Source: an optimization exercise on an open RTL-to-GDS flow (aim: small area and a short achievable clock period). Production flows keep margins and buffers that such runs may drop. Where RTL was checked, it was by simulation tests only, not by an equivalence proof against the original. The series may have gaps, and a smaller design here may also do less where the tests do not look. No functional check of the RTL was part of runs 3 to 8. In run 8 the design's own scripts or RTL, not TritonCTS, make the clock network. The clock port is modelled as an ideal driver, which makes a skipped or thinned clock tree look cheaper than it is; a real chip needs a root buffer or a tree. No activity file was given, so power comes from the tool's default toggle rates.

[design/flow/design.v]
module adder_top (
    input         clk,
    input  [63:0] a,
    input  [63:0] b,
    input         cin,
    output [63:0] sum,
    output        cout
);
    reg [63:0] a_q, b_q;
    reg        cin_q;
    reg [63:0] sum_q;
    reg        cout_q;
    wire [63:0] s;
    wire        c;
    Adder #(.WIDTH(64)) u_adder (
        .io_a   (a_q),
        .io_b   (b_q),
        .io_cin (cin_q),
        .io_sum (s),
        .io_cout(c)
    );
    always @(posedge clk) begin
        a_q    <= a;
        b_q    <= b;
        cin_q  <= cin;
        sum_q  <= s;
        cout_q <= c;
    end
    assign sum  = sum_q;
    assign cout = cout_q;
endmodule

module Adder #(
    parameter WIDTH = 64
) (
    input  [WIDTH-1:0] io_a,
    input  [WIDTH-1:0] io_b,
    input              io_cin,
    output [WIDTH-1:0] io_sum,
    output             io_cout
);
assign {io_cout, io_sum}  = io_a + io_b + io_cin;
endmodule
[design/flow/run.sh]
#!/bin/bash
# synth_recipe.tcl (not shown) runs the flow's synth.tcl, then flattens the netlist and writes it again
# the make line also repeats each setting of config.mk as NAME=value (left out here)
make -C /OpenROAD-flow-scripts/flow DESIGN_CONFIG=/design/flow/config.mk WORK_HOME=/design/flow/orfs CLKGATE_MAP_FILE= SYNTH_SCRIPT=/design/flow/synth_recipe.tcl finish
[design/flow/config.mk]
export PLATFORM = sky130hd
export DESIGN_NAME = adder_top
export DESIGN_NICKNAME = adder_top
export VERILOG_FILES = /design/flow/design.v
export SDC_FILE = /design/flow/constraint.sdc
export NUM_CORES = 4
export LEC_CHECK = 0
export ABC_CLOCK_PERIOD_IN_PS = 2500
export CAP_MARGIN = 20
export CORE_MARGIN = 2
export CORE_UTILIZATION = 40
export PLACE_DENSITY = 0.6
export SETUP_SLACK_MARGIN = 0.6
export SLEW_MARGIN = 20
[design/flow/constraint.sdc]
create_clock -name core_clock -period 3.1 [get_ports {clk}]
set_input_delay 0.6200 -clock core_clock [delete_from_list [all_inputs] [get_ports {clk}]]
set_output_delay 0.6200 -clock core_clock [all_outputs]
set_load 0.01 [all_outputs]
**Run 1: supply network**

The bar under the picture is 50 um long. Pins as bars on the die edge. Tap cells in grey.
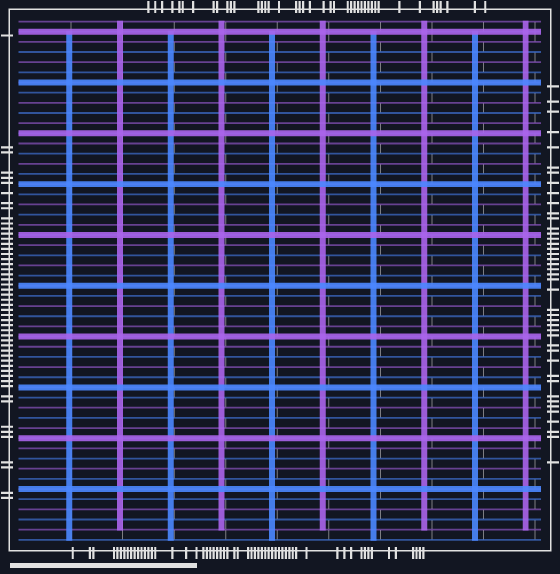
legend:
  blue:
    net: VSS
  purple:
    net: VDD
rows: 51
met4 straps: 10

**Run 1: cell classes on the final placement**

Fill, decap, tap and diode cells in grey.
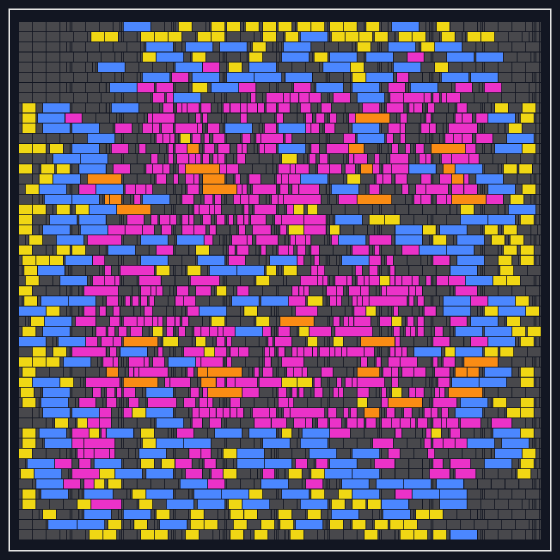
legend:
  orange:
    class: clock drivers and dummy loads
    cells: 32
    share_of_their_area: 5.2%
  yellow:
    class: other buffers and delay cells
    cells: 227
    share_of_their_area: 20%
  blue:
    class: flip-flops
    cells: 194
    share_of_their_area: 35%
  magenta:
    class: all other logic
    cells: 562
    share_of_their_area: 40%
Final Util: 58.9%
core footprint: 19400 um2
sequential share of cell area: 34.0%
design area: 11400 um2
num rows: 51

**Run 1: routed clock nets over the placement**

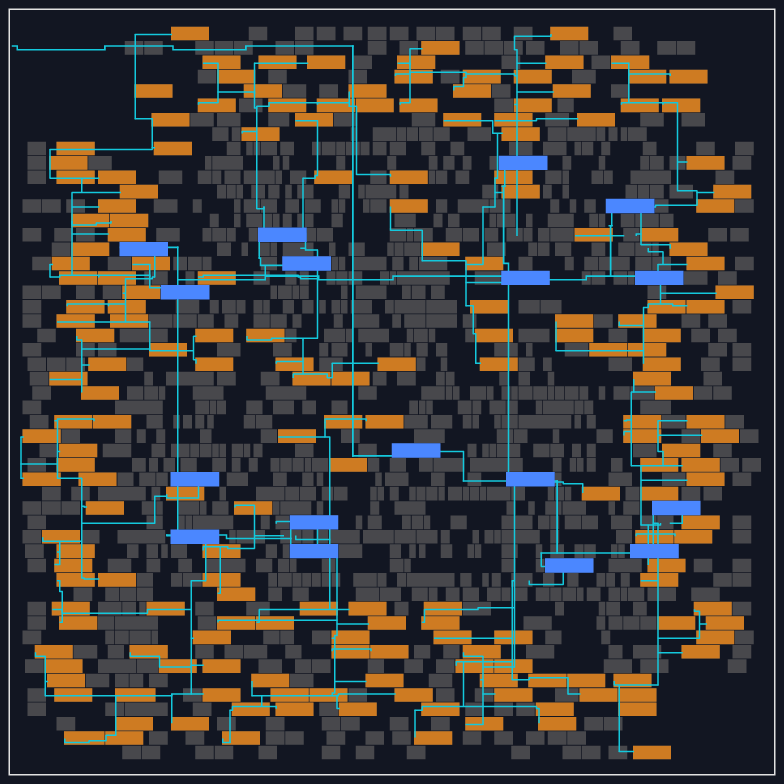
legend:
  blue:
    item: cells driving clock nets
    count: 17
  cyan:
    item: clock wires
    length: 2330 um
  orange:
    item: flip-flops
    count: 194
flops lie: spread over the die
routed clock nets: 18

==> flow_metrics.env, run 1 <==
export IMPL_yosys_area_share_simple_pct=13.2
export IMPL_grt_pass1_vias=6246
export IMPL_outcome="complete, no violations"
export IMPL_synth_top_family_by_area="compound AO/OA/AOI/OAI gates"
export IMPL_ys_top_cells_by_area="dfxtp_1 49%, ha_1 10%, a21oi_1 4.9%, xnor2_1 3.9%, a21o_1 3.1%"
export IMPL_crit_family="compound AO/OA/AOI/OAI gates"
export IMPL_fillerInstances=1708
export IMPL_ctsResizeCount=63
export IMPL_drv_cap=0
export IMPL_drive_gt1_share_pct=15.8
export IMPL_wl_met3_um=1170
export IMPL_worst_slew_pin_slew_ns=0.759
export IMPL_switching_share_pct=29.4
export IMPL_cts_num_sinks=194
export IMPL_endpoint_kind="flip-flop"
export IMPL_hold_viol_final=0
export IMPL_whs_path_depth=1
export IMPL_reg2reg_to="sum_q[60]"
export IMPL_multi_input_gates=551
export IMPL_synth_xor_area_share_pct=6.43
export IMPL_dp_hpwl_um=16400
export IMPL_p_comb_share_pct=25.9
export IMPL_layout_common_cells="194 x clkdlybuf4s50_1, 192 x dfxtp_1, 65 x a21oi_1"
export IMPL_cp_slowest_stage_delay_ns=0.40
export IMPL_die_w_um=145
export IMPL_seqPwrFrac_pct=42.5
export IMPL_clock_cell_area_share_pct=5.02
export IMPL_n_all_inverters=11
export IMPL_largest_class="multi-input combinational cells"
export IMPL_ff_latch_area_um2=3890
export IMPL_reg2reg_slack_ns=0.24
export IMPL_nets=1197
export IMPL_synth_seq_area_share_pct=49.2
export IMPL_antenna_cells=1
export IMPL_tritoncts="built"
export IMPL_syn_area_per_cell_um2=10.1
export IMPL_synth_edf_count=0
export IMPL_grt_max_degree=20
**Run 1: wiring by layer**

Two of the layers only.
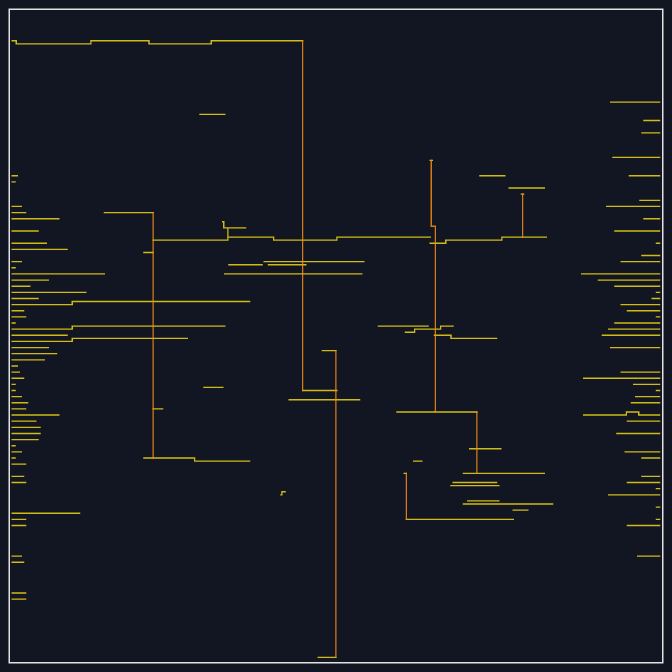

==> run 1 -> run 2 <==
--- a/design/flow/config.mk
+++ b/design/flow/config.mk
@@ -6,9 +6,9 @@
 export NUM_CORES = 4
 export LEC_CHECK = 0
-export ABC_CLOCK_PERIOD_IN_PS = 2500
+export ABC_CLOCK_PERIOD_IN_PS = 1000
 export CAP_MARGIN = 20
 export CORE_MARGIN = 2
 export CORE_UTILIZATION = 40
 export PLACE_DENSITY = 0.6
-export SETUP_SLACK_MARGIN = 0.6
+export SETUP_SLACK_MARGIN = 1.1
 export SLEW_MARGIN = 20
**Run 2: wiring by layer**

Two of the layers only.
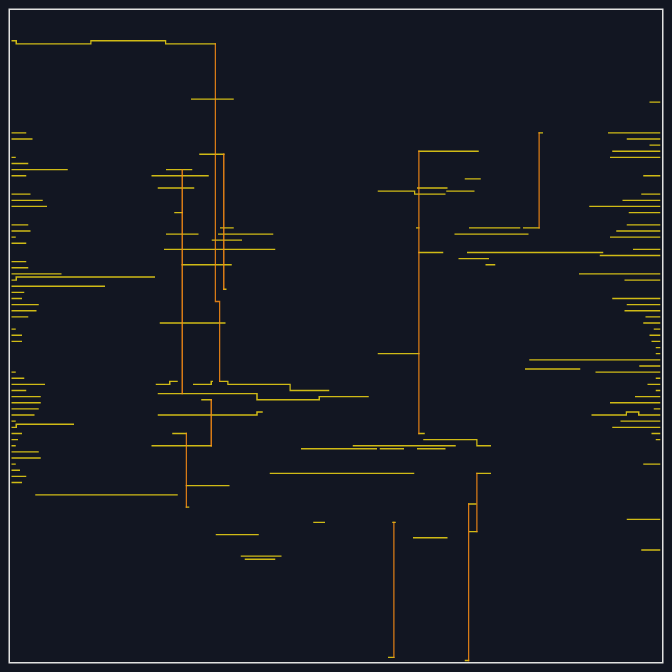
legend:
  orange:
    layer: met4
    wire_length: 343 um
  yellow:
    layer: met3
    wire_length: 1150 um
Total GRT Usage: 20.4%
vias: 6574
drt total wl: 21600 um

**Run 2: supply network**

The bar under the picture is 50 um long. Pins as bars on the die edge. Tap cells in grey.
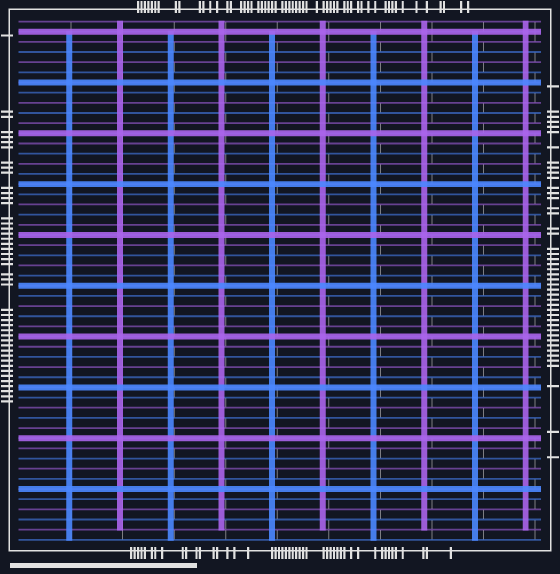
legend:
  blue:
    net: VSS
  purple:
    net: VDD
rows: 51
met5 straps: 10
Max VDD drop: 0.380 mV
chip height: 145 um
die width: 145 um

==> flow_metrics.env, run 2 <==
export IMPL_grt_pass1_vias=6318
export IMPL_ctsResizeCount=34
export IMPL_hold_viol_final=0
export IMPL_synth_top_family_by_area="compound AO/OA/AOI/OAI gates"
export IMPL_n_all_inverters=11
export IMPL_rows=51
export IMPL_drive_gt1_share_pct=18.3
export IMPL_endpoint_kind="flip-flop"
export IMPL_multi_input_gates=551
export IMPL_wl_met3_um=1150
export IMPL_sh_seq_area_pct=33.3
export IMPL_switching_share_pct=28.2
export IMPL_layout_common_cells="193 x dfxtp_1, 193 x clkdlybuf4s50_1, 59 x a21oi_1"
export IMPL_drv_cap=0
export IMPL_reg2reg_slack_ns=0.24
export IMPL_cts_num_sinks=194
export IMPL_reg2reg_to="sum_q[44]"
export IMPL_final_util_pct=60.2
export IMPL_synth_edf_count=0
export IMPL_yosys_area_share_simple_pct=13.2
export IMPL_cp_slowest_stage_delay_ns=0.39
export IMPL_tritoncts="built"
export IMPL_outcome="complete, no violations"
export IMPL_worst_slew_pin_slew_ns=0.565
export IMPL_whs_path_depth=1
export IMPL_grt_max_degree=18
export IMPL_use_met3_pct=4.17
export IMPL_nets=1216
export IMPL_synth_xor_area_share_pct=6.43
export IMPL_rsz0062_at_grt="yes"
export IMPL_synth_nets=974
export IMPL_clock_cell_area_share_pct=4.97
export IMPL_synth_seq_area_share_pct=49.2
export IMPL_ff_latch_area_um2=3880
export IMPL_largest_class="multi-input combinational cells"
export IMPL_io_buffers=194
export IMPL_dp_hpwl_um=16200
**Run 2: routing congestion**

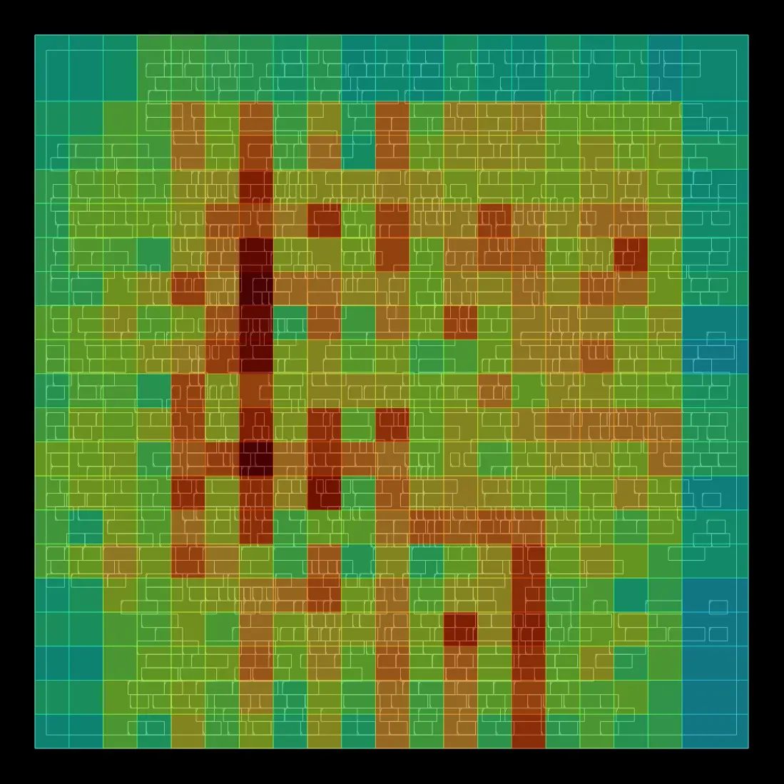

## Run 3: files that changed since run 2, shown whole
==> design/flow/design.v <==
module adder_top (
    input         clk,
    input  [63:0] a,
    input  [63:0] b,
    input         cin,
    output [63:0] sum,
    output        cout
);
    reg [63:0] a_q, b_q;
    reg        cin_q;
    reg [63:0] sum_q;
    reg        cout_q;
    wire [63:0] s;
    wire        c;
    Adder #(.WIDTH(64)) u_adder (
        .io_a   (a_q),
        .io_b   (b_q),
        .io_cin (cin_q),
        .io_sum (s),
        .io_cout(c)
    );
    always @(posedge clk) begin
        a_q    <= a;
        b_q    <= b;
        cin_q  <= cin;
        sum_q  <= s;
        cout_q <= c;
    end
    assign sum  = sum_q;
    assign cout = cout_q;
endmodule

module Adder #(
    parameter WIDTH = 64
) (
    input  [WIDTH-1:0] io_a,
    input  [WIDTH-1:0] io_b,
    input              io_cin,
    output [WIDTH-1:0] io_sum,
    output             io_cout
);
wire [WIDTH-1:0] p0 = io_a ^ io_b;
wire [WIDTH-1:0] g0 = io_a & io_b;
wire gc0 = g0[0] | (p0[0] & io_cin);
wire g1_1 = g0[1] | (p0[1] & gc0);
wire g1_3 = g0[3] | (p0[3] & g0[2]);
wire p1_3 = p0[3] & p0[2];
wire g1_5 = g0[5] | (p0[5] & g0[4]);
wire p1_5 = p0[5] & p0[4];
wire g1_7 = g0[7] | (p0[7] & g0[6]);
wire p1_7 = p0[7] & p0[6];
wire g1_9 = g0[9] | (p0[9] & g0[8]);
wire p1_9 = p0[9] & p0[8];
wire g1_11 = g0[11] | (p0[11] & g0[10]);
wire p1_11 = p0[11] & p0[10];
wire g1_13 = g0[13] | (p0[13] & g0[12]);
wire p1_13 = p0[13] & p0[12];
wire g1_15 = g0[15] | (p0[15] & g0[14]);
wire p1_15 = p0[15] & p0[14];
wire g1_17 = g0[17] | (p0[17] & g0[16]);
wire p1_17 = p0[17] & p0[16];
wire g1_19 = g0[19] | (p0[19] & g0[18]);
wire p1_19 = p0[19] & p0[18];
wire g1_21 = g0[21] | (p0[21] & g0[20]);
wire p1_21 = p0[21] & p0[20];
wire g1_23 = g0[23] | (p0[23] & g0[22]);
wire p1_23 = p0[23] & p0[22];
wire g1_25 = g0[25] | (p0[25] & g0[24]);
wire p1_25 = p0[25] & p0[24];
wire g1_27 = g0[27] | (p0[27] & g0[26]);
wire p1_27 = p0[27] & p0[26];
wire g1_29 = g0[29] | (p0[29] & g0[28]);
wire p1_29 = p0[29] & p0[28];
wire g1_31 = g0[31] | (p0[31] & g0[30]);
wire p1_31 = p0[31] & p0[30];
wire g1_33 = g0[33] | (p0[33] & g0[32]);
wire p1_33 = p0[33] & p0[32];
wire g1_35 = g0[35] | (p0[35] & g0[34]);
wire p1_35 = p0[35] & p0[34];
wire g1_37 = g0[37] | (p0[37] & g0[36]);
wire p1_37 = p0[37] & p0[36];
wire g1_39 = g0[39] | (p0[39] & g0[38]);
wire p1_39 = p0[39] & p0[38];
wire g1_41 = g0[41] | (p0[41] & g0[40]);
wire p1_41 = p0[41] & p0[40];
wire g1_43 = g0[43] | (p0[43] & g0[42]);
wire p1_43 = p0[43] & p0[42];
wire g1_45 = g0[45] | (p0[45] & g0[44]);
wire p1_45 = p0[45] & p0[44];
wire g1_47 = g0[47] | (p0[47] & g0[46]);
wire p1_47 = p0[47] & p0[46];
wire g1_49 = g0[49] | (p0[49] & g0[48]);
wire p1_49 = p0[49] & p0[48];
wire g1_51 = g0[51] | (p0[51] & g0[50]);
wire p1_51 = p0[51] & p0[50];
wire g1_53 = g0[53] | (p0[53] & g0[52]);
wire p1_53 = p0[53] & p0[52];
wire g1_55 = g0[55] | (p0[55] & g0[54]);
wire p1_55 = p0[55] & p0[54];
wire g1_57 = g0[57] | (p0[57] & g0[56]);
wire p1_57 = p0[57] & p0[56];
wire g1_59 = g0[59] | (p0[59] & g0[58]);
wire p1_59 = p0[59] & p0[58];
wire g1_61 = g0[61] | (p0[61] & g0[60]);
wire p1_61 = p0[61] & p0[60];
wire g1_63 = g0[63] | (p0[63] & g0[62]);
wire p1_63 = p0[63] & p0[62];
wire g2_3 = g1_3 | (p1_3 & g1_1);
wire g2_7 = g1_7 | (p1_7 & g1_5);
wire p2_7 = p1_7 & p1_5;
wire g2_11 = g1_11 | (p1_11 & g1_9);
wire p2_11 = p1_11 & p1_9;
wire g2_15 = g1_15 | (p1_15 & g1_13);
wire p2_15 = p1_15 & p1_13;
wire g2_19 = g1_19 | (p1_19 & g1_17);
wire p2_19 = p1_19 & p1_17;
wire g2_23 = g1_23 | (p1_23 & g1_21);
wire p2_23 = p1_23 & p1_21;
wire g2_27 = g1_27 | (p1_27 & g1_25);
wire p2_27 = p1_27 & p1_25;
wire g2_31 = g1_31 | (p1_31 & g1_29);
wire p2_31 = p1_31 & p1_29;
wire g2_35 = g1_35 | (p1_35 & g1_33);
wire p2_35 = p1_35 & p1_33;
wire g2_39 = g1_39 | (p1_39 & g1_37);
wire p2_39 = p1_39 & p1_37;
wire g2_43 = g1_43 | (p1_43 & g1_41);
wire p2_43 = p1_43 & p1_41;
wire g2_47 = g1_47 | (p1_47 & g1_45);
wire p2_47 = p1_47 & p1_45;
wire g2_51 = g1_51 | (p1_51 & g1_49);
wire p2_51 = p1_51 & p1_49;
wire g2_55 = g1_55 | (p1_55 & g1_53);
wire p2_55 = p1_55 & p1_53;
wire g2_59 = g1_59 | (p1_59 & g1_57);
wire p2_59 = p1_59 & p1_57;
wire g2_63 = g1_63 | (p1_63 & g1_61);
wire p2_63 = p1_63 & p1_61;
wire g3_7 = g2_7 | (p2_7 & g2_3);
wire g3_15 = g2_15 | (p2_15 & g2_11);
wire p3_15 = p2_15 & p2_11;
wire g3_23 = g2_23 | (p2_23 & g2_19);
wire p3_23 = p2_23 & p2_19;
wire g3_31 = g2_31 | (p2_31 & g2_27);
wire p3_31 = p2_31 & p2_27;
wire g3_39 = g2_39 | (p2_39 & g2_35);
wire p3_39 = p2_39 & p2_35;
wire g3_47 = g2_47 | (p2_47 & g2_43);
wire p3_47 = p2_47 & p2_43;
wire g3_55 = g2_55 | (p2_55 & g2_51);
wire p3_55 = p2_55 & p2_51;
wire g3_63 = g2_63 | (p2_63 & g2_59);
wire p3_63 = p2_63 & p2_59;
wire g4_15 = g3_15 | (p3_15 & g3_7);
wire g4_31 = g3_31 | (p3_31 & g3_23);
wire p4_31 = p3_31 & p3_23;
wire g4_47 = g3_47 | (p3_47 & g3_39);
wire p4_47 = p3_47 & p3_39;
wire g4_63 = g3_63 | (p3_63 & g3_55);
wire p4_63 = p3_63 & p3_55;
wire g5_31 = g4_31 | (p4_31 & g4_15);
wire g5_63 = g4_63 | (p4_63 & g4_47);
wire p5_63 = p4_63 & p4_47;
wire g6_63 = g5_63 | (p5_63 & g5_31);
wire g7_47 = g4_47 | (p4_47 & g5_31);
wire g8_23 = g3_23 | (p3_23 & g4_15);
wire g8_39 = g3_39 | (p3_39 & g5_31);
wire g8_55 = g3_55 | (p3_55 & g7_47);
wire g9_11 = g2_11 | (p2_11 & g3_7);
wire g9_19 = g2_19 | (p2_19 & g4_15);
wire g9_27 = g2_27 | (p2_27 & g8_23);
wire g9_35 = g2_35 | (p2_35 & g5_31);
wire g9_43 = g2_43 | (p2_43 & g8_39);
wire g9_51 = g2_51 | (p2_51 & g7_47);
wire g9_59 = g2_59 | (p2_59 & g8_55);
wire g10_5 = g1_5 | (p1_5 & g2_3);
wire g10_9 = g1_9 | (p1_9 & g3_7);
wire g10_13 = g1_13 | (p1_13 & g9_11);
wire g10_17 = g1_17 | (p1_17 & g4_15);
wire g10_21 = g1_21 | (p1_21 & g9_19);
wire g10_25 = g1_25 | (p1_25 & g8_23);
wire g10_29 = g1_29 | (p1_29 & g9_27);
wire g10_33 = g1_33 | (p1_33 & g5_31);
wire g10_37 = g1_37 | (p1_37 & g9_35);
wire g10_41 = g1_41 | (p1_41 & g8_39);
wire g10_45 = g1_45 | (p1_45 & g9_43);
wire g10_49 = g1_49 | (p1_49 & g7_47);
wire g10_53 = g1_53 | (p1_53 & g9_51);
wire g10_57 = g1_57 | (p1_57 & g8_55);
wire g10_61 = g1_61 | (p1_61 & g9_59);
wire g11_2 = g0[2] | (p0[2] & g1_1);
wire g11_4 = g0[4] | (p0[4] & g2_3);
wire g11_6 = g0[6] | (p0[6] & g10_5);
wire g11_8 = g0[8] | (p0[8] & g3_7);
wire g11_10 = g0[10] | (p0[10] & g10_9);
wire g11_12 = g0[12] | (p0[12] & g9_11);
wire g11_14 = g0[14] | (p0[14] & g10_13);
wire g11_16 = g0[16] | (p0[16] & g4_15);
wire g11_18 = g0[18] | (p0[18] & g10_17);
wire g11_20 = g0[20] | (p0[20] & g9_19);
wire g11_22 = g0[22] | (p0[22] & g10_21);
wire g11_24 = g0[24] | (p0[24] & g8_23);
wire g11_26 = g0[26] | (p0[26] & g10_25);
wire g11_28 = g0[28] | (p0[28] & g9_27);
wire g11_30 = g0[30] | (p0[30] & g10_29);
wire g11_32 = g0[32] | (p0[32] & g5_31);
wire g11_34 = g0[34] | (p0[34] & g10_33);
wire g11_36 = g0[36] | (p0[36] & g9_35);
wire g11_38 = g0[38] | (p0[38] & g10_37);
wire g11_40 = g0[40] | (p0[40] & g8_39);
wire g11_42 = g0[42] | (p0[42] & g10_41);
wire g11_44 = g0[44] | (p0[44] & g9_43);
wire g11_46 = g0[46] | (p0[46] & g10_45);
wire g11_48 = g0[48] | (p0[48] & g7_47);
wire g11_50 = g0[50] | (p0[50] & g10_49);
wire g11_52 = g0[52] | (p0[52] & g9_51);
wire g11_54 = g0[54] | (p0[54] & g10_53);
wire g11_56 = g0[56] | (p0[56] & g8_55);
wire g11_58 = g0[58] | (p0[58] & g10_57);
wire g11_60 = g0[60] | (p0[60] & g9_59);
wire g11_62 = g0[62] | (p0[62] & g10_61);
wire [WIDTH:0] c = {g6_63, g11_62, g10_61, g11_60, g9_59, g11_58, g10_57, g11_56, g8_55, g11_54, g10_53, g11_52, g9_51, g11_50, g10_49, g11_48, g7_47, g11_46, g10_45, g11_44, g9_43, g11_42, g10_41, g11_40, g8_39, g11_38, g10_37, g11_36, g9_35, g11_34, g10_33, g11_32, g5_31, g11_30, g10_29, g11_28, g9_27, g11_26, g10_25, g11_24, g8_23, g11_22, g10_21, g11_20, g9_19, g11_18, g10_17, g11_16, g4_15, g11_14, g10_13, g11_12, g9_11, g11_10, g10_9, g11_8, g3_7, g11_6, g10_5, g11_4, g2_3, g11_2, g1_1, gc0, io_cin};
assign io_sum = p0 ^ c[WIDTH-1:0];
assign io_cout = c[WIDTH];
endmodule
==> design/flow/config.mk <==
export PLATFORM = sky130hd
export DESIGN_NAME = adder_top
export DESIGN_NICKNAME = adder_top
export VERILOG_FILES = /design/flow/design.v
export SDC_FILE = /design/flow/constraint.sdc
export NUM_CORES = 4
export LEC_CHECK = 0
export ABC_CLOCK_PERIOD_IN_PS = 1500
export CAP_MARGIN = 20
export CORE_MARGIN = 2
export CORE_UTILIZATION = 40
export PLACE_DENSITY = 0.6
export SETUP_SLACK_MARGIN = 1.0
export SLEW_MARGIN = 20
**Run 3: routing congestion**

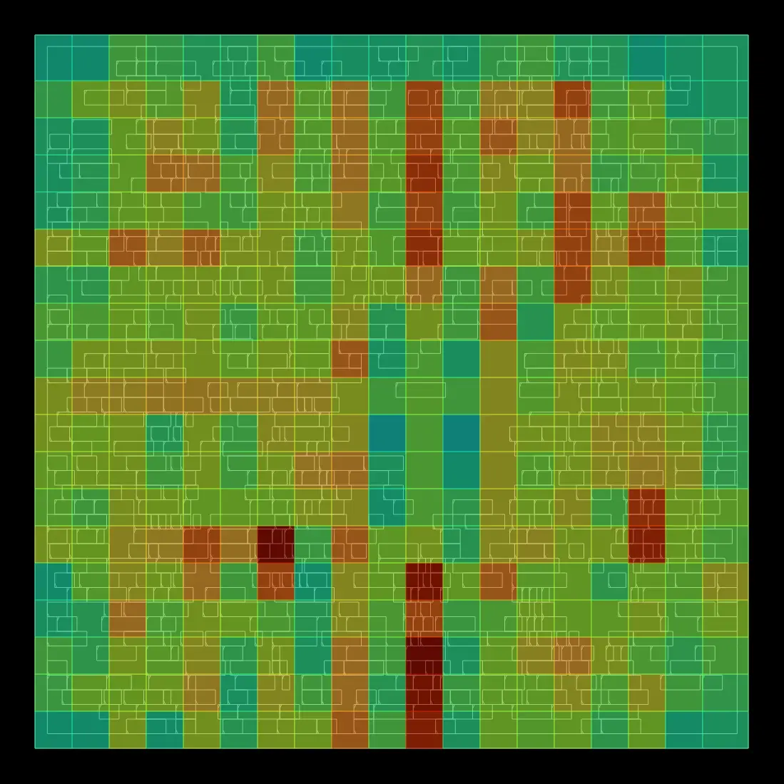
GR Layer Usage met2: 26.3%
Wirelength per Cell: 13.7 um
Final Util: 60.2%
Top Usage Layer GRT: met2

==> flow_metrics.env, run 3 <==
export IMPL_outcome="failed layout checks"
export IMPL_violatedChecks="setup timing"
export IMPL_drive_gt1_share_pct=14.8
export IMPL_dp_hpwl_um=10400
export IMPL_synth_edf_count=0
export IMPL_setup_slack_ns=-0.108
export IMPL_cts_num_sinks=194
export IMPL_startpoint="a_q[0]"
export IMPL_ff_latch_area_um2=3880
export IMPL_fillerInstances=1305
export IMPL_clock_cell_area_share_pct=5.96
export IMPL_ys_top_cells_by_area="dfxtp_1 59%, ha_1 12%, fa_1 10%, a21o_1 2.9%, xor2_1 2.9%"
export IMPL_period_share_pct=103
export IMPL_sh_seq_area_pct=39.4
export IMPL_tritoncts="built"
export IMPL_muxShareOfSynthArea_pct=0
export IMPL_hold_path_class="reg2reg"
export IMPL_coreArea_um2=16400
export IMPL_crit_family="compound AO/OA/AOI/OAI gates"
export IMPL_wl_met3_um=1020
export IMPL_power_mw=6.26
export IMPL_synth_nets=722
export IMPL_synth_top_family_by_area="adder cells"
export IMPL_syn_area_per_cell_um2=13.3
export IMPL_cp_depth=16
export IMPL_hold_viol_final=0
export IMPL_switching_share_pct=24.7
export IMPL_yosysMostFrequentCell="dfxtp_1"
export IMPL_p_comb_share_pct=19.7
export IMPL_synth_seq_area_share_pct=58.6
export IMPL_whs_path_depth=1
export IMPL_ctsResizeCount=28
export IMPL_finalSetupViolations=10
export IMPL_vdd_ir_drop_max_mv=0.545
export IMPL_rsz0062_at_grt="yes"
export IMPL_fp_dieH_um=133
export IMPL_multi_input_gates=263
export IMPL_io_buffers=194
export IMPL_nets=967
export IMPL_endpoint_kind="flip-flop"
export IMPL_reg2reg_to="sum_q[43]"
export IMPL_placed_area_um2=9020
export IMPL_rows=47
export IMPL_drv_cap=0
export IMPL_reg2reg_slack_ns=-0.11
export IMPL_yosys_area_share_simple_pct=4.29
export IMPL_die_w_um=133
export IMPL_final_cell_area_um2=9870
export IMPL_antenna_cells=0
export IMPL_grt_max_degree=18
export IMPL_grt_pass1_vias=4680
export IMPL_cp_slowest_stage_delay_ns=0.37
export IMPL_seqPwrFrac_pct=45.9
export IMPL_clkPwrFrac_pct=34.4
export IMPL_synth_xor_area_share_pct=4.10
**Run 3: wiring by layer**

Two of the layers only.
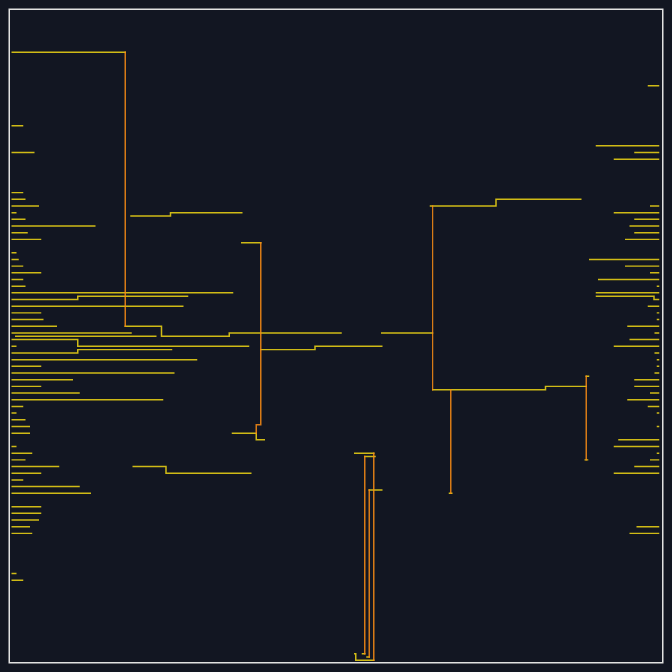
legend:
  orange:
    layer: met4
    wire_length: 287 um
  yellow:
    layer: met3
    wire_length: 1020 um
drt total wl: 13400 um
Total GRT Usage: 15.8%
vias: 4356

**Run 3: supply network**

The bar under the picture is 50 um long. Pins as bars on the die edge. Tap cells in grey.
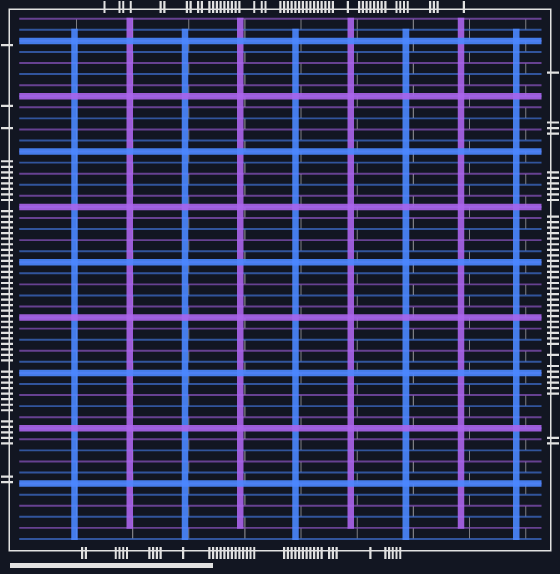

--- run 4 (changed files replaced; the others as in run 3) ---
==> design/flow/design.v <==
module adder_top (
    input         clk,
    input  [63:0] a,
    input  [63:0] b,
    input         cin,
    output [63:0] sum,
    output        cout
);
    reg [63:0] a_q, b_q;
    reg        cin_q;
    reg [63:0] sum_q;
    reg        cout_q;
    wire [63:0] s;
    wire        c;
    Adder #(.WIDTH(64)) u_adder (
        .io_a   (a_q),
        .io_b   (b_q),
        .io_cin (cin_q),
        .io_sum (s),
        .io_cout(c)
    );
    always @(posedge clk) begin
        a_q    <= a;
        b_q    <= b;
        cin_q  <= cin;
        sum_q  <= s;
        cout_q <= c;
    end
    assign sum  = sum_q;
    assign cout = cout_q;
endmodule

module Adder #(
    parameter WIDTH = 64
) (
    input  [WIDTH-1:0] io_a,
    input  [WIDTH-1:0] io_b,
    input              io_cin,
    output [WIDTH-1:0] io_sum,
    output             io_cout
);
wire [WIDTH-1:0] p0 = io_a ^ io_b;
wire [WIDTH-1:0] g0 = io_a & io_b;
wire gc0 = g0[0] | (p0[0] & io_cin);
wire g1_1 = g0[1] | (p0[1] & gc0);
wire g1_3 = g0[3] | (p0[3] & g0[2]);
wire p1_3 = p0[3] & p0[2];
wire g1_5 = g0[5] | (p0[5] & g0[4]);
wire p1_5 = p0[5] & p0[4];
wire g1_7 = g0[7] | (p0[7] & g0[6]);
wire p1_7 = p0[7] & p0[6];
wire g1_9 = g0[9] | (p0[9] & g0[8]);
wire p1_9 = p0[9] & p0[8];
wire g1_11 = g0[11] | (p0[11] & g0[10]);
wire p1_11 = p0[11] & p0[10];
wire g1_13 = g0[13] | (p0[13] & g0[12]);
wire p1_13 = p0[13] & p0[12];
wire g1_15 = g0[15] | (p0[15] & g0[14]);
wire p1_15 = p0[15] & p0[14];
wire g1_17 = g0[17] | (p0[17] & g0[16]);
wire p1_17 = p0[17] & p0[16];
wire g1_19 = g0[19] | (p0[19] & g0[18]);
wire p1_19 = p0[19] & p0[18];
wire g1_21 = g0[21] | (p0[21] & g0[20]);
wire p1_21 = p0[21] & p0[20];
wire g1_23 = g0[23] | (p0[23] & g0[22]);
wire p1_23 = p0[23] & p0[22];
wire g1_25 = g0[25] | (p0[25] & g0[24]);
wire p1_25 = p0[25] & p0[24];
wire g1_27 = g0[27] | (p0[27] & g0[26]);
wire p1_27 = p0[27] & p0[26];
wire g1_29 = g0[29] | (p0[29] & g0[28]);
wire p1_29 = p0[29] & p0[28];
wire g1_31 = g0[31] | (p0[31] & g0[30]);
wire p1_31 = p0[31] & p0[30];
wire g1_33 = g0[33] | (p0[33] & g0[32]);
wire p1_33 = p0[33] & p0[32];
wire g1_35 = g0[35] | (p0[35] & g0[34]);
wire p1_35 = p0[35] & p0[34];
wire g1_37 = g0[37] | (p0[37] & g0[36]);
wire p1_37 = p0[37] & p0[36];
wire g1_39 = g0[39] | (p0[39] & g0[38]);
wire p1_39 = p0[39] & p0[38];
wire g1_41 = g0[41] | (p0[41] & g0[40]);
wire p1_41 = p0[41] & p0[40];
wire g1_43 = g0[43] | (p0[43] & g0[42]);
wire p1_43 = p0[43] & p0[42];
wire g1_45 = g0[45] | (p0[45] & g0[44]);
wire p1_45 = p0[45] & p0[44];
wire g1_47 = g0[47] | (p0[47] & g0[46]);
wire p1_47 = p0[47] & p0[46];
wire g1_49 = g0[49] | (p0[49] & g0[48]);
wire p1_49 = p0[49] & p0[48];
wire g1_51 = g0[51] | (p0[51] & g0[50]);
wire p1_51 = p0[51] & p0[50];
wire g1_53 = g0[53] | (p0[53] & g0[52]);
wire p1_53 = p0[53] & p0[52];
wire g1_55 = g0[55] | (p0[55] & g0[54]);
wire p1_55 = p0[55] & p0[54];
wire g1_57 = g0[57] | (p0[57] & g0[56]);
wire p1_57 = p0[57] & p0[56];
wire g1_59 = g0[59] | (p0[59] & g0[58]);
wire p1_59 = p0[59] & p0[58];
wire g1_61 = g0[61] | (p0[61] & g0[60]);
wire p1_61 = p0[61] & p0[60];
wire g1_63 = g0[63] | (p0[63] & g0[62]);
wire p1_63 = p0[63] & p0[62];
wire g2_2 = g0[2] | (p0[2] & g1_1);
wire g2_3 = g1_3 | (p1_3 & g1_1);
wire g2_6 = g0[6] | (p0[6] & g1_5);
wire p2_6 = p0[6] & p1_5;
wire g2_7 = g1_7 | (p1_7 & g1_5);
wire p2_7 = p1_7 & p1_5;
wire g2_10 = g0[10] | (p0[10] & g1_9);
wire p2_10 = p0[10] & p1_9;
wire g2_11 = g1_11 | (p1_11 & g1_9);
wire p2_11 = p1_11 & p1_9;
wire g2_14 = g0[14] | (p0[14] & g1_13);
wire p2_14 = p0[14] & p1_13;
wire g2_15 = g1_15 | (p1_15 & g1_13);
wire p2_15 = p1_15 & p1_13;
wire g2_18 = g0[18] | (p0[18] & g1_17);
wire p2_18 = p0[18] & p1_17;
wire g2_19 = g1_19 | (p1_19 & g1_17);
wire p2_19 = p1_19 & p1_17;
wire g2_22 = g0[22] | (p0[22] & g1_21);
wire p2_22 = p0[22] & p1_21;
wire g2_23 = g1_23 | (p1_23 & g1_21);
wire p2_23 = p1_23 & p1_21;
wire g2_26 = g0[26] | (p0[26] & g1_25);
wire p2_26 = p0[26] & p1_25;
wire g2_27 = g1_27 | (p1_27 & g1_25);
wire p2_27 = p1_27 & p1_25;
wire g2_30 = g0[30] | (p0[30] & g1_29);
wire p2_30 = p0[30] & p1_29;
wire g2_31 = g1_31 | (p1_31 & g1_29);
wire p2_31 = p1_31 & p1_29;
wire g2_34 = g0[34] | (p0[34] & g1_33);
wire p2_34 = p0[34] & p1_33;
wire g2_35 = g1_35 | (p1_35 & g1_33);
wire p2_35 = p1_35 & p1_33;
wire g2_38 = g0[38] | (p0[38] & g1_37);
wire p2_38 = p0[38] & p1_37;
wire g2_39 = g1_39 | (p1_39 & g1_37);
wire p2_39 = p1_39 & p1_37;
wire g2_42 = g0[42] | (p0[42] & g1_41);
wire p2_42 = p0[42] & p1_41;
wire g2_43 = g1_43 | (p1_43 & g1_41);
wire p2_43 = p1_43 & p1_41;
wire g2_46 = g0[46] | (p0[46] & g1_45);
wire p2_46 = p0[46] & p1_45;
wire g2_47 = g1_47 | (p1_47 & g1_45);
wire p2_47 = p1_47 & p1_45;
wire g2_50 = g0[50] | (p0[50] & g1_49);
wire p2_50 = p0[50] & p1_49;
wire g2_51 = g1_51 | (p1_51 & g1_49);
wire p2_51 = p1_51 & p1_49;
wire g2_54 = g0[54] | (p0[54] & g1_53);
wire p2_54 = p0[54] & p1_53;
wire g2_55 = g1_55 | (p1_55 & g1_53);
wire p2_55 = p1_55 & p1_53;
wire g2_58 = g0[58] | (p0[58] & g1_57);
wire p2_58 = p0[58] & p1_57;
wire g2_59 = g1_59 | (p1_59 & g1_57);
wire p2_59 = p1_59 & p1_57;
wire g2_62 = g0[62] | (p0[62] & g1_61);
wire p2_62 = p0[62] & p1_61;
wire g2_63 = g1_63 | (p1_63 & g1_61);
wire p2_63 = p1_63 & p1_61;
wire g3_4 = g0[4] | (p0[4] & g2_3);
wire g3_5 = g1_5 | (p1_5 & g2_3);
wire g3_6 = g2_6 | (p2_6 & g2_3);
wire g3_7 = g2_7 | (p2_7 & g2_3);
wire g3_12 = g0[12] | (p0[12] & g2_11);
wire p3_12 = p0[12] & p2_11;
wire g3_13 = g1_13 | (p1_13 & g2_11);
wire p3_13 = p1_13 & p2_11;
wire g3_14 = g2_14 | (p2_14 & g2_11);
wire p3_14 = p2_14 & p2_11;
wire g3_15 = g2_15 | (p2_15 & g2_11);
wire p3_15 = p2_15 & p2_11;
wire g3_20 = g0[20] | (p0[20] & g2_19);
wire p3_20 = p0[20] & p2_19;
wire g3_21 = g1_21 | (p1_21 & g2_19);
wire p3_21 = p1_21 & p2_19;
wire g3_22 = g2_22 | (p2_22 & g2_19);
wire p3_22 = p2_22 & p2_19;
wire g3_23 = g2_23 | (p2_23 & g2_19);
wire p3_23 = p2_23 & p2_19;
wire g3_28 = g0[28] | (p0[28] & g2_27);
wire p3_28 = p0[28] & p2_27;
wire g3_29 = g1_29 | (p1_29 & g2_27);
wire p3_29 = p1_29 & p2_27;
wire g3_30 = g2_30 | (p2_30 & g2_27);
wire p3_30 = p2_30 & p2_27;
wire g3_31 = g2_31 | (p2_31 & g2_27);
wire p3_31 = p2_31 & p2_27;
wire g3_36 = g0[36] | (p0[36] & g2_35);
wire p3_36 = p0[36] & p2_35;
wire g3_37 = g1_37 | (p1_37 & g2_35);
wire p3_37 = p1_37 & p2_35;
wire g3_38 = g2_38 | (p2_38 & g2_35);
wire p3_38 = p2_38 & p2_35;
wire g3_39 = g2_39 | (p2_39 & g2_35);
wire p3_39 = p2_39 & p2_35;
wire g3_44 = g0[44] | (p0[44] & g2_43);
wire p3_44 = p0[44] & p2_43;
wire g3_45 = g1_45 | (p1_45 & g2_43);
wire p3_45 = p1_45 & p2_43;
wire g3_46 = g2_46 | (p2_46 & g2_43);
wire p3_46 = p2_46 & p2_43;
wire g3_47 = g2_47 | (p2_47 & g2_43);
wire p3_47 = p2_47 & p2_43;
wire g3_52 = g0[52] | (p0[52] & g2_51);
wire p3_52 = p0[52] & p2_51;
wire g3_53 = g1_53 | (p1_53 & g2_51);
wire p3_53 = p1_53 & p2_51;
wire g3_54 = g2_54 | (p2_54 & g2_51);
wire p3_54 = p2_54 & p2_51;
wire g3_55 = g2_55 | (p2_55 & g2_51);
wire p3_55 = p2_55 & p2_51;
wire g3_60 = g0[60] | (p0[60] & g2_59);
wire p3_60 = p0[60] & p2_59;
wire g3_61 = g1_61 | (p1_61 & g2_59);
wire p3_61 = p1_61 & p2_59;
wire g3_62 = g2_62 | (p2_62 & g2_59);
wire p3_62 = p2_62 & p2_59;
wire g3_63 = g2_63 | (p2_63 & g2_59);
wire p3_63 = p2_63 & p2_59;
wire g4_8 = g0[8] | (p0[8] & g3_7);
wire g4_9 = g1_9 | (p1_9 & g3_7);
wire g4_10 = g2_10 | (p2_10 & g3_7);
wire g4_11 = g2_11 | (p2_11 & g3_7);
wire g4_12 = g3_12 | (p3_12 & g3_7);
wire g4_13 = g3_13 | (p3_13 & g3_7);
wire g4_14 = g3_14 | (p3_14 & g3_7);
wire g4_15 = g3_15 | (p3_15 & g3_7);
wire g4_24 = g0[24] | (p0[24] & g3_23);
wire p4_24 = p0[24] & p3_23;
wire g4_25 = g1_25 | (p1_25 & g3_23);
wire p4_25 = p1_25 & p3_23;
wire g4_26 = g2_26 | (p2_26 & g3_23);
wire p4_26 = p2_26 & p3_23;
wire g4_27 = g2_27 | (p2_27 & g3_23);
wire p4_27 = p2_27 & p3_23;
wire g4_28 = g3_28 | (p3_28 & g3_23);
wire p4_28 = p3_28 & p3_23;
wire g4_29 = g3_29 | (p3_29 & g3_23);
wire p4_29 = p3_29 & p3_23;
wire g4_30 = g3_30 | (p3_30 & g3_23);
wire p4_30 = p3_30 & p3_23;
wire g4_31 = g3_31 | (p3_31 & g3_23);
wire p4_31 = p3_31 & p3_23;
wire g4_40 = g0[40] | (p0[40] & g3_39);
wire p4_40 = p0[40] & p3_39;
wire g4_41 = g1_41 | (p1_41 & g3_39);
wire p4_41 = p1_41 & p3_39;
wire g4_42 = g2_42 | (p2_42 & g3_39);
wire p4_42 = p2_42 & p3_39;
wire g4_43 = g2_43 | (p2_43 & g3_39);
wire p4_43 = p2_43 & p3_39;
wire g4_44 = g3_44 | (p3_44 & g3_39);
wire p4_44 = p3_44 & p3_39;
wire g4_45 = g3_45 | (p3_45 & g3_39);
wire p4_45 = p3_45 & p3_39;
wire g4_46 = g3_46 | (p3_46 & g3_39);
wire p4_46 = p3_46 & p3_39;
wire g4_47 = g3_47 | (p3_47 & g3_39);
wire p4_47 = p3_47 & p3_39;
wire g4_56 = g0[56] | (p0[56] & g3_55);
wire p4_56 = p0[56] & p3_55;
wire g4_57 = g1_57 | (p1_57 & g3_55);
wire p4_57 = p1_57 & p3_55;
wire g4_58 = g2_58 | (p2_58 & g3_55);
wire p4_58 = p2_58 & p3_55;
wire g4_59 = g2_59 | (p2_59 & g3_55);
wire p4_59 = p2_59 & p3_55;
wire g4_60 = g3_60 | (p3_60 & g3_55);
wire p4_60 = p3_60 & p3_55;
wire g4_61 = g3_61 | (p3_61 & g3_55);
wire p4_61 = p3_61 & p3_55;
wire g4_62 = g3_62 | (p3_62 & g3_55);
wire p4_62 = p3_62 & p3_55;
wire g4_63 = g3_63 | (p3_63 & g3_55);
wire p4_63 = p3_63 & p3_55;
wire g5_16 = g0[16] | (p0[16] & g4_15);
wire g5_17 = g1_17 | (p1_17 & g4_15);
wire g5_18 = g2_18 | (p2_18 & g4_15);
wire g5_19 = g2_19 | (p2_19 & g4_15);
wire g5_20 = g3_20 | (p3_20 & g4_15);
wire g5_21 = g3_21 | (p3_21 & g4_15);
wire g5_22 = g3_22 | (p3_22 & g4_15);
wire g5_23 = g3_23 | (p3_23 & g4_15);
wire g5_24 = g4_24 | (p4_24 & g4_15);
wire g5_25 = g4_25 | (p4_25 & g4_15);
wire g5_26 = g4_26 | (p4_26 & g4_15);
wire g5_27 = g4_27 | (p4_27 & g4_15);
wire g5_28 = g4_28 | (p4_28 & g4_15);
wire g5_29 = g4_29 | (p4_29 & g4_15);
wire g5_30 = g4_30 | (p4_30 & g4_15);
wire g5_31 = g4_31 | (p4_31 & g4_15);
wire g5_48 = g0[48] | (p0[48] & g4_47);
wire p5_48 = p0[48] & p4_47;
wire g5_49 = g1_49 | (p1_49 & g4_47);
wire p5_49 = p1_49 & p4_47;
wire g5_50 = g2_50 | (p2_50 & g4_47);
wire p5_50 = p2_50 & p4_47;
wire g5_51 = g2_51 | (p2_51 & g4_47);
wire p5_51 = p2_51 & p4_47;
wire g5_52 = g3_52 | (p3_52 & g4_47);
wire p5_52 = p3_52 & p4_47;
wire g5_53 = g3_53 | (p3_53 & g4_47);
wire p5_53 = p3_53 & p4_47;
wire g5_54 = g3_54 | (p3_54 & g4_47);
wire p5_54 = p3_54 & p4_47;
wire g5_55 = g3_55 | (p3_55 & g4_47);
wire p5_55 = p3_55 & p4_47;
wire g5_56 = g4_56 | (p4_56 & g4_47);
wire p5_56 = p4_56 & p4_47;
wire g5_57 = g4_57 | (p4_57 & g4_47);
wire p5_57 = p4_57 & p4_47;
wire g5_58 = g4_58 | (p4_58 & g4_47);
wire p5_58 = p4_58 & p4_47;
wire g5_59 = g4_59 | (p4_59 & g4_47);
wire p5_59 = p4_59 & p4_47;
wire g5_60 = g4_60 | (p4_60 & g4_47);
wire p5_60 = p4_60 & p4_47;
wire g5_61 = g4_61 | (p4_61 & g4_47);
wire p5_61 = p4_61 & p4_47;
wire g5_62 = g4_62 | (p4_62 & g4_47);
wire p5_62 = p4_62 & p4_47;
wire g5_63 = g4_63 | (p4_63 & g4_47);
wire p5_63 = p4_63 & p4_47;
wire g6_32 = g0[32] | (p0[32] & g5_31);
wire g6_33 = g1_33 | (p1_33 & g5_31);
wire g6_34 = g2_34 | (p2_34 & g5_31);
wire g6_35 = g2_35 | (p2_35 & g5_31);
wire g6_36 = g3_36 | (p3_36 & g5_31);
wire g6_37 = g3_37 | (p3_37 & g5_31);
wire g6_38 = g3_38 | (p3_38 & g5_31);
wire g6_39 = g3_39 | (p3_39 & g5_31);
wire g6_40 = g4_40 | (p4_40 & g5_31);
wire g6_41 = g4_41 | (p4_41 & g5_31);
wire g6_42 = g4_42 | (p4_42 & g5_31);
wire g6_43 = g4_43 | (p4_43 & g5_31);
wire g6_44 = g4_44 | (p4_44 & g5_31);
wire g6_45 = g4_45 | (p4_45 & g5_31);
wire g6_46 = g4_46 | (p4_46 & g5_31);
wire g6_47 = g4_47 | (p4_47 & g5_31);
wire g6_48 = g5_48 | (p5_48 & g5_31);
wire g6_49 = g5_49 | (p5_49 & g5_31);
wire g6_50 = g5_50 | (p5_50 & g5_31);
wire g6_51 = g5_51 | (p5_51 & g5_31);
wire g6_52 = g5_52 | (p5_52 & g5_31);
wire g6_53 = g5_53 | (p5_53 & g5_31);
wire g6_54 = g5_54 | (p5_54 & g5_31);
wire g6_55 = g5_55 | (p5_55 & g5_31);
wire g6_56 = g5_56 | (p5_56 & g5_31);
wire g6_57 = g5_57 | (p5_57 & g5_31);
wire g6_58 = g5_58 | (p5_58 & g5_31);
wire g6_59 = g5_59 | (p5_59 & g5_31);
wire g6_60 = g5_60 | (p5_60 & g5_31);
wire g6_61 = g5_61 | (p5_61 & g5_31);
wire g6_62 = g5_62 | (p5_62 & g5_31);
wire g6_63 = g5_63 | (p5_63 & g5_31);
wire [WIDTH:0] c = {g6_63, g6_62, g6_61, g6_60, g6_59, g6_58, g6_57, g6_56, g6_55, g6_54, g6_53, g6_52, g6_51, g6_50, g6_49, g6_48, g6_47, g6_46, g6_45, g6_44, g6_43, g6_42, g6_41, g6_40, g6_39, g6_38, g6_37, g6_36, g6_35, g6_34, g6_33, g6_32, g5_31, g5_30, g5_29, g5_28, g5_27, g5_26, g5_25, g5_24, g5_23, g5_22, g5_21, g5_20, g5_19, g5_18, g5_17, g5_16, g4_15, g4_14, g4_13, g4_12, g4_11, g4_10, g4_9, g4_8, g3_7, g3_6, g3_5, g3_4, g2_3, g2_2, g1_1, gc0, io_cin};
assign io_sum = p0 ^ c[WIDTH-1:0];
assign io_cout = c[WIDTH];
endmodule
**Run 4: supply network**

The bar under the picture is 50 um long. Pins as bars on the die edge. Tap cells in grey.
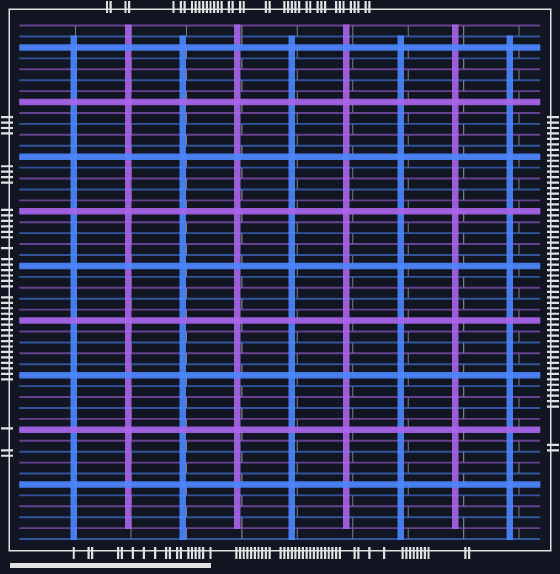
legend:
  purple:
    net: VDD
  blue:
    net: VSS
rows: 47
met1 rails: 48
met4 straps: 9
met5 straps: 9
tap cells: 220

**Run 4: cell classes on the final placement**

Fill, decap, tap and diode cells in grey.
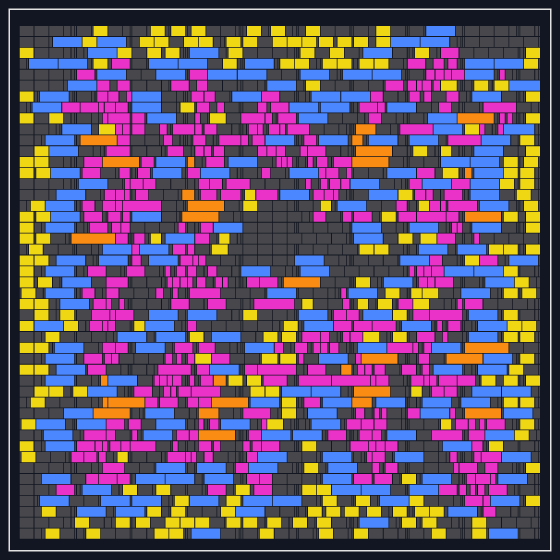
legend:
  orange:
    class: clock drivers and dummy loads
    cells: 30
    share_of_their_area: 5.8%
  magenta:
    class: all other logic
    cells: 377
    share_of_their_area: 33%
  blue:
    class: flip-flops
    cells: 194
    share_of_their_area: 39%
  yellow:
    class: other buffers and delay cells
    cells: 220
    share_of_their_area: 22%

==> flow_metrics.env, run 4 <==
export IMPL_whs_path_depth=2
export IMPL_synth_xor_area_share_pct=6.31
export IMPL_startpoint="cin_q"
export IMPL_cp_slowest_stage_delay_ns=0.37
export IMPL_fillerInstances=1398
export IMPL_hold_path_class="reg2reg"
export IMPL_wl_um=15800
export IMPL_wl_per_cell_um=15.1
export IMPL_grt_pass1_vias=4931
export IMPL_p_comb_share_pct=21.5
export IMPL_ys_top_cells_by_area="dfxtp_1 57%, ha_1 11%, xnor2_1 3.7%, a21oi_1 2.8%, xor2_1 2.6%"
export IMPL_multi_input_gates=353
export IMPL_fp_dieH_um=134
export IMPL_yosysMostFrequentCell="dfxtp_1"
export IMPL_yosys_area_share_simple_pct=9.03
export IMPL_antenna_cells=0
export IMPL_placed_area_um2=9080
export IMPL_n_all_inverters=24
export IMPL_outcome="complete, no violations"
export IMPL_io_buffers=194
export IMPL_ff_latch_area_um2=3890
export IMPL_reg2reg_slack_ns=0.35
export IMPL_reg2reg_to="sum_q[35]"
export IMPL_syn_area_per_cell_um2=11.8
export IMPL_endpoint_kind="flip-flop"
export IMPL_rsz0062_at_grt="yes"
export IMPL_setup_slack_ns=0.348
export IMPL_use_met3_pct=4.35
export IMPL_muxShareOfSynthArea_pct=0.147
export IMPL_worst_slew_pin_slew_ns=0.508
export IMPL_nets=1009
export IMPL_synth_top_family_by_area="adder cells"
export IMPL_final_cell_area_um2=10200
export IMPL_clock_cell_area_share_pct=5.69
export IMPL_sh_seq_area_pct=38.2
export IMPL_vdd_ir_drop_max_mv=0.417
export IMPL_track_usage_pct=17.4
export IMPL_synth_edf_count=0
export IMPL_ctsResizeCount=34
export IMPL_grt_max_degree=17
**Run 4: routed clock nets over the placement**

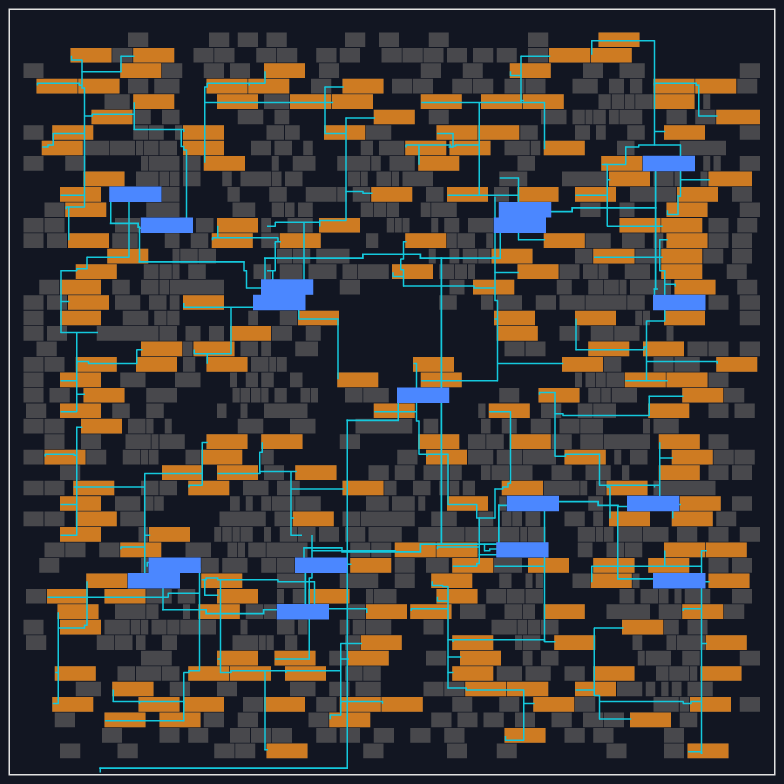

--- run 5: outline of the changes from run 4 ---
design/flow/design.v: 369 -> 1015 lines; modules unchanged: 1
  Adder: edited, 337 -> 956 lines
  AdderPgN: new, 4 lines
  AdderXor: new, 3 lines
  AdderXnor: new, 3 lines
  AdderBlackP: new, 4 lines
  AdderGreyP: new, 3 lines
  AdderBlackN: new, 4 lines
  AdderGreyN: new, 3 lines
  AdderInv: new, 3 lines
==> module AdderBlackN as of run 5 <==
module AdderBlackN (input gin, input pin, input gjn, input pjn, output g, output p);
  assign g = ~(gin & (pin | gjn));
  assign p = ~(pin | pjn);
endmodule
==> module AdderXnor as of run 5 <==
module AdderXnor (input a, input b, output y);
  assign y = ~(a ^ b);
endmodule
==> module AdderInv as of run 5 <==
module AdderInv (input a, output y);
  assign y = ~a;
endmodule
==> module AdderBlackP as of run 5 <==
module AdderBlackP (input gi, input pi, input gj, input pj, output gn, output pn);
  assign gn = ~(gi | (pi & gj));
  assign pn = ~(pi & pj);
endmodule
==> module AdderGreyN as of run 5 <==
module AdderGreyN (input gin, input pin, input gjn, output g);
  assign g = ~(gin & (pin | gjn));
endmodule
==> module AdderGreyP as of run 5 <==
module AdderGreyP (input gi, input pi, input gj, output gn);
  assign gn = ~(gi | (pi & gj));
endmodule
==> module AdderPgN as of run 5 <==
module AdderPgN (input a, input b, output gn, output pn);
  assign gn = ~(a & b);
  assign pn = ~(a | b);
endmodule
==> module AdderXor as of run 5 <==
module AdderXor (input a, input b, output y);
  assign y = a ^ b;
endmodule
--- a/design/flow/config.mk
+++ b/design/flow/config.mk
@@ -11,4 +11,5 @@
 export CORE_UTILIZATION = 40
 export PLACE_DENSITY = 0.6
-export SETUP_SLACK_MARGIN = 1.0
+export SETUP_SLACK_MARGIN = 1.1
 export SLEW_MARGIN = 20
+export SYNTH_HIERARCHICAL = 1
**Run 5: routed clock nets over the placement**

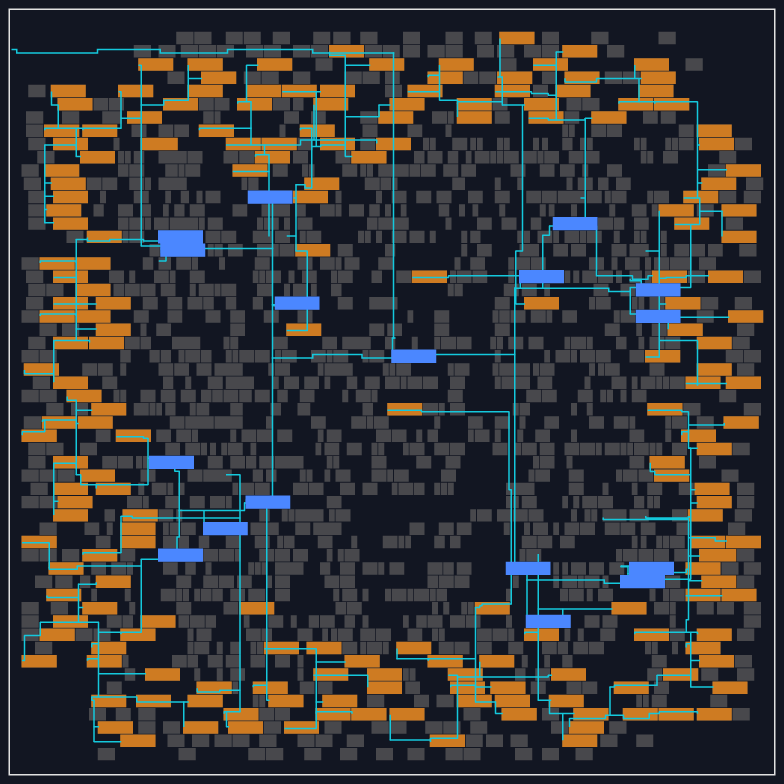
legend:
  cyan:
    item: clock wires
    length: 2380 um
  orange:
    item: flip-flops
    count: 194
  blue:
    item: cells driving clock nets
    count: 17
flops lie: spread over the die
Clock Power: 2.18 mW
Clk pwr share: 30.1%

==> flow_metrics.env, run 5 <==
export IMPL_outcome="complete, no violations"
export IMPL_muxShareOfSynthArea_pct=0
export IMPL_placed_area_um2=11700
export IMPL_multi_input_gates=848
export IMPL_cp_slowest_stage_delay_ns=0.60
export IMPL_switching_share_pct=33.4
export IMPL_rows=55
export IMPL_track_usage_pct=23.6
export IMPL_worst_slew_pin_slew_ns=0.529
export IMPL_final_util_pct=55.8
export IMPL_crit_family="buffers and inverters"
export IMPL_synth_seq_area_share_pct=41.6
export IMPL_tritoncts="built"
export IMPL_cts_num_sinks=194
export IMPL_wl_met3_um=1160
export IMPL_largest_class="multi-input combinational cells"
export IMPL_startpoint="sum_q[15]"
export IMPL_drv_cap=0
export IMPL_hold_viol_final=0
export IMPL_grtUsageMet2_pct=41.5
export IMPL_layout_common_cells="192 x dfxtp_1, 190 x clkdlybuf4s50_1, 169 x nand2_1"
export IMPL_ff_latch_area_um2=3890
export IMPL_rsz0062_at_grt="yes"
export IMPL_grt_max_degree=20
export IMPL_clock_cell_area_share_pct=4.59
export IMPL_sh_seq_area_pct=30.6
export IMPL_wl_per_cell_um=18.0
export IMPL_period_share_pct=63.5
export IMPL_wl_um=28900
**Run 5: supply network**

The bar under the picture is 50 um long. Pins as bars on the die edge. Tap cells in grey.
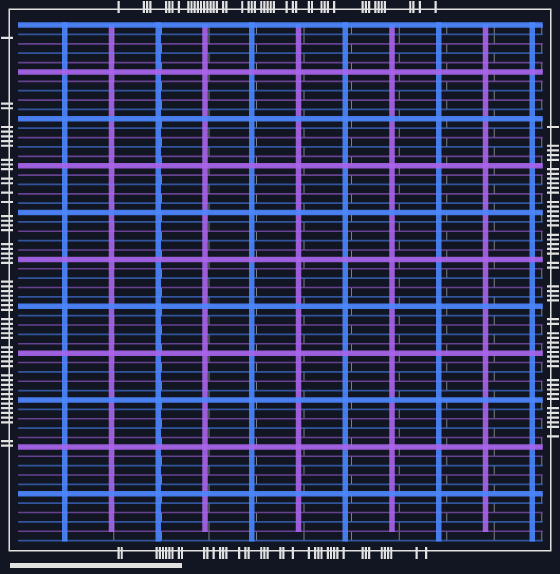
legend:
  purple:
    net: VDD
  blue:
    net: VSS
met4 straps: 11
met1 rails: 56
core footprint: 22800 um2
Max VDD drop: 0.339 mV
die width: 157 um

**Run 5: wiring by layer**

Two of the layers only.
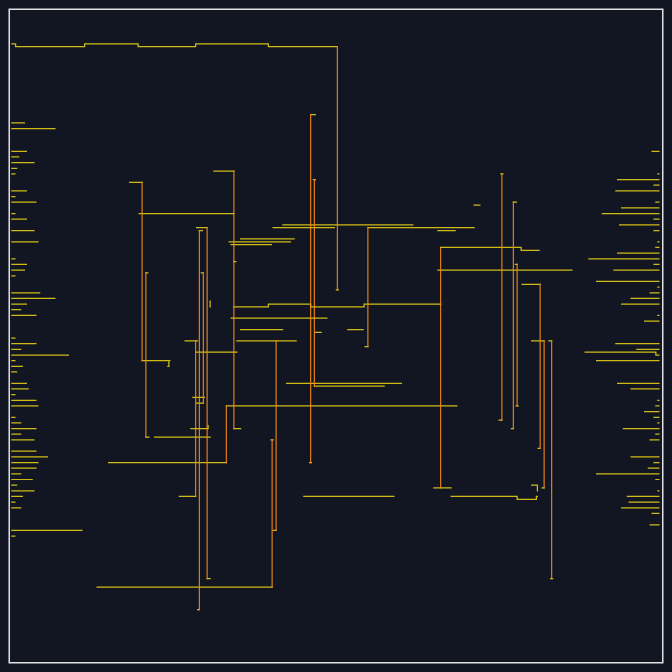

==> run 5 -> run 6 <==
==> design/flow/flow/run.sh (new file) <==
#!/bin/bash
# Layout: the standard ORFS flow, with the input and output ports buffered
# by a plain buffer (buf_2) instead of the cell buffer_ports picks on its own.
set -euo pipefail
bash standard.sh BUFFER_PORTS_ARGS="-buffer_cell sky130_fd_sc_hd__buf_2" finish > flow_make.log 2>&1
==> design/flow/standard.sh (new file) <==
#!/bin/bash
# synth_recipe.tcl (not shown) runs the flow's synth.tcl, then flattens the netlist and writes it again
# the make line also repeats each setting of config.mk as NAME=value (left out here)
make -C /OpenROAD-flow-scripts/flow DESIGN_CONFIG=/design/flow/config.mk WORK_HOME=/design/flow/orfs CLKGATE_MAP_FILE= SYNTH_SCRIPT=/design/flow/synth_recipe.tcl "${@:-finish}"
--- a/design/flow/config.mk
+++ b/design/flow/config.mk
@@ -6,10 +6,10 @@
 export NUM_CORES = 4
 export LEC_CHECK = 0
-export ABC_CLOCK_PERIOD_IN_PS = 1500
+export ABC_CLOCK_PERIOD_IN_PS = 1000
 export CAP_MARGIN = 20
 export CORE_MARGIN = 2
 export CORE_UTILIZATION = 40
 export PLACE_DENSITY = 0.6
-export SETUP_SLACK_MARGIN = 1.1
+export SETUP_SLACK_MARGIN = 1.6
 export SLEW_MARGIN = 20
 export SYNTH_HIERARCHICAL = 1
removed: design/flow/run.sh
**Run 6: wiring by layer**

Two of the layers only.
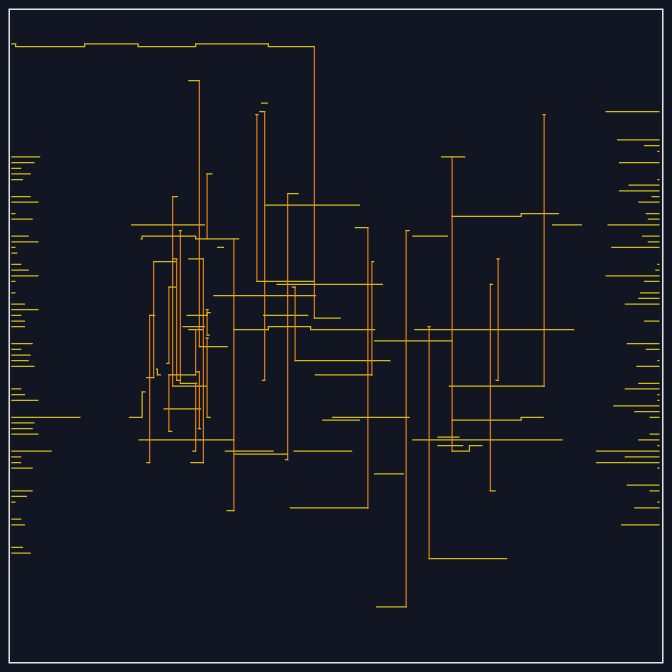
legend:
  yellow:
    layer: met3
    wire_length: 1170 um
  orange:
    layer: met4
    wire_length: 1170 um

**Run 6: routed clock nets over the placement**

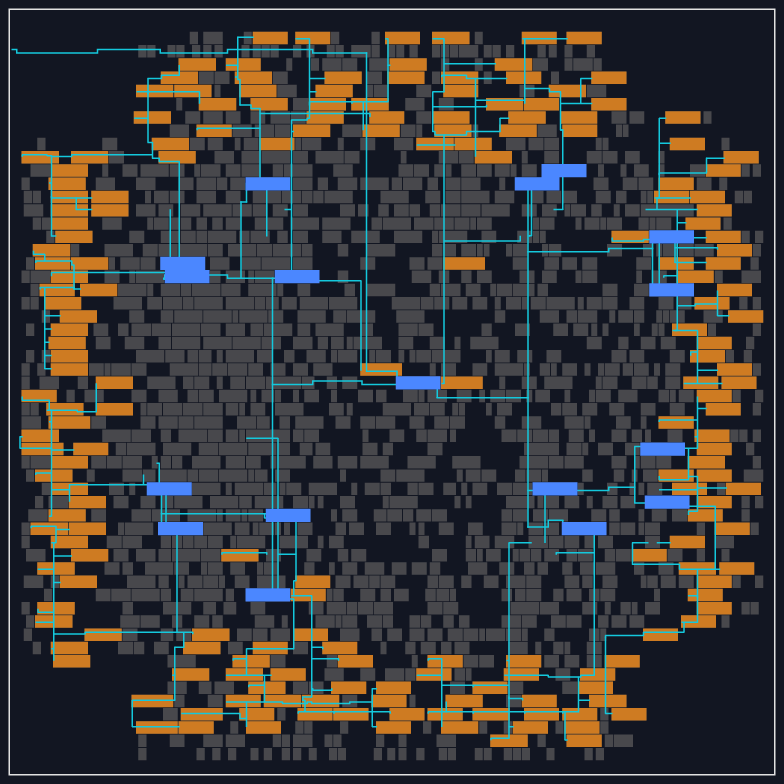
legend:
  blue:
    item: cells driving clock nets
    count: 17
  cyan:
    item: clock wires
    length: 2320 um
  orange:
    item: flip-flops
    count: 194
routed clock nets: 18
Post-Route Skew: 0.0143 ns
Clock Power: 2.22 mW
Clk Latency, worst-skew pair: 0.44 ns
Clk pwr share: 29.2%

==> flow_metrics.env, run 6 <==
export IMPL_outcome="complete, no violations"
export IMPL_fillerInstances=1930
export IMPL_power_mw=7.59
export IMPL_finalSetupViolations=0
export IMPL_drive_gt1_share_pct=71.1
export IMPL_rsz0062_at_grt="yes"
export IMPL_dp_hpwl_um=23300
export IMPL_whs_path_depth=1
export IMPL_seqPwrFrac_pct=39.7
export IMPL_setup_slack_ns=1.25
export IMPL_clock_cell_area_share_pct=4.24
export IMPL_yosysMostFrequentCell="nor2_1"
export IMPL_reg2reg_slack_ns=1.25
export IMPL_synth_edf_count=0
export IMPL_yosys_area_share_simple_pct=15.8
export IMPL_grt_busiest_layer="met2"
export IMPL_period_share_pct=59.6
export IMPL_reg2reg_to="sum_q[41]"
export IMPL_wl_per_cell_um=17.9
export IMPL_synth_xor_area_share_pct=12.0
export IMPL_die_w_um=157
export IMPL_synth_nets=1188
export IMPL_syn_area_per_cell_um2=8.82
export IMPL_n_all_inverters=16
export IMPL_ff_latch_area_um2=4030
export IMPL_startpoint="a_q[6]"
export IMPL_drv_cap=0
export IMPL_final_cell_area_um2=14000
==> run 6 -> run 7 <==
--- a/design/flow/config.mk
+++ b/design/flow/config.mk
@@ -9,7 +9,7 @@
 export CAP_MARGIN = 20
 export CORE_MARGIN = 2
-export CORE_UTILIZATION = 40
-export PLACE_DENSITY = 0.6
-export SETUP_SLACK_MARGIN = 1.6
+export CORE_UTILIZATION = 65
+export PLACE_DENSITY = 0.85
+export SETUP_SLACK_MARGIN = 1.4
 export SLEW_MARGIN = 20
 export SYNTH_HIERARCHICAL = 1
==> flow_metrics.env, run 7 <==
export IMPL_outcome="aborted with a tool error"
export IMPL_stop_stage="global routing"
export IMPL_firstError="[ERROR GRT-0232] Routing congestion too high. Check the congestion heatmap in the GUI."
export IMPL_yosysMostFrequentCell="nor2_1"
export IMPL_die_w_um=124
export IMPL_syn_area_per_cell_um2=8.82
export IMPL_synth_seq_area_share_pct=41.6
export IMPL_synth_edf_count=0
export IMPL_dp_hpwl_um=22400
export IMPL_synth_xor_area_share_pct=12.0
export IMPL_fp_dieH_um=124
export IMPL_synth_nets=1188
export IMPL_yosys_area_share_simple_pct=15.8
export IMPL_grtUsageMet2_pct=143
export IMPL_yosys_register_bits=194
export IMPL_postCtsSetupRepairBufs=28
export IMPL_synth_compound_area_share_pct=29.9
export IMPL_async_flop_share_pct=0
export IMPL_rows=43
export IMPL_io_buffers=194
export IMPL_grt_busiest_layer="met2"
export IMPL_hold_buffers=0
export IMPL_grt_overflow=1644
export IMPL_track_usage_pct=97.4
export IMPL_cts_num_sinks=194
export IMPL_use_met3_pct=61.6
export IMPL_muxShareOfSynthArea_pct=0
export IMPL_ys_top_cells_by_area="dfxtp_1 42%, a21oi_2 14%, o21ai_2 14%, nor2_1 8.7%, xor2_1 8.1%"
export IMPL_placed_area_um2=10600
export IMPL_ys_flop_type="dfxtp_1"
export IMPL_grt_max_degree=19
export IMPL_synth_top_family_by_area="compound AO/OA/AOI/OAI gates"
export IMPL_worstEndpointGrtRepair="sum_q[42]$_DFF_P_/D"
export IMPL_ctsResizeCount=368
export IMPL_synth_common_cells="217 x nor2_1, 194 x dfxtp_1, 175 x nand2_1"
export IMPL_worstEpCategory="register input"
export IMPL_clockRootBuffer="clkbuf_16"
==> run 8: too many edits to list; what changed since run 7 <==
design/flow/design.v: 1015 -> 1018 lines; modules unchanged: 8
  Adder: edited, 956 -> 956 lines
  AdderHalf: new, 3 lines
  AdderHalfN: new, 3 lines
  removed: AdderXnor
==> module AdderHalfN as of run 8 <==
module AdderHalfN (input gn, input pn, output xn);
  assign xn = ~(gn & ~pn);
endmodule
==> module AdderHalf as of run 8 <==
module AdderHalf (input gn, input pn, output x);
  assign x = gn & ~pn;
endmodule
==> design/flow/flow/run.sh (replaced) <==
#!/bin/bash
# Layout: the standard ORFS flow (standard.sh) with these changes:
#  - after floorplanning, flow/downsize.tcl sets every logic gate to its
#    smallest drive strength (timing repair later upsizes what it needs);
#  - the input and output ports are buffered by buf_1 (buffer_ports -buffer_cell),
#    and after clock tree synthesis flow/outbuf.tcl makes the output ones stronger;
#  - after clock tree synthesis, flow/clocktree.tcl replaces the clock tree with
#    a two-level one (see its header); timing repair then runs after global
#    routing, on the new tree.
# make's full output goes to flow_make.log; each ORFS step logs to orfs/logs/.
set -euo pipefail
here=$(pwd)
# clock tree cells (read by flow/clocktree.tcl)
export CT_IN_ROOTS=3 CT_IN_LEAVES=9 CT_OUT_LEAVES=4
export CT_IN_CELL=sky130_fd_sc_hd__clkbuf_16
export CT_IN_LEAF_CELL=sky130_fd_sc_hd__clkbuf_8
export CT_MID_CELL=sky130_fd_sc_hd__clkbuf_2
export CT_OUT_CELL=sky130_fd_sc_hd__clkbuf_16
# output port buffer (read by flow/outbuf.tcl)
export OUT_PORT_BUF=sky130_fd_sc_hd__buf_2
bash standard.sh \
  BUFFER_PORTS_ARGS="-buffer_cell sky130_fd_sc_hd__buf_1" \
  POST_FLOORPLAN_TCL="$here/flow/downsize.tcl" \
  SKIP_CTS_REPAIR_TIMING=1 \
  POST_CTS_TCL="$here/flow/post_cts.tcl" \
  finish > flow_make.log 2>&1
==> design/flow/flow/clocktree.tcl (new file) <==
proc ct_env { name default } {
  if { [info exists ::env($name)] && $::env($name) ne "" } { return $::env($name) }
  return $default
}
set in_roots   [ct_env CT_IN_ROOTS 3]
set in_leaves  [ct_env CT_IN_LEAVES 9]
set in_cell    [ct_env CT_IN_CELL sky130_fd_sc_hd__clkbuf_16]
set in_leaf_cell [ct_env CT_IN_LEAF_CELL sky130_fd_sc_hd__clkbuf_16]
set mid_cell   [ct_env CT_MID_CELL sky130_fd_sc_hd__clkbuf_8]
set out_leaves [ct_env CT_OUT_LEAVES 4]
set out_cell   [ct_env CT_OUT_CELL sky130_fd_sc_hd__clkbuf_16]

# signal (or clock) input and output pins, leaving out the supply pins
proc ct_in { it } {
  set mt [$it getMTerm]
  return [expr { [$mt getSigType] in {SIGNAL CLOCK} && [$mt getIoType] eq "INPUT" }]
}
proc ct_out { it } {
  set mt [$it getMTerm]
  return [expr { [$mt getSigType] in {SIGNAL CLOCK} && [$mt getIoType] eq "OUTPUT" }]
}

set db [ord::get_db]
set block [ord::get_db_block]
set clk_net [[$block findBTerm clk] getNet]

# Walk the clock network: registers' clock pins are sinks; everything else on
# it (CTS buffers and its dummy loads) is removed.
set sinks {}
set old_insts {}
set old_nets {}
set todo [list $clk_net]
while { [llength $todo] } {
  set net [lindex $todo 0]
  set todo [lrange $todo 1 end]
  foreach it [$net getITerms] {
    if { ![ct_in $it] } { continue }
    set inst [$it getInst]
    set m [[$inst getMaster] getName]
    if { [string match "*df*" $m] } {
      lappend sinks $it
      continue
    }
    if { ![string match "*buf*" $m] && ![string match "*inv*" $m] } {
      error "unexpected cell $m ([$inst getName]) on the clock network"
    }
    if { [lsearch -exact $old_insts $inst] >= 0 } { continue }
    lappend old_insts $inst
    foreach ot [$inst getITerms] {
      if { [ct_out $ot] && [$ot getNet] ne "NULL" } {
        if { [string match "*inv*" $m] && [llength [[$ot getNet] getITerms]] > 1 } {
          error "inverter [$inst getName] drives a clock net"
        }
        lappend todo [$ot getNet]
        lappend old_nets [$ot getNet]
      }
    }
  }
}
puts "clocktree: [llength $sinks] register clock pins, removing [llength $old_insts] cells and [llength $old_nets] nets"
foreach it $sinks { $it disconnect }
foreach inst $old_insts { odb::dbInst_destroy $inst }
foreach net $old_nets { odb::dbNet_destroy $net }

proc ct_center { it } {
  set b [[$it getInst] getBBox]
  return [list [expr { ([$b xMin] + [$b xMax]) / 2 }] [expr { ([$b yMin] + [$b yMax]) / 2 }]]
}

# k-means clustering of clock pins by position, into k groups of similar size
proc ct_cluster { iterms k } {
  set pts {}
  foreach it $iterms { lappend pts [ct_center $it] }
  set n [llength $pts]
  # start from points spread along a sort by angle around the centroid
  set cx 0; set cy 0
  foreach p $pts { set cx [expr { $cx + [lindex $p 0] }]; set cy [expr { $cy + [lindex $p 1] }] }
  set cx [expr { double($cx) / $n }]; set cy [expr { double($cy) / $n }]
  set order {}
  set i 0
  foreach p $pts {
    lappend order [list $i [expr { atan2([lindex $p 1] - $cy, [lindex $p 0] - $cx) }]]
    incr i
  }
  set order [lsort -real -index 1 $order]
  set cap [expr { int(ceil(double($n) / $k)) }]
  set assign [lrepeat $n 0]
  set i 0
  foreach o $order {
    lset assign [lindex $o 0] [expr { $i / $cap }]
    incr i
  }
  for { set iter 0 } { $iter < 20 } { incr iter } {
    set sx [lrepeat $k 0.0]; set sy [lrepeat $k 0.0]; set sn [lrepeat $k 0]
    for { set i 0 } { $i < $n } { incr i } {
      set c [lindex $assign $i]
      lset sx $c [expr { [lindex $sx $c] + [lindex $pts $i 0] }]
      lset sy $c [expr { [lindex $sy $c] + [lindex $pts $i 1] }]
      lset sn $c [expr { [lindex $sn $c] + 1 }]
    }
    set cent {}
    for { set c 0 } { $c < $k } { incr c } {
      set m [expr { max(1, [lindex $sn $c]) }]
      lappend cent [list [expr { [lindex $sx $c] / $m }] [expr { [lindex $sy $c] / $m }]]
    }
    # balanced assignment: points in order of their best distance, capped per cluster
    set cand {}
    for { set i 0 } { $i < $n } { incr i } {
      for { set c 0 } { $c < $k } { incr c } {
        set d [expr { abs([lindex $pts $i 0] - [lindex $cent $c 0]) + abs([lindex $pts $i 1] - [lindex $cent $c 1]) }]
        lappend cand [list $i $c $d]
      }
    }
    set cand [lsort -real -index 2 $cand]
    set done [lrepeat $n 0]
    set cnt [lrepeat $k 0]
    foreach e $cand {
      lassign $e i c d
      if { [lindex $done $i] || [lindex $cnt $c] >= $cap } { continue }
      lset assign $i $c
      lset done $i 1
      lset cnt $c [expr { [lindex $cnt $c] + 1 }]
    }
  }
  set groups {}
  for { set c 0 } { $c < $k } { incr c } { lappend groups {} }
  for { set i 0 } { $i < $n } { incr i } {
    set c [lindex $assign $i]
    lset groups $c [concat [lindex $groups $c] [list [lindex $iterms $i]]]
  }
  return $groups
}

set ::ct_count 0
# a buffer of master cell driving a new net, placed at (x, y), input on net in_net
proc ct_buffer { cell in_net x y } {
  set db [ord::get_db]
  set block [ord::get_db_block]
  set master [$db findMaster $cell]
  if { $master eq "NULL" } { error "no cell $cell" }
  set inst [odb::dbInst_create $block $master "clktree_buf_$::ct_count"]
  set ::ct_last_inst $inst
  set net [odb::dbNet_create $block "clktree_net_$::ct_count"]
  incr ::ct_count
  $net setSigType CLOCK
  set w [$master getWidth]
  set h [$master getHeight]
  $inst setLocation [expr { int($x - $w / 2) }] [expr { int($y - $h / 2) }]
  $inst setPlacementStatus PLACED
  foreach it [$inst getITerms] {
    if { [ct_in $it] } { $it connect $in_net }
    if { [ct_out $it] } { $it connect $net }
  }
  return $net
}

proc ct_centroid { iterms } {
  set sx 0; set sy 0
  foreach it $iterms {
    lassign [ct_center $it] x y
    set sx [expr { $sx + $x }]; set sy [expr { $sy + $y }]
  }
  set n [llength $iterms]
  return [list [expr { $sx / $n }] [expr { $sy / $n }]]
}

set in_sinks {}
set out_sinks {}
foreach it $sinks {
  set n [[$it getInst] getName]
  if { [string match "sum_q*" $n] || [string match "cout_q*" $n] } {
    lappend out_sinks $it
  } else {
    lappend in_sinks $it
  }
}

# leaf buffers on clusters of registers; their input pins, clustered again, go
# to the root buffers.  Returns the leaf buffers' input pins.
proc ct_leaves { regs nleaves cell what } {
  set pins {}
  foreach g [ct_cluster $regs $nleaves] {
    lassign [ct_centroid $g] x y
    set net [odb::dbNet_create [ord::get_db_block] "clktree_tmp_$::ct_count"]
    set leafnet [ct_buffer $cell $net $x $y]
    foreach it $g { $it connect $leafnet }
    set inst $::ct_last_inst
    foreach it [$inst getITerms] {
      if { [ct_in $it] } { lappend pins $it }
    }
    puts "clocktree: $cell at ([expr {$x/1000.0}], [expr {$y/1000.0}]) drives [llength $g] $what registers"
  }
  return $pins
}
proc ct_drive { pins cell in_net } {
  lassign [ct_centroid $pins] x y
  set net [ct_buffer $cell $in_net $x $y]
  foreach it $pins {
    set old [$it getNet]
    $it disconnect
    if { $old ne "NULL" && [llength [$old getITerms]] == 0 } { odb::dbNet_destroy $old }
    $it connect $net
  }
  puts "clocktree: $cell at ([expr {$x/1000.0}], [expr {$y/1000.0}]) drives [llength $pins] buffers"
  return $net
}

set in_leaf_pins [ct_leaves $in_sinks $in_leaves $in_leaf_cell operand]
foreach g [ct_cluster $in_leaf_pins $in_roots] {
  ct_drive $g $in_cell $clk_net
}
set out_leaf_pins [ct_leaves $out_sinks $out_leaves $out_cell result]
ct_drive $out_leaf_pins $mid_cell $clk_net

global_connect
detailed_placement
check_placement -verbose
estimate_parasitics -placement
report_clock_skew
report_clock_latency
report_checks -path_delay max -digits 3
report_checks -path_delay max -to [all_outputs] -digits 3
report_worst_slack -max
report_worst_slack -min
==> design/flow/flow/downsize.tcl (new file) <==
# POST_FLOORPLAN hook: synthesis maps each small helper module of the adder
# once, at whatever drive strength ABC picks, and every instance inherits it.
# Start all logic gates from the smallest drive strength of their kind
# instead; timing repair after placement and routing upsizes the ones on
# critical paths.  Registers and tie cells are left alone.
set db [ord::get_db]
set ds_count 0
foreach inst [[ord::get_db_block] getInsts] {
  set m [[$inst getMaster] getName]
  if { ![regexp {^(sky130_fd_sc_hd__(?:a21oi|o21ai|nand2|nor2|nand2b|nor2b|xor2|xnor2|inv|and2|or2|a21o|o21a|a21boi|o21bai))_([0-9]+)$} $m -> base size] } { continue }
  if { $size == 1 } { continue }
  set small [$db findMaster "${base}_1"]
  if { $small eq "NULL" } { continue }
  $inst swapMaster $small
  incr ds_count
}
puts "downsize: $ds_count logic gates set to drive strength 1"
==> design/flow/flow/outbuf.tcl (new file) <==
# Give the output ports a stronger buffer than the one buffer_ports put on
# every port (OUT_PORT_BUF, default buf_2): the path from the result
# registers to the outputs is one of the critical ones.
set ob_cell [expr { [info exists ::env(OUT_PORT_BUF)] ? $::env(OUT_PORT_BUF) : "sky130_fd_sc_hd__buf_2" }]
set ob_master [[ord::get_db] findMaster $ob_cell]
if { $ob_master eq "NULL" } { error "no cell $ob_cell" }
set ob_count 0
foreach bt [[ord::get_db_block] getBTerms] {
  if { [$bt getIoType] ne "OUTPUT" } { continue }
  set net [$bt getNet]
  foreach it [$net getITerms] {
    if { [[$it getMTerm] getIoType] ne "OUTPUT" } { continue }
    set inst [$it getInst]
    if { [string match "sky130_fd_sc_hd__buf_*" [[$inst getMaster] getName]] } {
      $inst swapMaster $ob_master
      incr ob_count
    }
  }
}
puts "outbuf: $ob_count output port buffers are now $ob_cell"
==> design/flow/flow/post_cts.tcl (new file) <==
# POST_CTS hook: stronger output port buffers, then the clock tree.
set post_cts_dir [file dirname [info script]]
source [file join $post_cts_dir outbuf.tcl]
source [file join $post_cts_dir clocktree.tcl]
--- a/design/flow/config.mk
+++ b/design/flow/config.mk
@@ -6,9 +6,9 @@
 export NUM_CORES = 4
 export LEC_CHECK = 0
-export ABC_CLOCK_PERIOD_IN_PS = 1000
+export ABC_CLOCK_PERIOD_IN_PS = 1500
 export CAP_MARGIN = 20
 export CORE_MARGIN = 2
-export CORE_UTILIZATION = 65
-export PLACE_DENSITY = 0.85
+export CORE_UTILIZATION = 40
+export PLACE_DENSITY = 0.6
 export SETUP_SLACK_MARGIN = 1.4
 export SLEW_MARGIN = 20
**Run 8: routed clock nets over the placement**

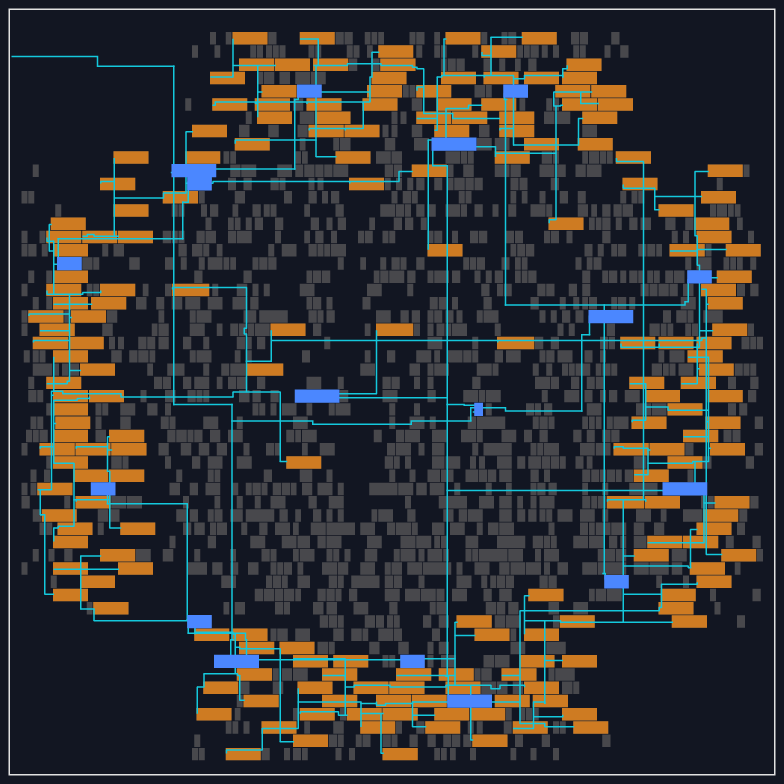
legend:
  orange:
    item: flip-flops
    count: 194
  blue:
    item: cells driving clock nets
    count: 17
  cyan:
    item: clock wires
    length: 2740 um
routed clock nets: 18
flops lie: spread over the die

==> flow_metrics.env, run 8 <==
export IMPL_p_comb_share_pct=25.9
export IMPL_ys_top_cells_by_area="dfxtp_1 42%, a21oi_2 14%, o21ai_2 14%, nor2_1 8.7%, nand2_1 7.0%"
export IMPL_drv_cap=0
export IMPL_synth_compound_area_share_pct=29.9
export IMPL_period_share_pct=54.9
export IMPL_synth_nets=1188
export IMPL_yosysMostFrequentCell="nor2_1"
export IMPL_final_cell_area_um2=10300
export IMPL_placed_area_um2=9140
export IMPL_yosys_register_bits=194
export IMPL_n_all_inverters=16
export IMPL_fillerInstances=2408
export IMPL_coreArea_um2=22800
export IMPL_reg2reg_to="sum_q[53]"
export IMPL_wl_per_cell_um=17.5
export IMPL_final_util_pct=45.2
export IMPL_outcome="complete, no violations"
export IMPL_endpoint_kind="output pin"
export IMPL_seqPwrFrac_pct=48.6
export IMPL_pg_clk_mw=1.51
export IMPL_use_met3_pct=5.32
export IMPL_clkPwrFrac_pct=25.5
export IMPL_grt_overflow=0
export IMPL_nets=1418
export IMPL_ys_flop_type="dfxtp_1"
export IMPL_insertion_delay_ns=0.59
export IMPL_yosys_area_share_simple_pct=21.8
export IMPL_grt_busiest_layer="met2"
export IMPL_grt_max_degree=18
export IMPL_ff_latch_area_um2=3890
export IMPL_setup_slack_ns=1.40
export IMPL_wl_met3_um=2290
export IMPL_cts_num_sinks=194
**Run 8: wiring by layer**

Two of the layers only.
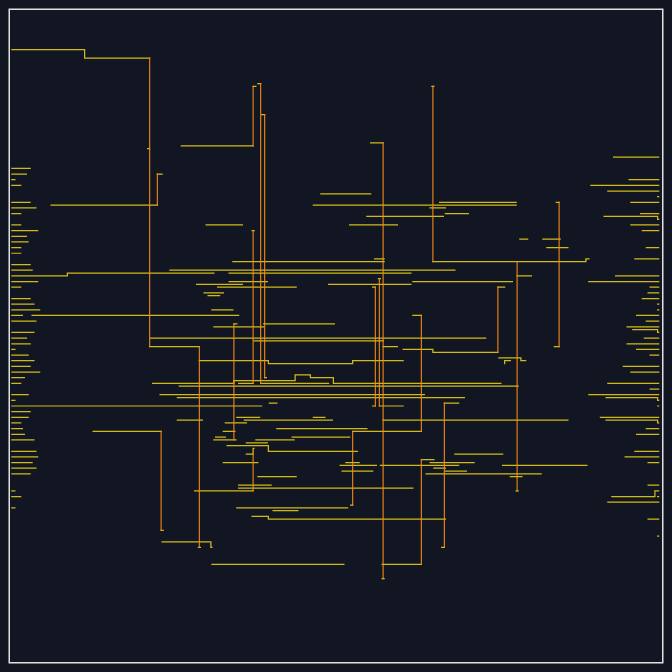
legend:
  orange:
    layer: met4
    wire_length: 789 um
  yellow:
    layer: met3
    wire_length: 2290 um

**Run 8: cell classes on the final placement**

Fill, decap, tap and diode cells in grey.
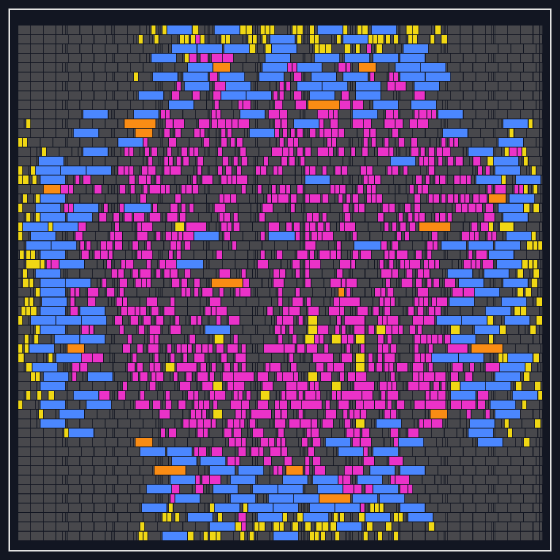

--- run 9: outline of the changes from run 8 ---
design/flow/design.v: 1018 -> 747 lines; modules unchanged: 8
  Adder: edited, 956 -> 688 lines
  AdderXnor: new, 3 lines
  removed: AdderHalf, AdderHalfN
==> module AdderXnor as of run 9 <==
module AdderXnor (input a, input b, output y);
  assign y = ~(a ^ b);
endmodule
==> design/flow/run.sh (new file) <==
#!/bin/bash
# synth_recipe.tcl (not shown) runs the flow's synth.tcl, then flattens the netlist and writes it again
# the make line also repeats each setting of config.mk as NAME=value (left out here)
make -C /OpenROAD-flow-scripts/flow DESIGN_CONFIG=/design/flow/config.mk WORK_HOME=/design/flow/orfs CLKGATE_MAP_FILE= SYNTH_SCRIPT=/design/flow/synth_recipe.tcl finish
--- a/design/flow/config.mk
+++ b/design/flow/config.mk
@@ -11,5 +11,5 @@
 export CORE_UTILIZATION = 40
 export PLACE_DENSITY = 0.6
-export SETUP_SLACK_MARGIN = 1.4
+export SETUP_SLACK_MARGIN = 1.1
 export SLEW_MARGIN = 20
 export SYNTH_HIERARCHICAL = 1
removed: design/flow/flow/run.sh
removed: design/flow/flow/clocktree.tcl
removed: design/flow/flow/downsize.tcl
removed: design/flow/flow/outbuf.tcl
removed: design/flow/flow/post_cts.tcl
removed: design/flow/standard.sh
**Run 9: cell classes on the final placement**

Fill, decap, tap and diode cells in grey.
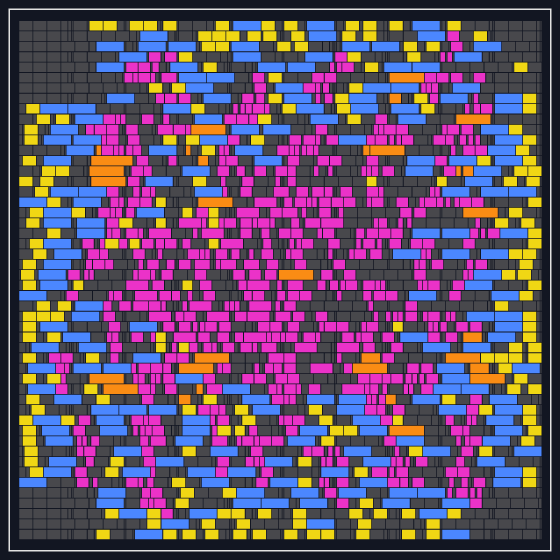
legend:
  yellow:
    class: other buffers and delay cells
    cells: 211
    share_of_their_area: 19%
  magenta:
    class: all other logic
    cells: 595
    share_of_their_area: 39%
  blue:
    class: flip-flops
    cells: 194
    share_of_their_area: 36%
  orange:
    class: clock drivers and dummy loads
    cells: 31
    share_of_their_area: 5.2%

==> flow_metrics.env, run 9 <==
export IMPL_startpoint="sum_q[5]"
export IMPL_vias=5818
export IMPL_outcome="complete, no violations"
export IMPL_insertion_delay_ns=0.43
export IMPL_muxShareOfSynthArea_pct=0
export IMPL_synth_common_cells="194 x dfxtp_1, 139 x nor2_1, 118 x nand2_1"
export IMPL_nets=1149
export IMPL_synth_edf_count=0
export IMPL_hold_path_class="reg2reg"
export IMPL_ys_flop_type="dfxtp_1"
export IMPL_yosys_register_bits=194
export IMPL_ctsResizeCount=39
export IMPL_p_comb_share_pct=24.4
export IMPL_layout_common_cells="194 x dfxtp_1, 194 x clkdlybuf4s50_1, 107 x nand2_1, 107 x xor2_1, 79 x o21ai_2"
export IMPL_crit_family="buffers and inverters"
export IMPL_tritoncts="built"
export IMPL_grt_busiest_layer="met2"
export IMPL_wl_um=18700
export IMPL_yosysMostFrequentCell="dfxtp_1"
export IMPL_cts_num_sinks=194
export IMPL_switching_share_pct=28.0
export IMPL_die_w_um=141
export IMPL_antenna_cells=0
export IMPL_drive_gt1_share_pct=28.9
export IMPL_wl_met3_um=909
export IMPL_drv_cap=0
export IMPL_cp_slowest_stage_delay_ns=0.54
export IMPL_track_usage_pct=18.3
export IMPL_whs_path_depth=1
export IMPL_power_mw=6.64
export IMPL_async_flop_share_pct=0
export IMPL_fillerInstances=1668
export IMPL_sh_seq_area_pct=35.3
export IMPL_final_cell_area_um2=11000
export IMPL_use_met3_pct=4.72
export IMPL_rsz0062_at_grt="yes"
export IMPL_postCtsSetupRepairBufs=3
export IMPL_reg2reg_slack_ns=1.18
export IMPL_endpoint_kind="output pin"
export IMPL_worst_slew_pin_slew_ns=0.272
**Run 9: supply network**

The bar under the picture is 50 um long. Pins as bars on the die edge. Tap cells in grey.
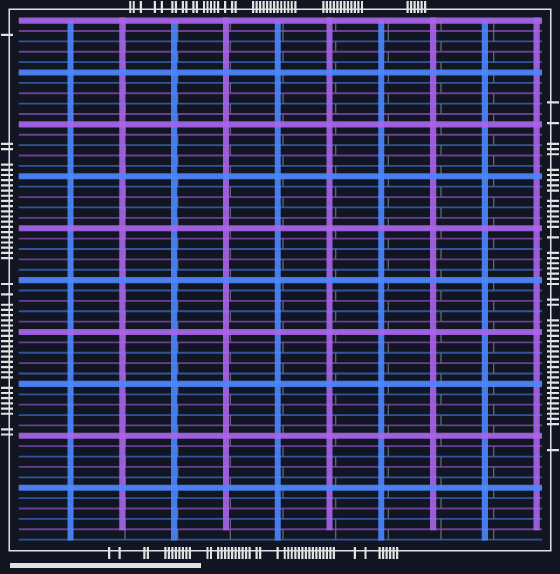
legend:
  purple:
    net: VDD
  blue:
    net: VSS
signal pins: 195
met1 rails: 51
rows: 50

**Run 9: routed clock nets over the placement**

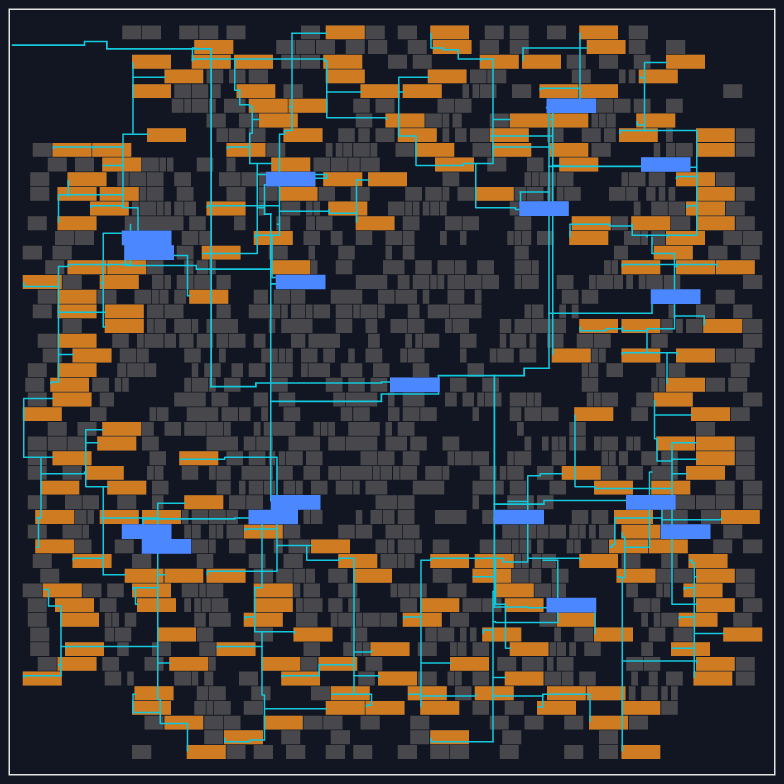

==> run 9 -> run 10 <==
==> design/flow/flow/run.sh (new file) <==
#!/bin/bash
# Layout: the standard ORFS flow, with the input and output ports buffered
# by a plain buffer (buf_2) instead of the cell buffer_ports picks on its own.
set -euo pipefail
bash standard.sh BUFFER_PORTS_ARGS="-buffer_cell sky130_fd_sc_hd__buf_2" finish > flow_make.log 2>&1
==> design/flow/standard.sh (new file) <==
#!/bin/bash
# synth_recipe.tcl (not shown) runs the flow's synth.tcl, then flattens the netlist and writes it again
# the make line also repeats each setting of config.mk as NAME=value (left out here)
make -C /OpenROAD-flow-scripts/flow DESIGN_CONFIG=/design/flow/config.mk WORK_HOME=/design/flow/orfs CLKGATE_MAP_FILE= SYNTH_SCRIPT=/design/flow/synth_recipe.tcl "${@:-finish}"
--- a/design/flow/config.mk
+++ b/design/flow/config.mk
@@ -6,10 +6,10 @@
 export NUM_CORES = 4
 export LEC_CHECK = 0
-export ABC_CLOCK_PERIOD_IN_PS = 1500
+export ABC_CLOCK_PERIOD_IN_PS = 1000
 export CAP_MARGIN = 20
 export CORE_MARGIN = 2
 export CORE_UTILIZATION = 40
 export PLACE_DENSITY = 0.6
-export SETUP_SLACK_MARGIN = 1.1
+export SETUP_SLACK_MARGIN = 1.6
 export SLEW_MARGIN = 20
 export SYNTH_HIERARCHICAL = 1
removed: design/flow/run.sh
**Run 10: routed clock nets over the placement**

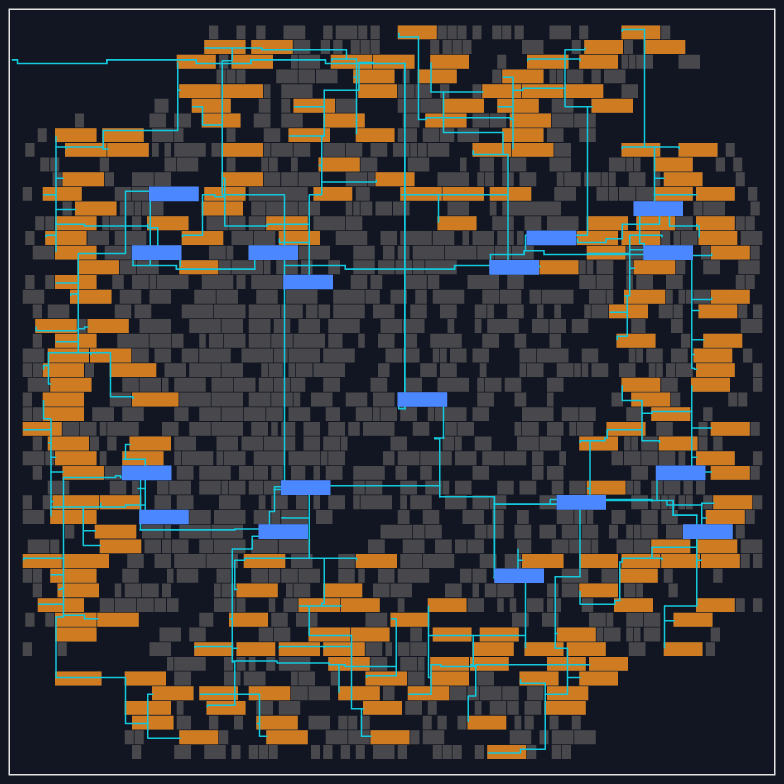
legend:
  orange:
    item: flip-flops
    count: 194
  blue:
    item: cells driving clock nets
    count: 17
  cyan:
    item: clock wires
    length: 2140 um
flops lie: spread over the die
Clk pwr share: 31.1%
Clock Power: 2.13 mW
Clk Latency, worst-skew pair: 0.43 ns

==> flow_metrics.env, run 10 <==
export IMPL_outcome="complete, no violations"
export IMPL_startpoint="b_q[4]"
export IMPL_final_cell_area_um2=11600
export IMPL_ctsResizeCount=209
export IMPL_dp_hpwl_um=14400
export IMPL_rows=50
export IMPL_ys_flop_type="dfxtp_1"
export IMPL_drv_cap=0
export IMPL_clock_skew_ns=0.0139
export IMPL_synth_xor_area_share_pct=14.8
export IMPL_placed_area_um2=9240
export IMPL_yosysMostFrequentCell="dfxtp_1"
export IMPL_power_mw=6.85
export IMPL_switching_share_pct=28.6
export IMPL_synth_common_cells="194 x dfxtp_1, 139 x nor2_1, 118 x nand2_1"
export IMPL_reg2reg_slack_ns=1.26
export IMPL_track_usage_pct=18.8
export IMPL_synth_nets=919
export IMPL_vias=5981
export IMPL_async_flop_share_pct=0
export IMPL_wl_per_cell_um=14.7
export IMPL_yosys_register_bits=194
export IMPL_final_util_pct=62.2
export IMPL_multi_input_gates=578
export IMPL_period_share_pct=59.2
export IMPL_tritoncts="built"
export IMPL_hold_buffers=0
export IMPL_antenna_cells=0
export IMPL_synth_top_family_by_area="compound AO/OA/AOI/OAI gates"
export IMPL_ff_latch_area_um2=4030
export IMPL_fillerInstances=1559
**Run 10: supply network**

The bar under the picture is 50 um long. Pins as bars on the die edge. Tap cells in grey.
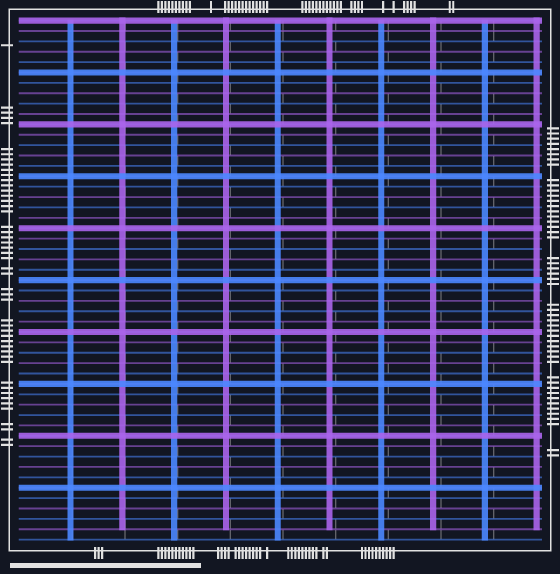
legend:
  blue:
    net: VSS
  purple:
    net: VDD
tap cells: 234
met4 straps: 10
met5 straps: 10
signal pins: 195

==> run 10 -> run 11 <==
--- a/design/flow/config.mk
+++ b/design/flow/config.mk
@@ -9,7 +9,7 @@
 export CAP_MARGIN = 20
 export CORE_MARGIN = 2
-export CORE_UTILIZATION = 40
-export PLACE_DENSITY = 0.6
-export SETUP_SLACK_MARGIN = 1.6
+export CORE_UTILIZATION = 65
+export PLACE_DENSITY = 0.85
+export SETUP_SLACK_MARGIN = 1.4
 export SLEW_MARGIN = 20
 export SYNTH_HIERARCHICAL = 1
==> flow_metrics.env, run 11 <==
export IMPL_outcome="aborted with a tool error"
export IMPL_synth_xor_area_share_pct=14.8
export IMPL_muxShareOfSynthArea_pct=0
export IMPL_cts_num_sinks=194
export IMPL_placed_area_um2=8760
export IMPL_ys_top_cells_by_area="dfxtp_1 51%, xor2_1 12%, a21oi_2 8.7%, o21ai_2 8.7%, nor2_1 6.9%"
export IMPL_syn_area_per_cell_um2=9.58
export IMPL_clockRootBuffer="clkbuf_16"
export IMPL_yosysMostFrequentCell="dfxtp_1"
export IMPL_yosys_area_share_simple_pct=12.8
export IMPL_synth_common_cells="194 x dfxtp_1, 139 x nor2_1, 118 x nand2_1"
export IMPL_async_flop_share_pct=0
export IMPL_grt_busiest_layer="met2"
export IMPL_synth_compound_area_share_pct=20.2
export IMPL_io_buffers=194
export IMPL_dp_hpwl_um=13500
export IMPL_yosys_register_bits=194
export IMPL_grtUsageMet2_pct=126
export IMPL_die_w_um=112
export IMPL_stop_stage="global routing"
export IMPL_synth_seq_area_share_pct=51.4
export IMPL_grt_overflow=925
export IMPL_synth_top_family_by_area="compound AO/OA/AOI/OAI gates"
export IMPL_worstEpCategory="register input"
export IMPL_fp_dieH_um=112
export IMPL_hold_buffers=0
export IMPL_firstError="[ERROR GRT-0232] Routing congestion too high. Check the congestion heatmap in the GUI."
export IMPL_track_usage_pct=91.7
export IMPL_use_met3_pct=59.2
export IMPL_synth_edf_count=0
==> run 11 -> run 12 <==
--- a/design/flow/config.mk
+++ b/design/flow/config.mk
@@ -9,6 +9,6 @@
 export CAP_MARGIN = 20
 export CORE_MARGIN = 2
-export CORE_UTILIZATION = 65
-export PLACE_DENSITY = 0.85
+export CORE_UTILIZATION = 50
+export PLACE_DENSITY = 0.7
 export SETUP_SLACK_MARGIN = 1.4
 export SLEW_MARGIN = 20
**Run 12: routed clock nets over the placement**

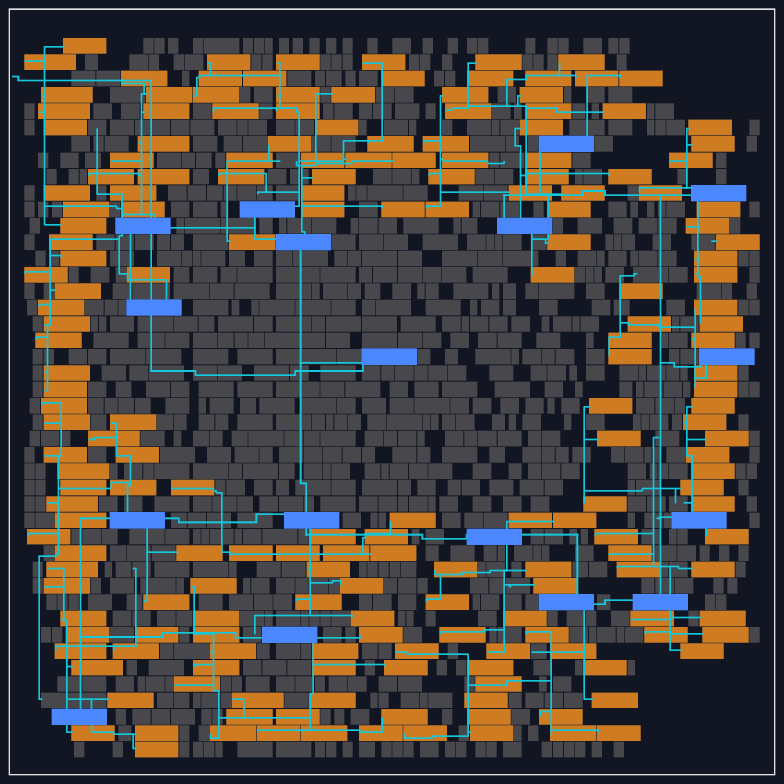
legend:
  cyan:
    item: clock wires
    length: 2040 um
  blue:
    item: cells driving clock nets
    count: 17
  orange:
    item: flip-flops
    count: 194
routed clock nets: 18

**Run 12: cell classes on the final placement**

Fill, decap, tap and diode cells in grey.
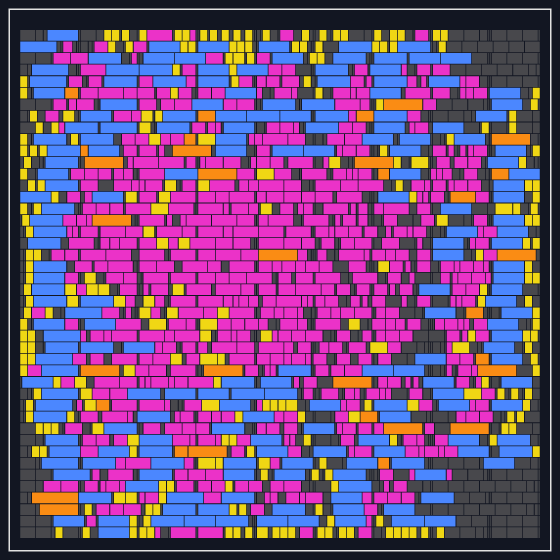
legend:
  orange:
    class: clock drivers and dummy loads
    cells: 32
    share_of_their_area: 5.2%
  yellow:
    class: other buffers and delay cells
    cells: 251
    share_of_their_area: 13%
  blue:
    class: flip-flops
    cells: 194
    share_of_their_area: 36%
  magenta:
    class: all other logic
    cells: 595
    share_of_their_area: 46%

==> flow_metrics.env, run 12 <==
export IMPL_yosysMostFrequentCell="dfxtp_1"
export IMPL_dp_hpwl_um=13300
export IMPL_synth_top_family_by_area="compound AO/OA/AOI/OAI gates"
export IMPL_final_cell_area_um2=11500
export IMPL_yosys_register_bits=194
export IMPL_coreArea_um2=14600
export IMPL_yosys_area_share_simple_pct=12.8
export IMPL_switching_share_pct=32.0
export IMPL_hold_viol_final=0
export IMPL_antenna_cells=0
export IMPL_grt_busiest_layer="met2"
export IMPL_synth_edf_count=0
export IMPL_insertion_delay_ns=0.45
export IMPL_layout_common_cells="194 x buf_2, 111 x dfxtp_1, 107 x xor2_1"
export IMPL_hold_path_class="in2reg"
export IMPL_worst_slew_pin_slew_ns=0.291
export IMPL_sh_seq_area_pct=34.9
export IMPL_vdd_ir_drop_max_mv=0.839
export IMPL_whs_path_depth=1
export IMPL_synth_common_cells="194 x dfxtp_1, 139 x nor2_1, 118 x nand2_1"
export IMPL_clock_skew_ns=0.00817
export IMPL_n_all_inverters=17
export IMPL_wl_um=22400
export IMPL_rows=44
export IMPL_fillerInstances=888
export IMPL_seqPwrFrac_pct=43.2
export IMPL_wl_per_cell_um=17.9
export IMPL_wl_met3_um=1020
export IMPL_track_usage_pct=22.8
export IMPL_grt_overflow=0
export IMPL_cts_num_sinks=194
export IMPL_tritoncts="built"
export IMPL_vias=6502
export IMPL_outcome="complete, no violations"
export IMPL_drive_gt1_share_pct=66.8
export IMPL_syn_area_per_cell_um2=9.58
export IMPL_crit_family="compound AO/OA/AOI/OAI gates"
export IMPL_io_buffers=194
export IMPL_grtUsageMet2_pct=42.3
export IMPL_rsz0062_at_grt="yes"
export IMPL_ys_top_cells_by_area="dfxtp_1 51%, xor2_1 12%, a21oi_2 8.7%, o21ai_2 8.7%, nor2_1 6.9%"
export IMPL_muxShareOfSynthArea_pct=0
export IMPL_finalSetupViolations=0
export IMPL_drv_cap=0
export IMPL_period_share_pct=64.8
**Run 12: wiring by layer**

Two of the layers only.
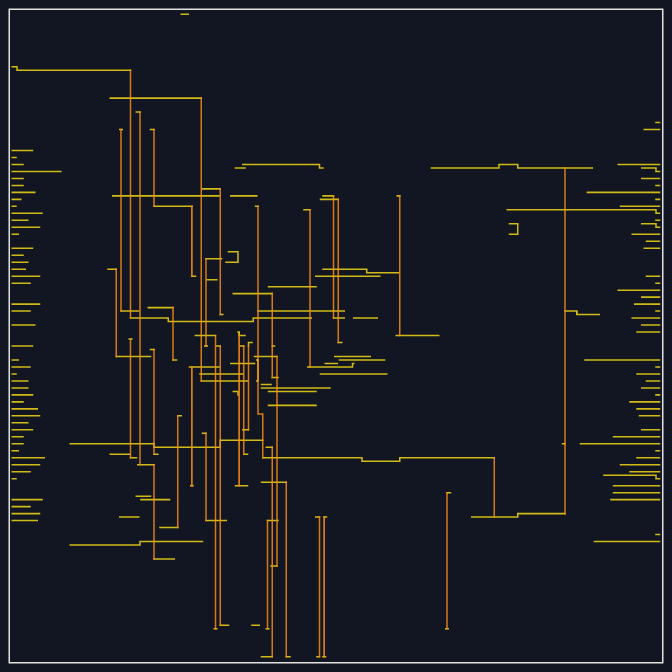

==> run 12 -> run 13 <==
==> design/flow/config.mk (replaced) <==
export PLATFORM = sky130hd
export DESIGN_NAME = adder_top
export DESIGN_NICKNAME = adder_top
export VERILOG_FILES = /design/flow/design.v
export SDC_FILE = /design/flow/constraint.sdc
export NUM_CORES = 4
export LEC_CHECK = 0
export ABC_CLOCK_PERIOD_IN_PS = 1500
export CAP_MARGIN = 20
export CORE_MARGIN = 2
export CORE_UTILIZATION = 40
export PLACE_DENSITY = 0.6
export SETUP_SLACK_MARGIN = 1.1
export SLEW_MARGIN = 20
export SYNTH_HIERARCHICAL = 1
**Run 13: wiring by layer**

Two of the layers only.
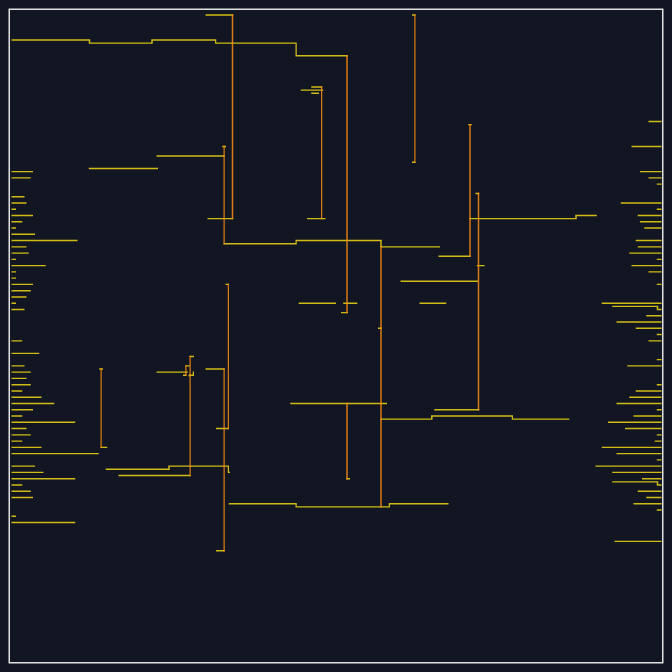
legend:
  orange:
    layer: met4
    wire_length: 445 um
  yellow:
    layer: met3
    wire_length: 900 um

==> flow_metrics.env, run 13 <==
export IMPL_outcome="complete, no violations"
export IMPL_grt_pass1_vias=5647
export IMPL_hold_path_class="in2reg"
export IMPL_nets=1141
export IMPL_ctsResizeCount=35
export IMPL_synth_edf_count=0
export IMPL_reg2reg_to="sum_q[56]"
export IMPL_switching_share_pct=28.8
export IMPL_syn_area_per_cell_um2=9.58
export IMPL_reg2reg_slack_ns=1.16
export IMPL_fp_dieH_um=141
export IMPL_fillerInstances=1696
export IMPL_vias=5816
export IMPL_antenna_cells=0
export IMPL_grt_max_degree=17
export IMPL_crit_family="compound AO/OA/AOI/OAI gates"
export IMPL_cp_depth=9
export IMPL_track_usage_pct=17.8
export IMPL_grtUsageMet2_pct=31.8
export IMPL_muxShareOfSynthArea_pct=0
export IMPL_grt_overflow=0
export IMPL_p_comb_share_pct=20.6
export IMPL_largest_class="multi-input combinational cells"
export IMPL_dp_hpwl_um=14200
export IMPL_finalSetupViolations=0
export IMPL_wl_met3_um=899
export IMPL_clock_cell_area_share_pct=6.01
export IMPL_worst_slew_pin_slew_ns=0.302
export IMPL_clockRootBuffer="clkbuf_16"
export IMPL_hold_viol_final=0
export IMPL_whs_path_depth=1
export IMPL_synth_xor_area_share_pct=14.8
export IMPL_yosys_area_share_simple_pct=12.8
export IMPL_insertion_delay_ns=0.44
export IMPL_seqPwrFrac_pct=45.0
export IMPL_clkPwrFrac_pct=34.4
export IMPL_cp_slowest_stage_delay_ns=0.39
export IMPL_synth_nets=919
export IMPL_synth_compound_area_share_pct=20.2
export IMPL_vdd_ir_drop_max_mv=0.501
export IMPL_endpoint_kind="flip-flop"
export IMPL_ys_top_cells_by_area="dfxtp_1 51%, xor2_1 12%, a21oi_2 8.7%, o21ai_2 8.7%, nor2_1 6.9%"
export IMPL_ff_latch_area_um2=3890
export IMPL_hold_buffers=0
export IMPL_tritoncts="built"
export IMPL_wl_um=17900
export IMPL_async_flop_share_pct=0
export IMPL_drv_cap=0
export IMPL_grt_busiest_layer="met2"
export IMPL_clock_skew_ns=0.00986
export IMPL_setup_slack_ns=1.16
export IMPL_cts_num_sinks=194
**Run 13: cell classes on the final placement**

Fill, decap, tap and diode cells in grey.
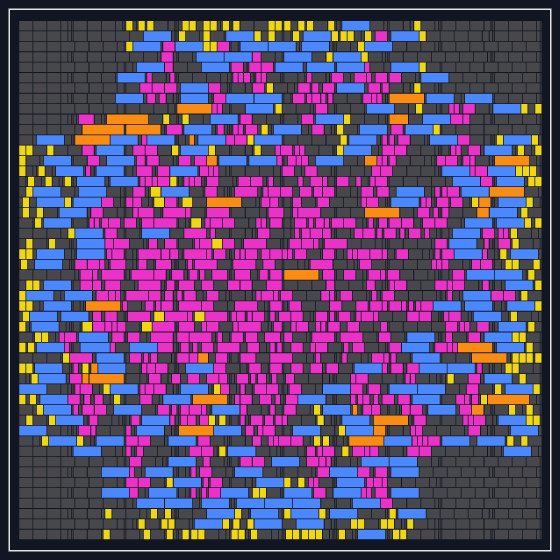
legend:
  yellow:
    class: other buffers and delay cells
    cells: 203
    share_of_their_area: 11%
  blue:
    class: flip-flops
    cells: 194
    share_of_their_area: 40%
  orange:
    class: clock drivers and dummy loads
    cells: 32
    share_of_their_area: 6.2%
  magenta:
    class: all other logic
    cells: 595
    share_of_their_area: 43%
core footprint: 18600 um2
sequential share of cell area: 38.6%
design area: 10100 um2
Final Util: 54.0%
num rows: 50

**Run 13: routed clock nets over the placement**

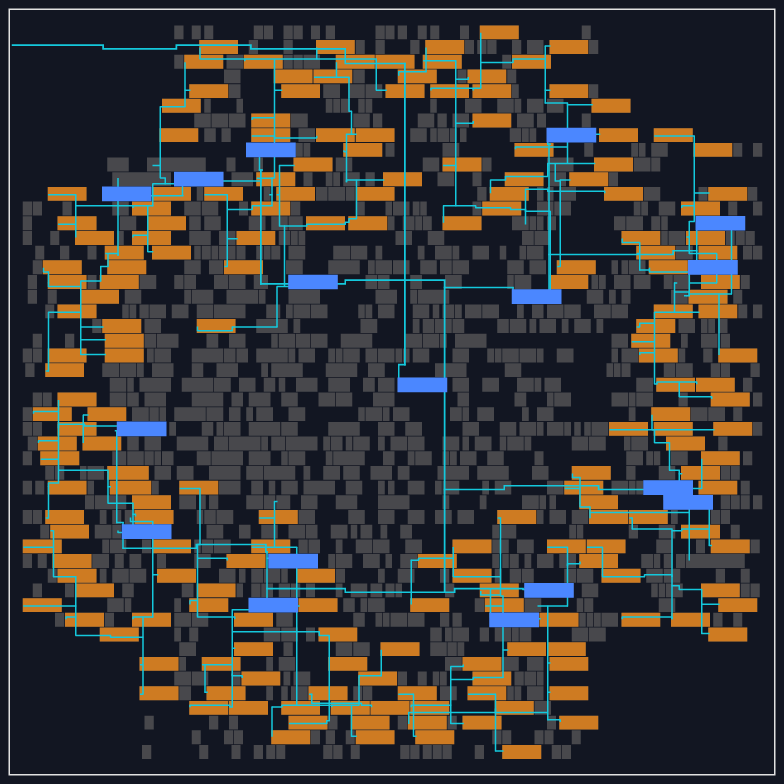

==> run 13 -> run 14 <==
==> design/flow/flow/run.sh (replaced) <==
#!/bin/bash
# Layout: the standard ORFS flow, with the input and output ports buffered
# by a plain buffer (buf_1) instead of the cell buffer_ports picks on its own.
set -euo pipefail
bash standard.sh BUFFER_PORTS_ARGS="-buffer_cell sky130_fd_sc_hd__buf_1" finish > flow_make.log 2>&1
--- a/design/flow/config.mk
+++ b/design/flow/config.mk
@@ -10,4 +10,5 @@
 export CORE_MARGIN = 2
 export CORE_UTILIZATION = 40
+export CTS_BUF_LIST = sky130_fd_sc_hd__clkbuf_8
 export PLACE_DENSITY = 0.6
 export SETUP_SLACK_MARGIN = 1.1
**Run 14: routed clock nets over the placement**

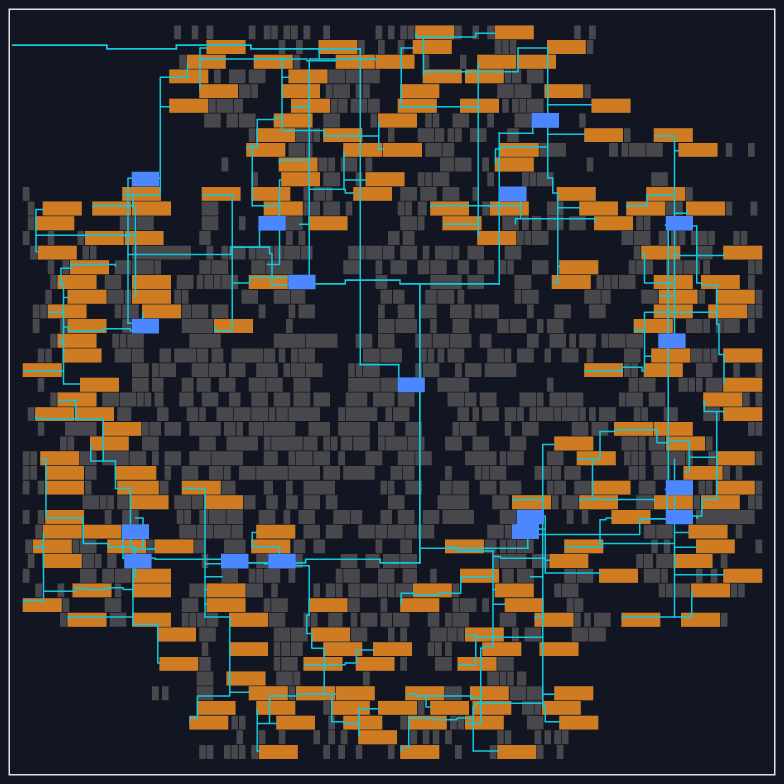
legend:
  blue:
    item: cells driving clock nets
    count: 17
  cyan:
    item: clock wires
    length: 2150 um
  orange:
    item: flip-flops
    count: 194
routed clock nets: 18
flops lie: spread over the die

==> flow_metrics.env, run 14 <==
export IMPL_nets=1148
export IMPL_ff_latch_area_um2=3890
export IMPL_vdd_ir_drop_max_mv=0.422
export IMPL_n_all_inverters=17
export IMPL_use_met3_pct=4.42
export IMPL_grt_max_degree=18
export IMPL_wl_per_cell_um=14.1
export IMPL_finalSetupViolations=0
export IMPL_pg_clk_mw=1.73
export IMPL_synth_top_family_by_area="compound AO/OA/AOI/OAI gates"
export IMPL_startpoint="b_q[3]"
export IMPL_syn_area_per_cell_um2=9.58
export IMPL_grt_busiest_layer="met2"
export IMPL_outcome="complete, no violations"
export IMPL_worst_slew_pin_slew_ns=0.279
export IMPL_largest_class="multi-input combinational cells"
export IMPL_clock_cell_area_share_pct=4.43
export IMPL_reg2reg_to="sum_q[50]"
export IMPL_yosys_area_share_simple_pct=12.8
export IMPL_muxShareOfSynthArea_pct=0
export IMPL_period_share_pct=62.9
export IMPL_io_buffers=194
export IMPL_cp_depth=9
export IMPL_grt_pass1_vias=5667
export IMPL_clkPwrFrac_pct=29.2
export IMPL_whs_path_depth=1
export IMPL_cp_slowest_stage_delay_ns=0.34
export IMPL_antenna_cells=0
export IMPL_synth_xor_area_share_pct=14.8
export IMPL_async_flop_share_pct=0
export IMPL_wl_um=17800
export IMPL_setup_slack_ns=1.15
export IMPL_cts_num_sinks=194
export IMPL_switching_share_pct=31.0
export IMPL_synth_edf_count=0
export IMPL_power_mw=5.93
export IMPL_grtUsageMet2_pct=32.1
export IMPL_placed_area_um2=8590
export IMPL_drv_cap=0
export IMPL_synth_nets=919
export IMPL_coreArea_um2=18600
**Run 14: cell classes on the final placement**

Fill, decap, tap and diode cells in grey.
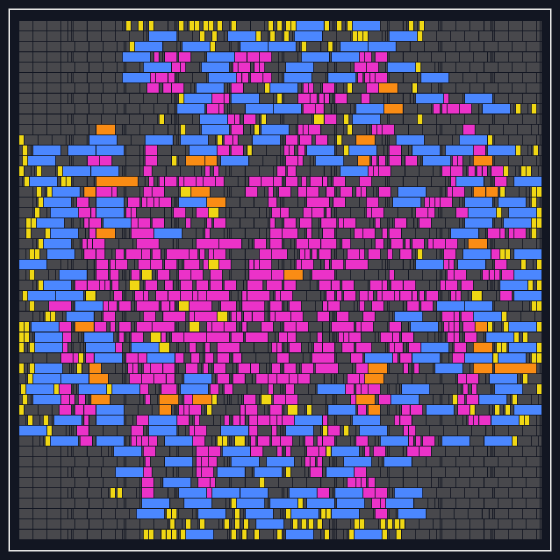
legend:
  blue:
    class: flip-flops
    cells: 194
    share_of_their_area: 41%
  orange:
    class: clock drivers and dummy loads
    cells: 32
    share_of_their_area: 4.6%
  yellow:
    class: other buffers and delay cells
    cells: 210
    share_of_their_area: 9.1%
  magenta:
    class: all other logic
    cells: 595
    share_of_their_area: 45%
design area: 9660 um2
sequential share of cell area: 40.2%

**Run 14: wiring by layer**

Two of the layers only.
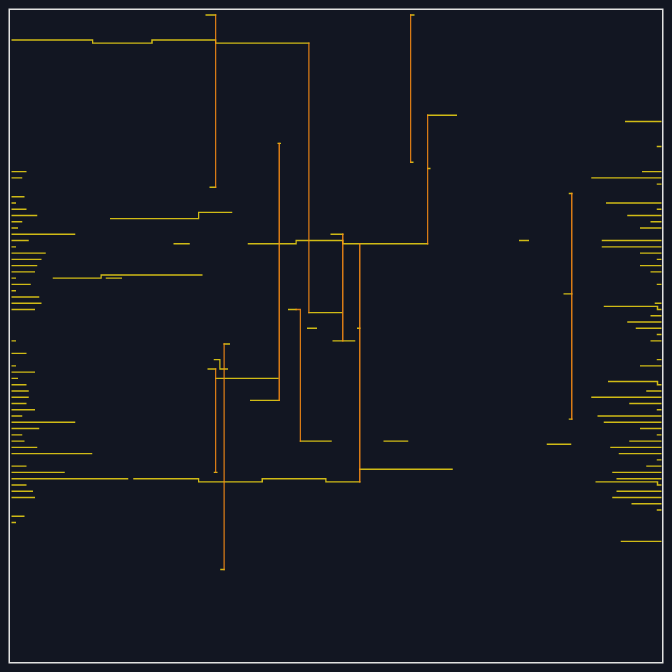

==> run 14 -> run 15 <==
==> design/flow/flow/run.sh (replaced) <==
#!/bin/bash
# Layout: the standard ORFS flow with two changes:
#  - the input and output ports are buffered by buf_1 (buffer_ports -buffer_cell)
#  - after clock tree synthesis, flow/skew.tcl gives the result registers a
#    later clock (useful skew on the register-to-register adder path); timing
#    repair then runs after global routing, with the skew in place.
set -euo pipefail
here=$(pwd)
bash standard.sh \
  BUFFER_PORTS_ARGS="-buffer_cell sky130_fd_sc_hd__buf_1" \
  SKIP_CTS_REPAIR_TIMING=1 \
  POST_CTS_TCL="$here/flow/skew.tcl" \
  finish > flow_make.log 2>&1
==> design/flow/flow/skew.tcl (new file) <==
# POST_CTS hook: give the result registers (sum_q, cout_q) a later clock than
# the operand registers, so the adder path between them gets more of the
# cycle.  Every result register's clock pin is moved from its leaf clock net
# onto a new net driven by a delay buffer hung on that same leaf net.
set skew_cell sky130_fd_sc_hd__clkbuf_4
set block [ord::get_db_block]
set master [[ord::get_db] findMaster $skew_cell]
if { $master == "NULL" } { error "no master $skew_cell" }
set groups [dict create]
foreach inst [$block getInsts] {
  set n [$inst getName]
  if { [string match "sum_q*" $n] || [string match "cout_q*" $n] } {
    set it [$inst findITerm CLK]
    set net [$it getNet]
    dict lappend groups [$net getName] $it
  }
}
set k 0
foreach netname [dict keys $groups] {
  set net [$block findNet $netname]
  set iterms [dict get $groups $netname]
  set newnet [odb::dbNet_create $block "clk_late_$k"]
  $newnet setSigType CLOCK
  set buf [odb::dbInst_create $block $master "clk_late_buf_$k"]
  set sx 0
  set sy 0
  foreach it $iterms {
    set b [[$it getInst] getBBox]
    set sx [expr { $sx + ([$b xMin] + [$b xMax]) / 2 }]
    set sy [expr { $sy + ([$b yMin] + [$b yMax]) / 2 }]
    $it disconnect
    $it connect $newnet
  }
  set n [llength $iterms]
  $buf setLocation [expr { $sx / $n }] [expr { $sy / $n }]
  $buf setPlacementStatus PLACED
  foreach it [$buf getITerms] {
    set mt [$it getMTerm]
    if { [$mt getSigType] == "POWER" || [$mt getSigType] == "GROUND" } { continue }
    if { [$mt getIoType] == "INPUT" } { $it connect $net }
    if { [$mt getIoType] == "OUTPUT" } { $it connect $newnet }
  }
  puts "skew: $netname -> clk_late_$k ($n result registers)"
  incr k
}
global_connect
detailed_placement
check_placement -verbose
estimate_parasitics -placement
report_clock_skew
report_checks -path_delay max -digits 3
report_checks -path_delay max -to [all_outputs] -digits 3
report_worst_slack -max
report_worst_slack -min
--- a/design/flow/config.mk
+++ b/design/flow/config.mk
@@ -12,5 +12,5 @@
 export CTS_BUF_LIST = sky130_fd_sc_hd__clkbuf_8
 export PLACE_DENSITY = 0.6
-export SETUP_SLACK_MARGIN = 1.1
+export SETUP_SLACK_MARGIN = 1.3
 export SLEW_MARGIN = 20
 export SYNTH_HIERARCHICAL = 1
**Run 15: wiring by layer**

Two of the layers only.
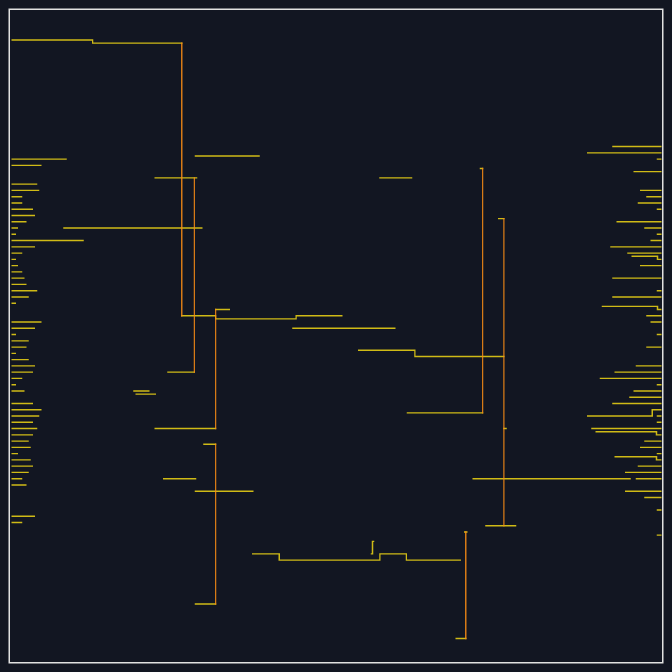
legend:
  yellow:
    layer: met3
    wire_length: 827 um
  orange:
    layer: met4
    wire_length: 305 um
vias: 5924
Total GRT Usage: 17.6%
Wirelength per Cell: 14.0 um

==> flow_metrics.env, run 15 <==
export IMPL_sh_seq_area_pct=39.0
export IMPL_coreArea_um2=18600
export IMPL_ys_top_cells_by_area="dfxtp_1 51%, xor2_1 12%, a21oi_2 8.7%, o21ai_2 8.7%, nor2_1 6.9%"
export IMPL_ff_latch_area_um2=3890
export IMPL_worst_slew_pin_slew_ns=0.277
export IMPL_nets=1164
export IMPL_grtUsageMet2_pct=31.5
export IMPL_vdd_ir_drop_max_mv=0.291
export IMPL_p_comb_share_pct=20.3
export IMPL_synth_top_family_by_area="compound AO/OA/AOI/OAI gates"
export IMPL_fillerInstances=1746
export IMPL_tritoncts="built"
export IMPL_dp_hpwl_um=14100
export IMPL_whs_path_depth=1
export IMPL_grt_overflow=0
export IMPL_synth_seq_area_share_pct=51.4
export IMPL_outcome="complete, no violations"
export IMPL_cp_slowest_stage_delay_ns=0.36
export IMPL_synth_compound_area_share_pct=20.2
export IMPL_drv_cap=0
**Run 15: routed clock nets over the placement**

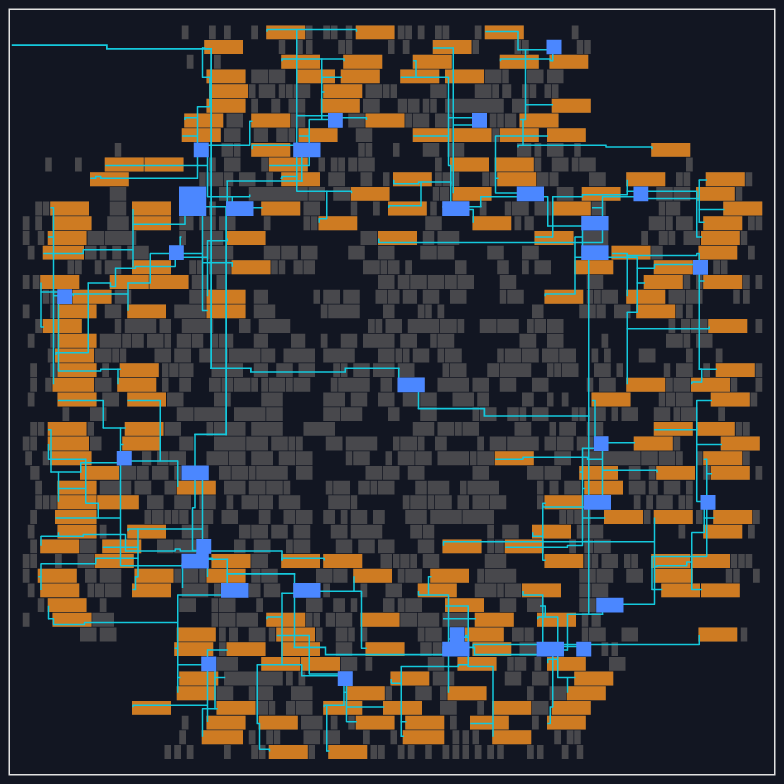
legend:
  orange:
    item: flip-flops
    count: 194
  cyan:
    item: clock wires
    length: 2550 um
  blue:
    item: cells driving clock nets
    count: 33
flops lie: spread over the die
Post-Route Skew: 0.179 ns
Clk pwr share: 33.6%
Clock Power: 2.14 mW
Clk Latency, worst-skew pair: 0.61 ns

Re-timed with assumed drivers on the ports (clkbuf_16 on the clock, buf_2 on other inputs), run 15 has 1.302 ns of setup slack against 1.335 ns with ideal ports, and 1.335 ns once port delays also move by the mid clock arrival of 0.563 ns.
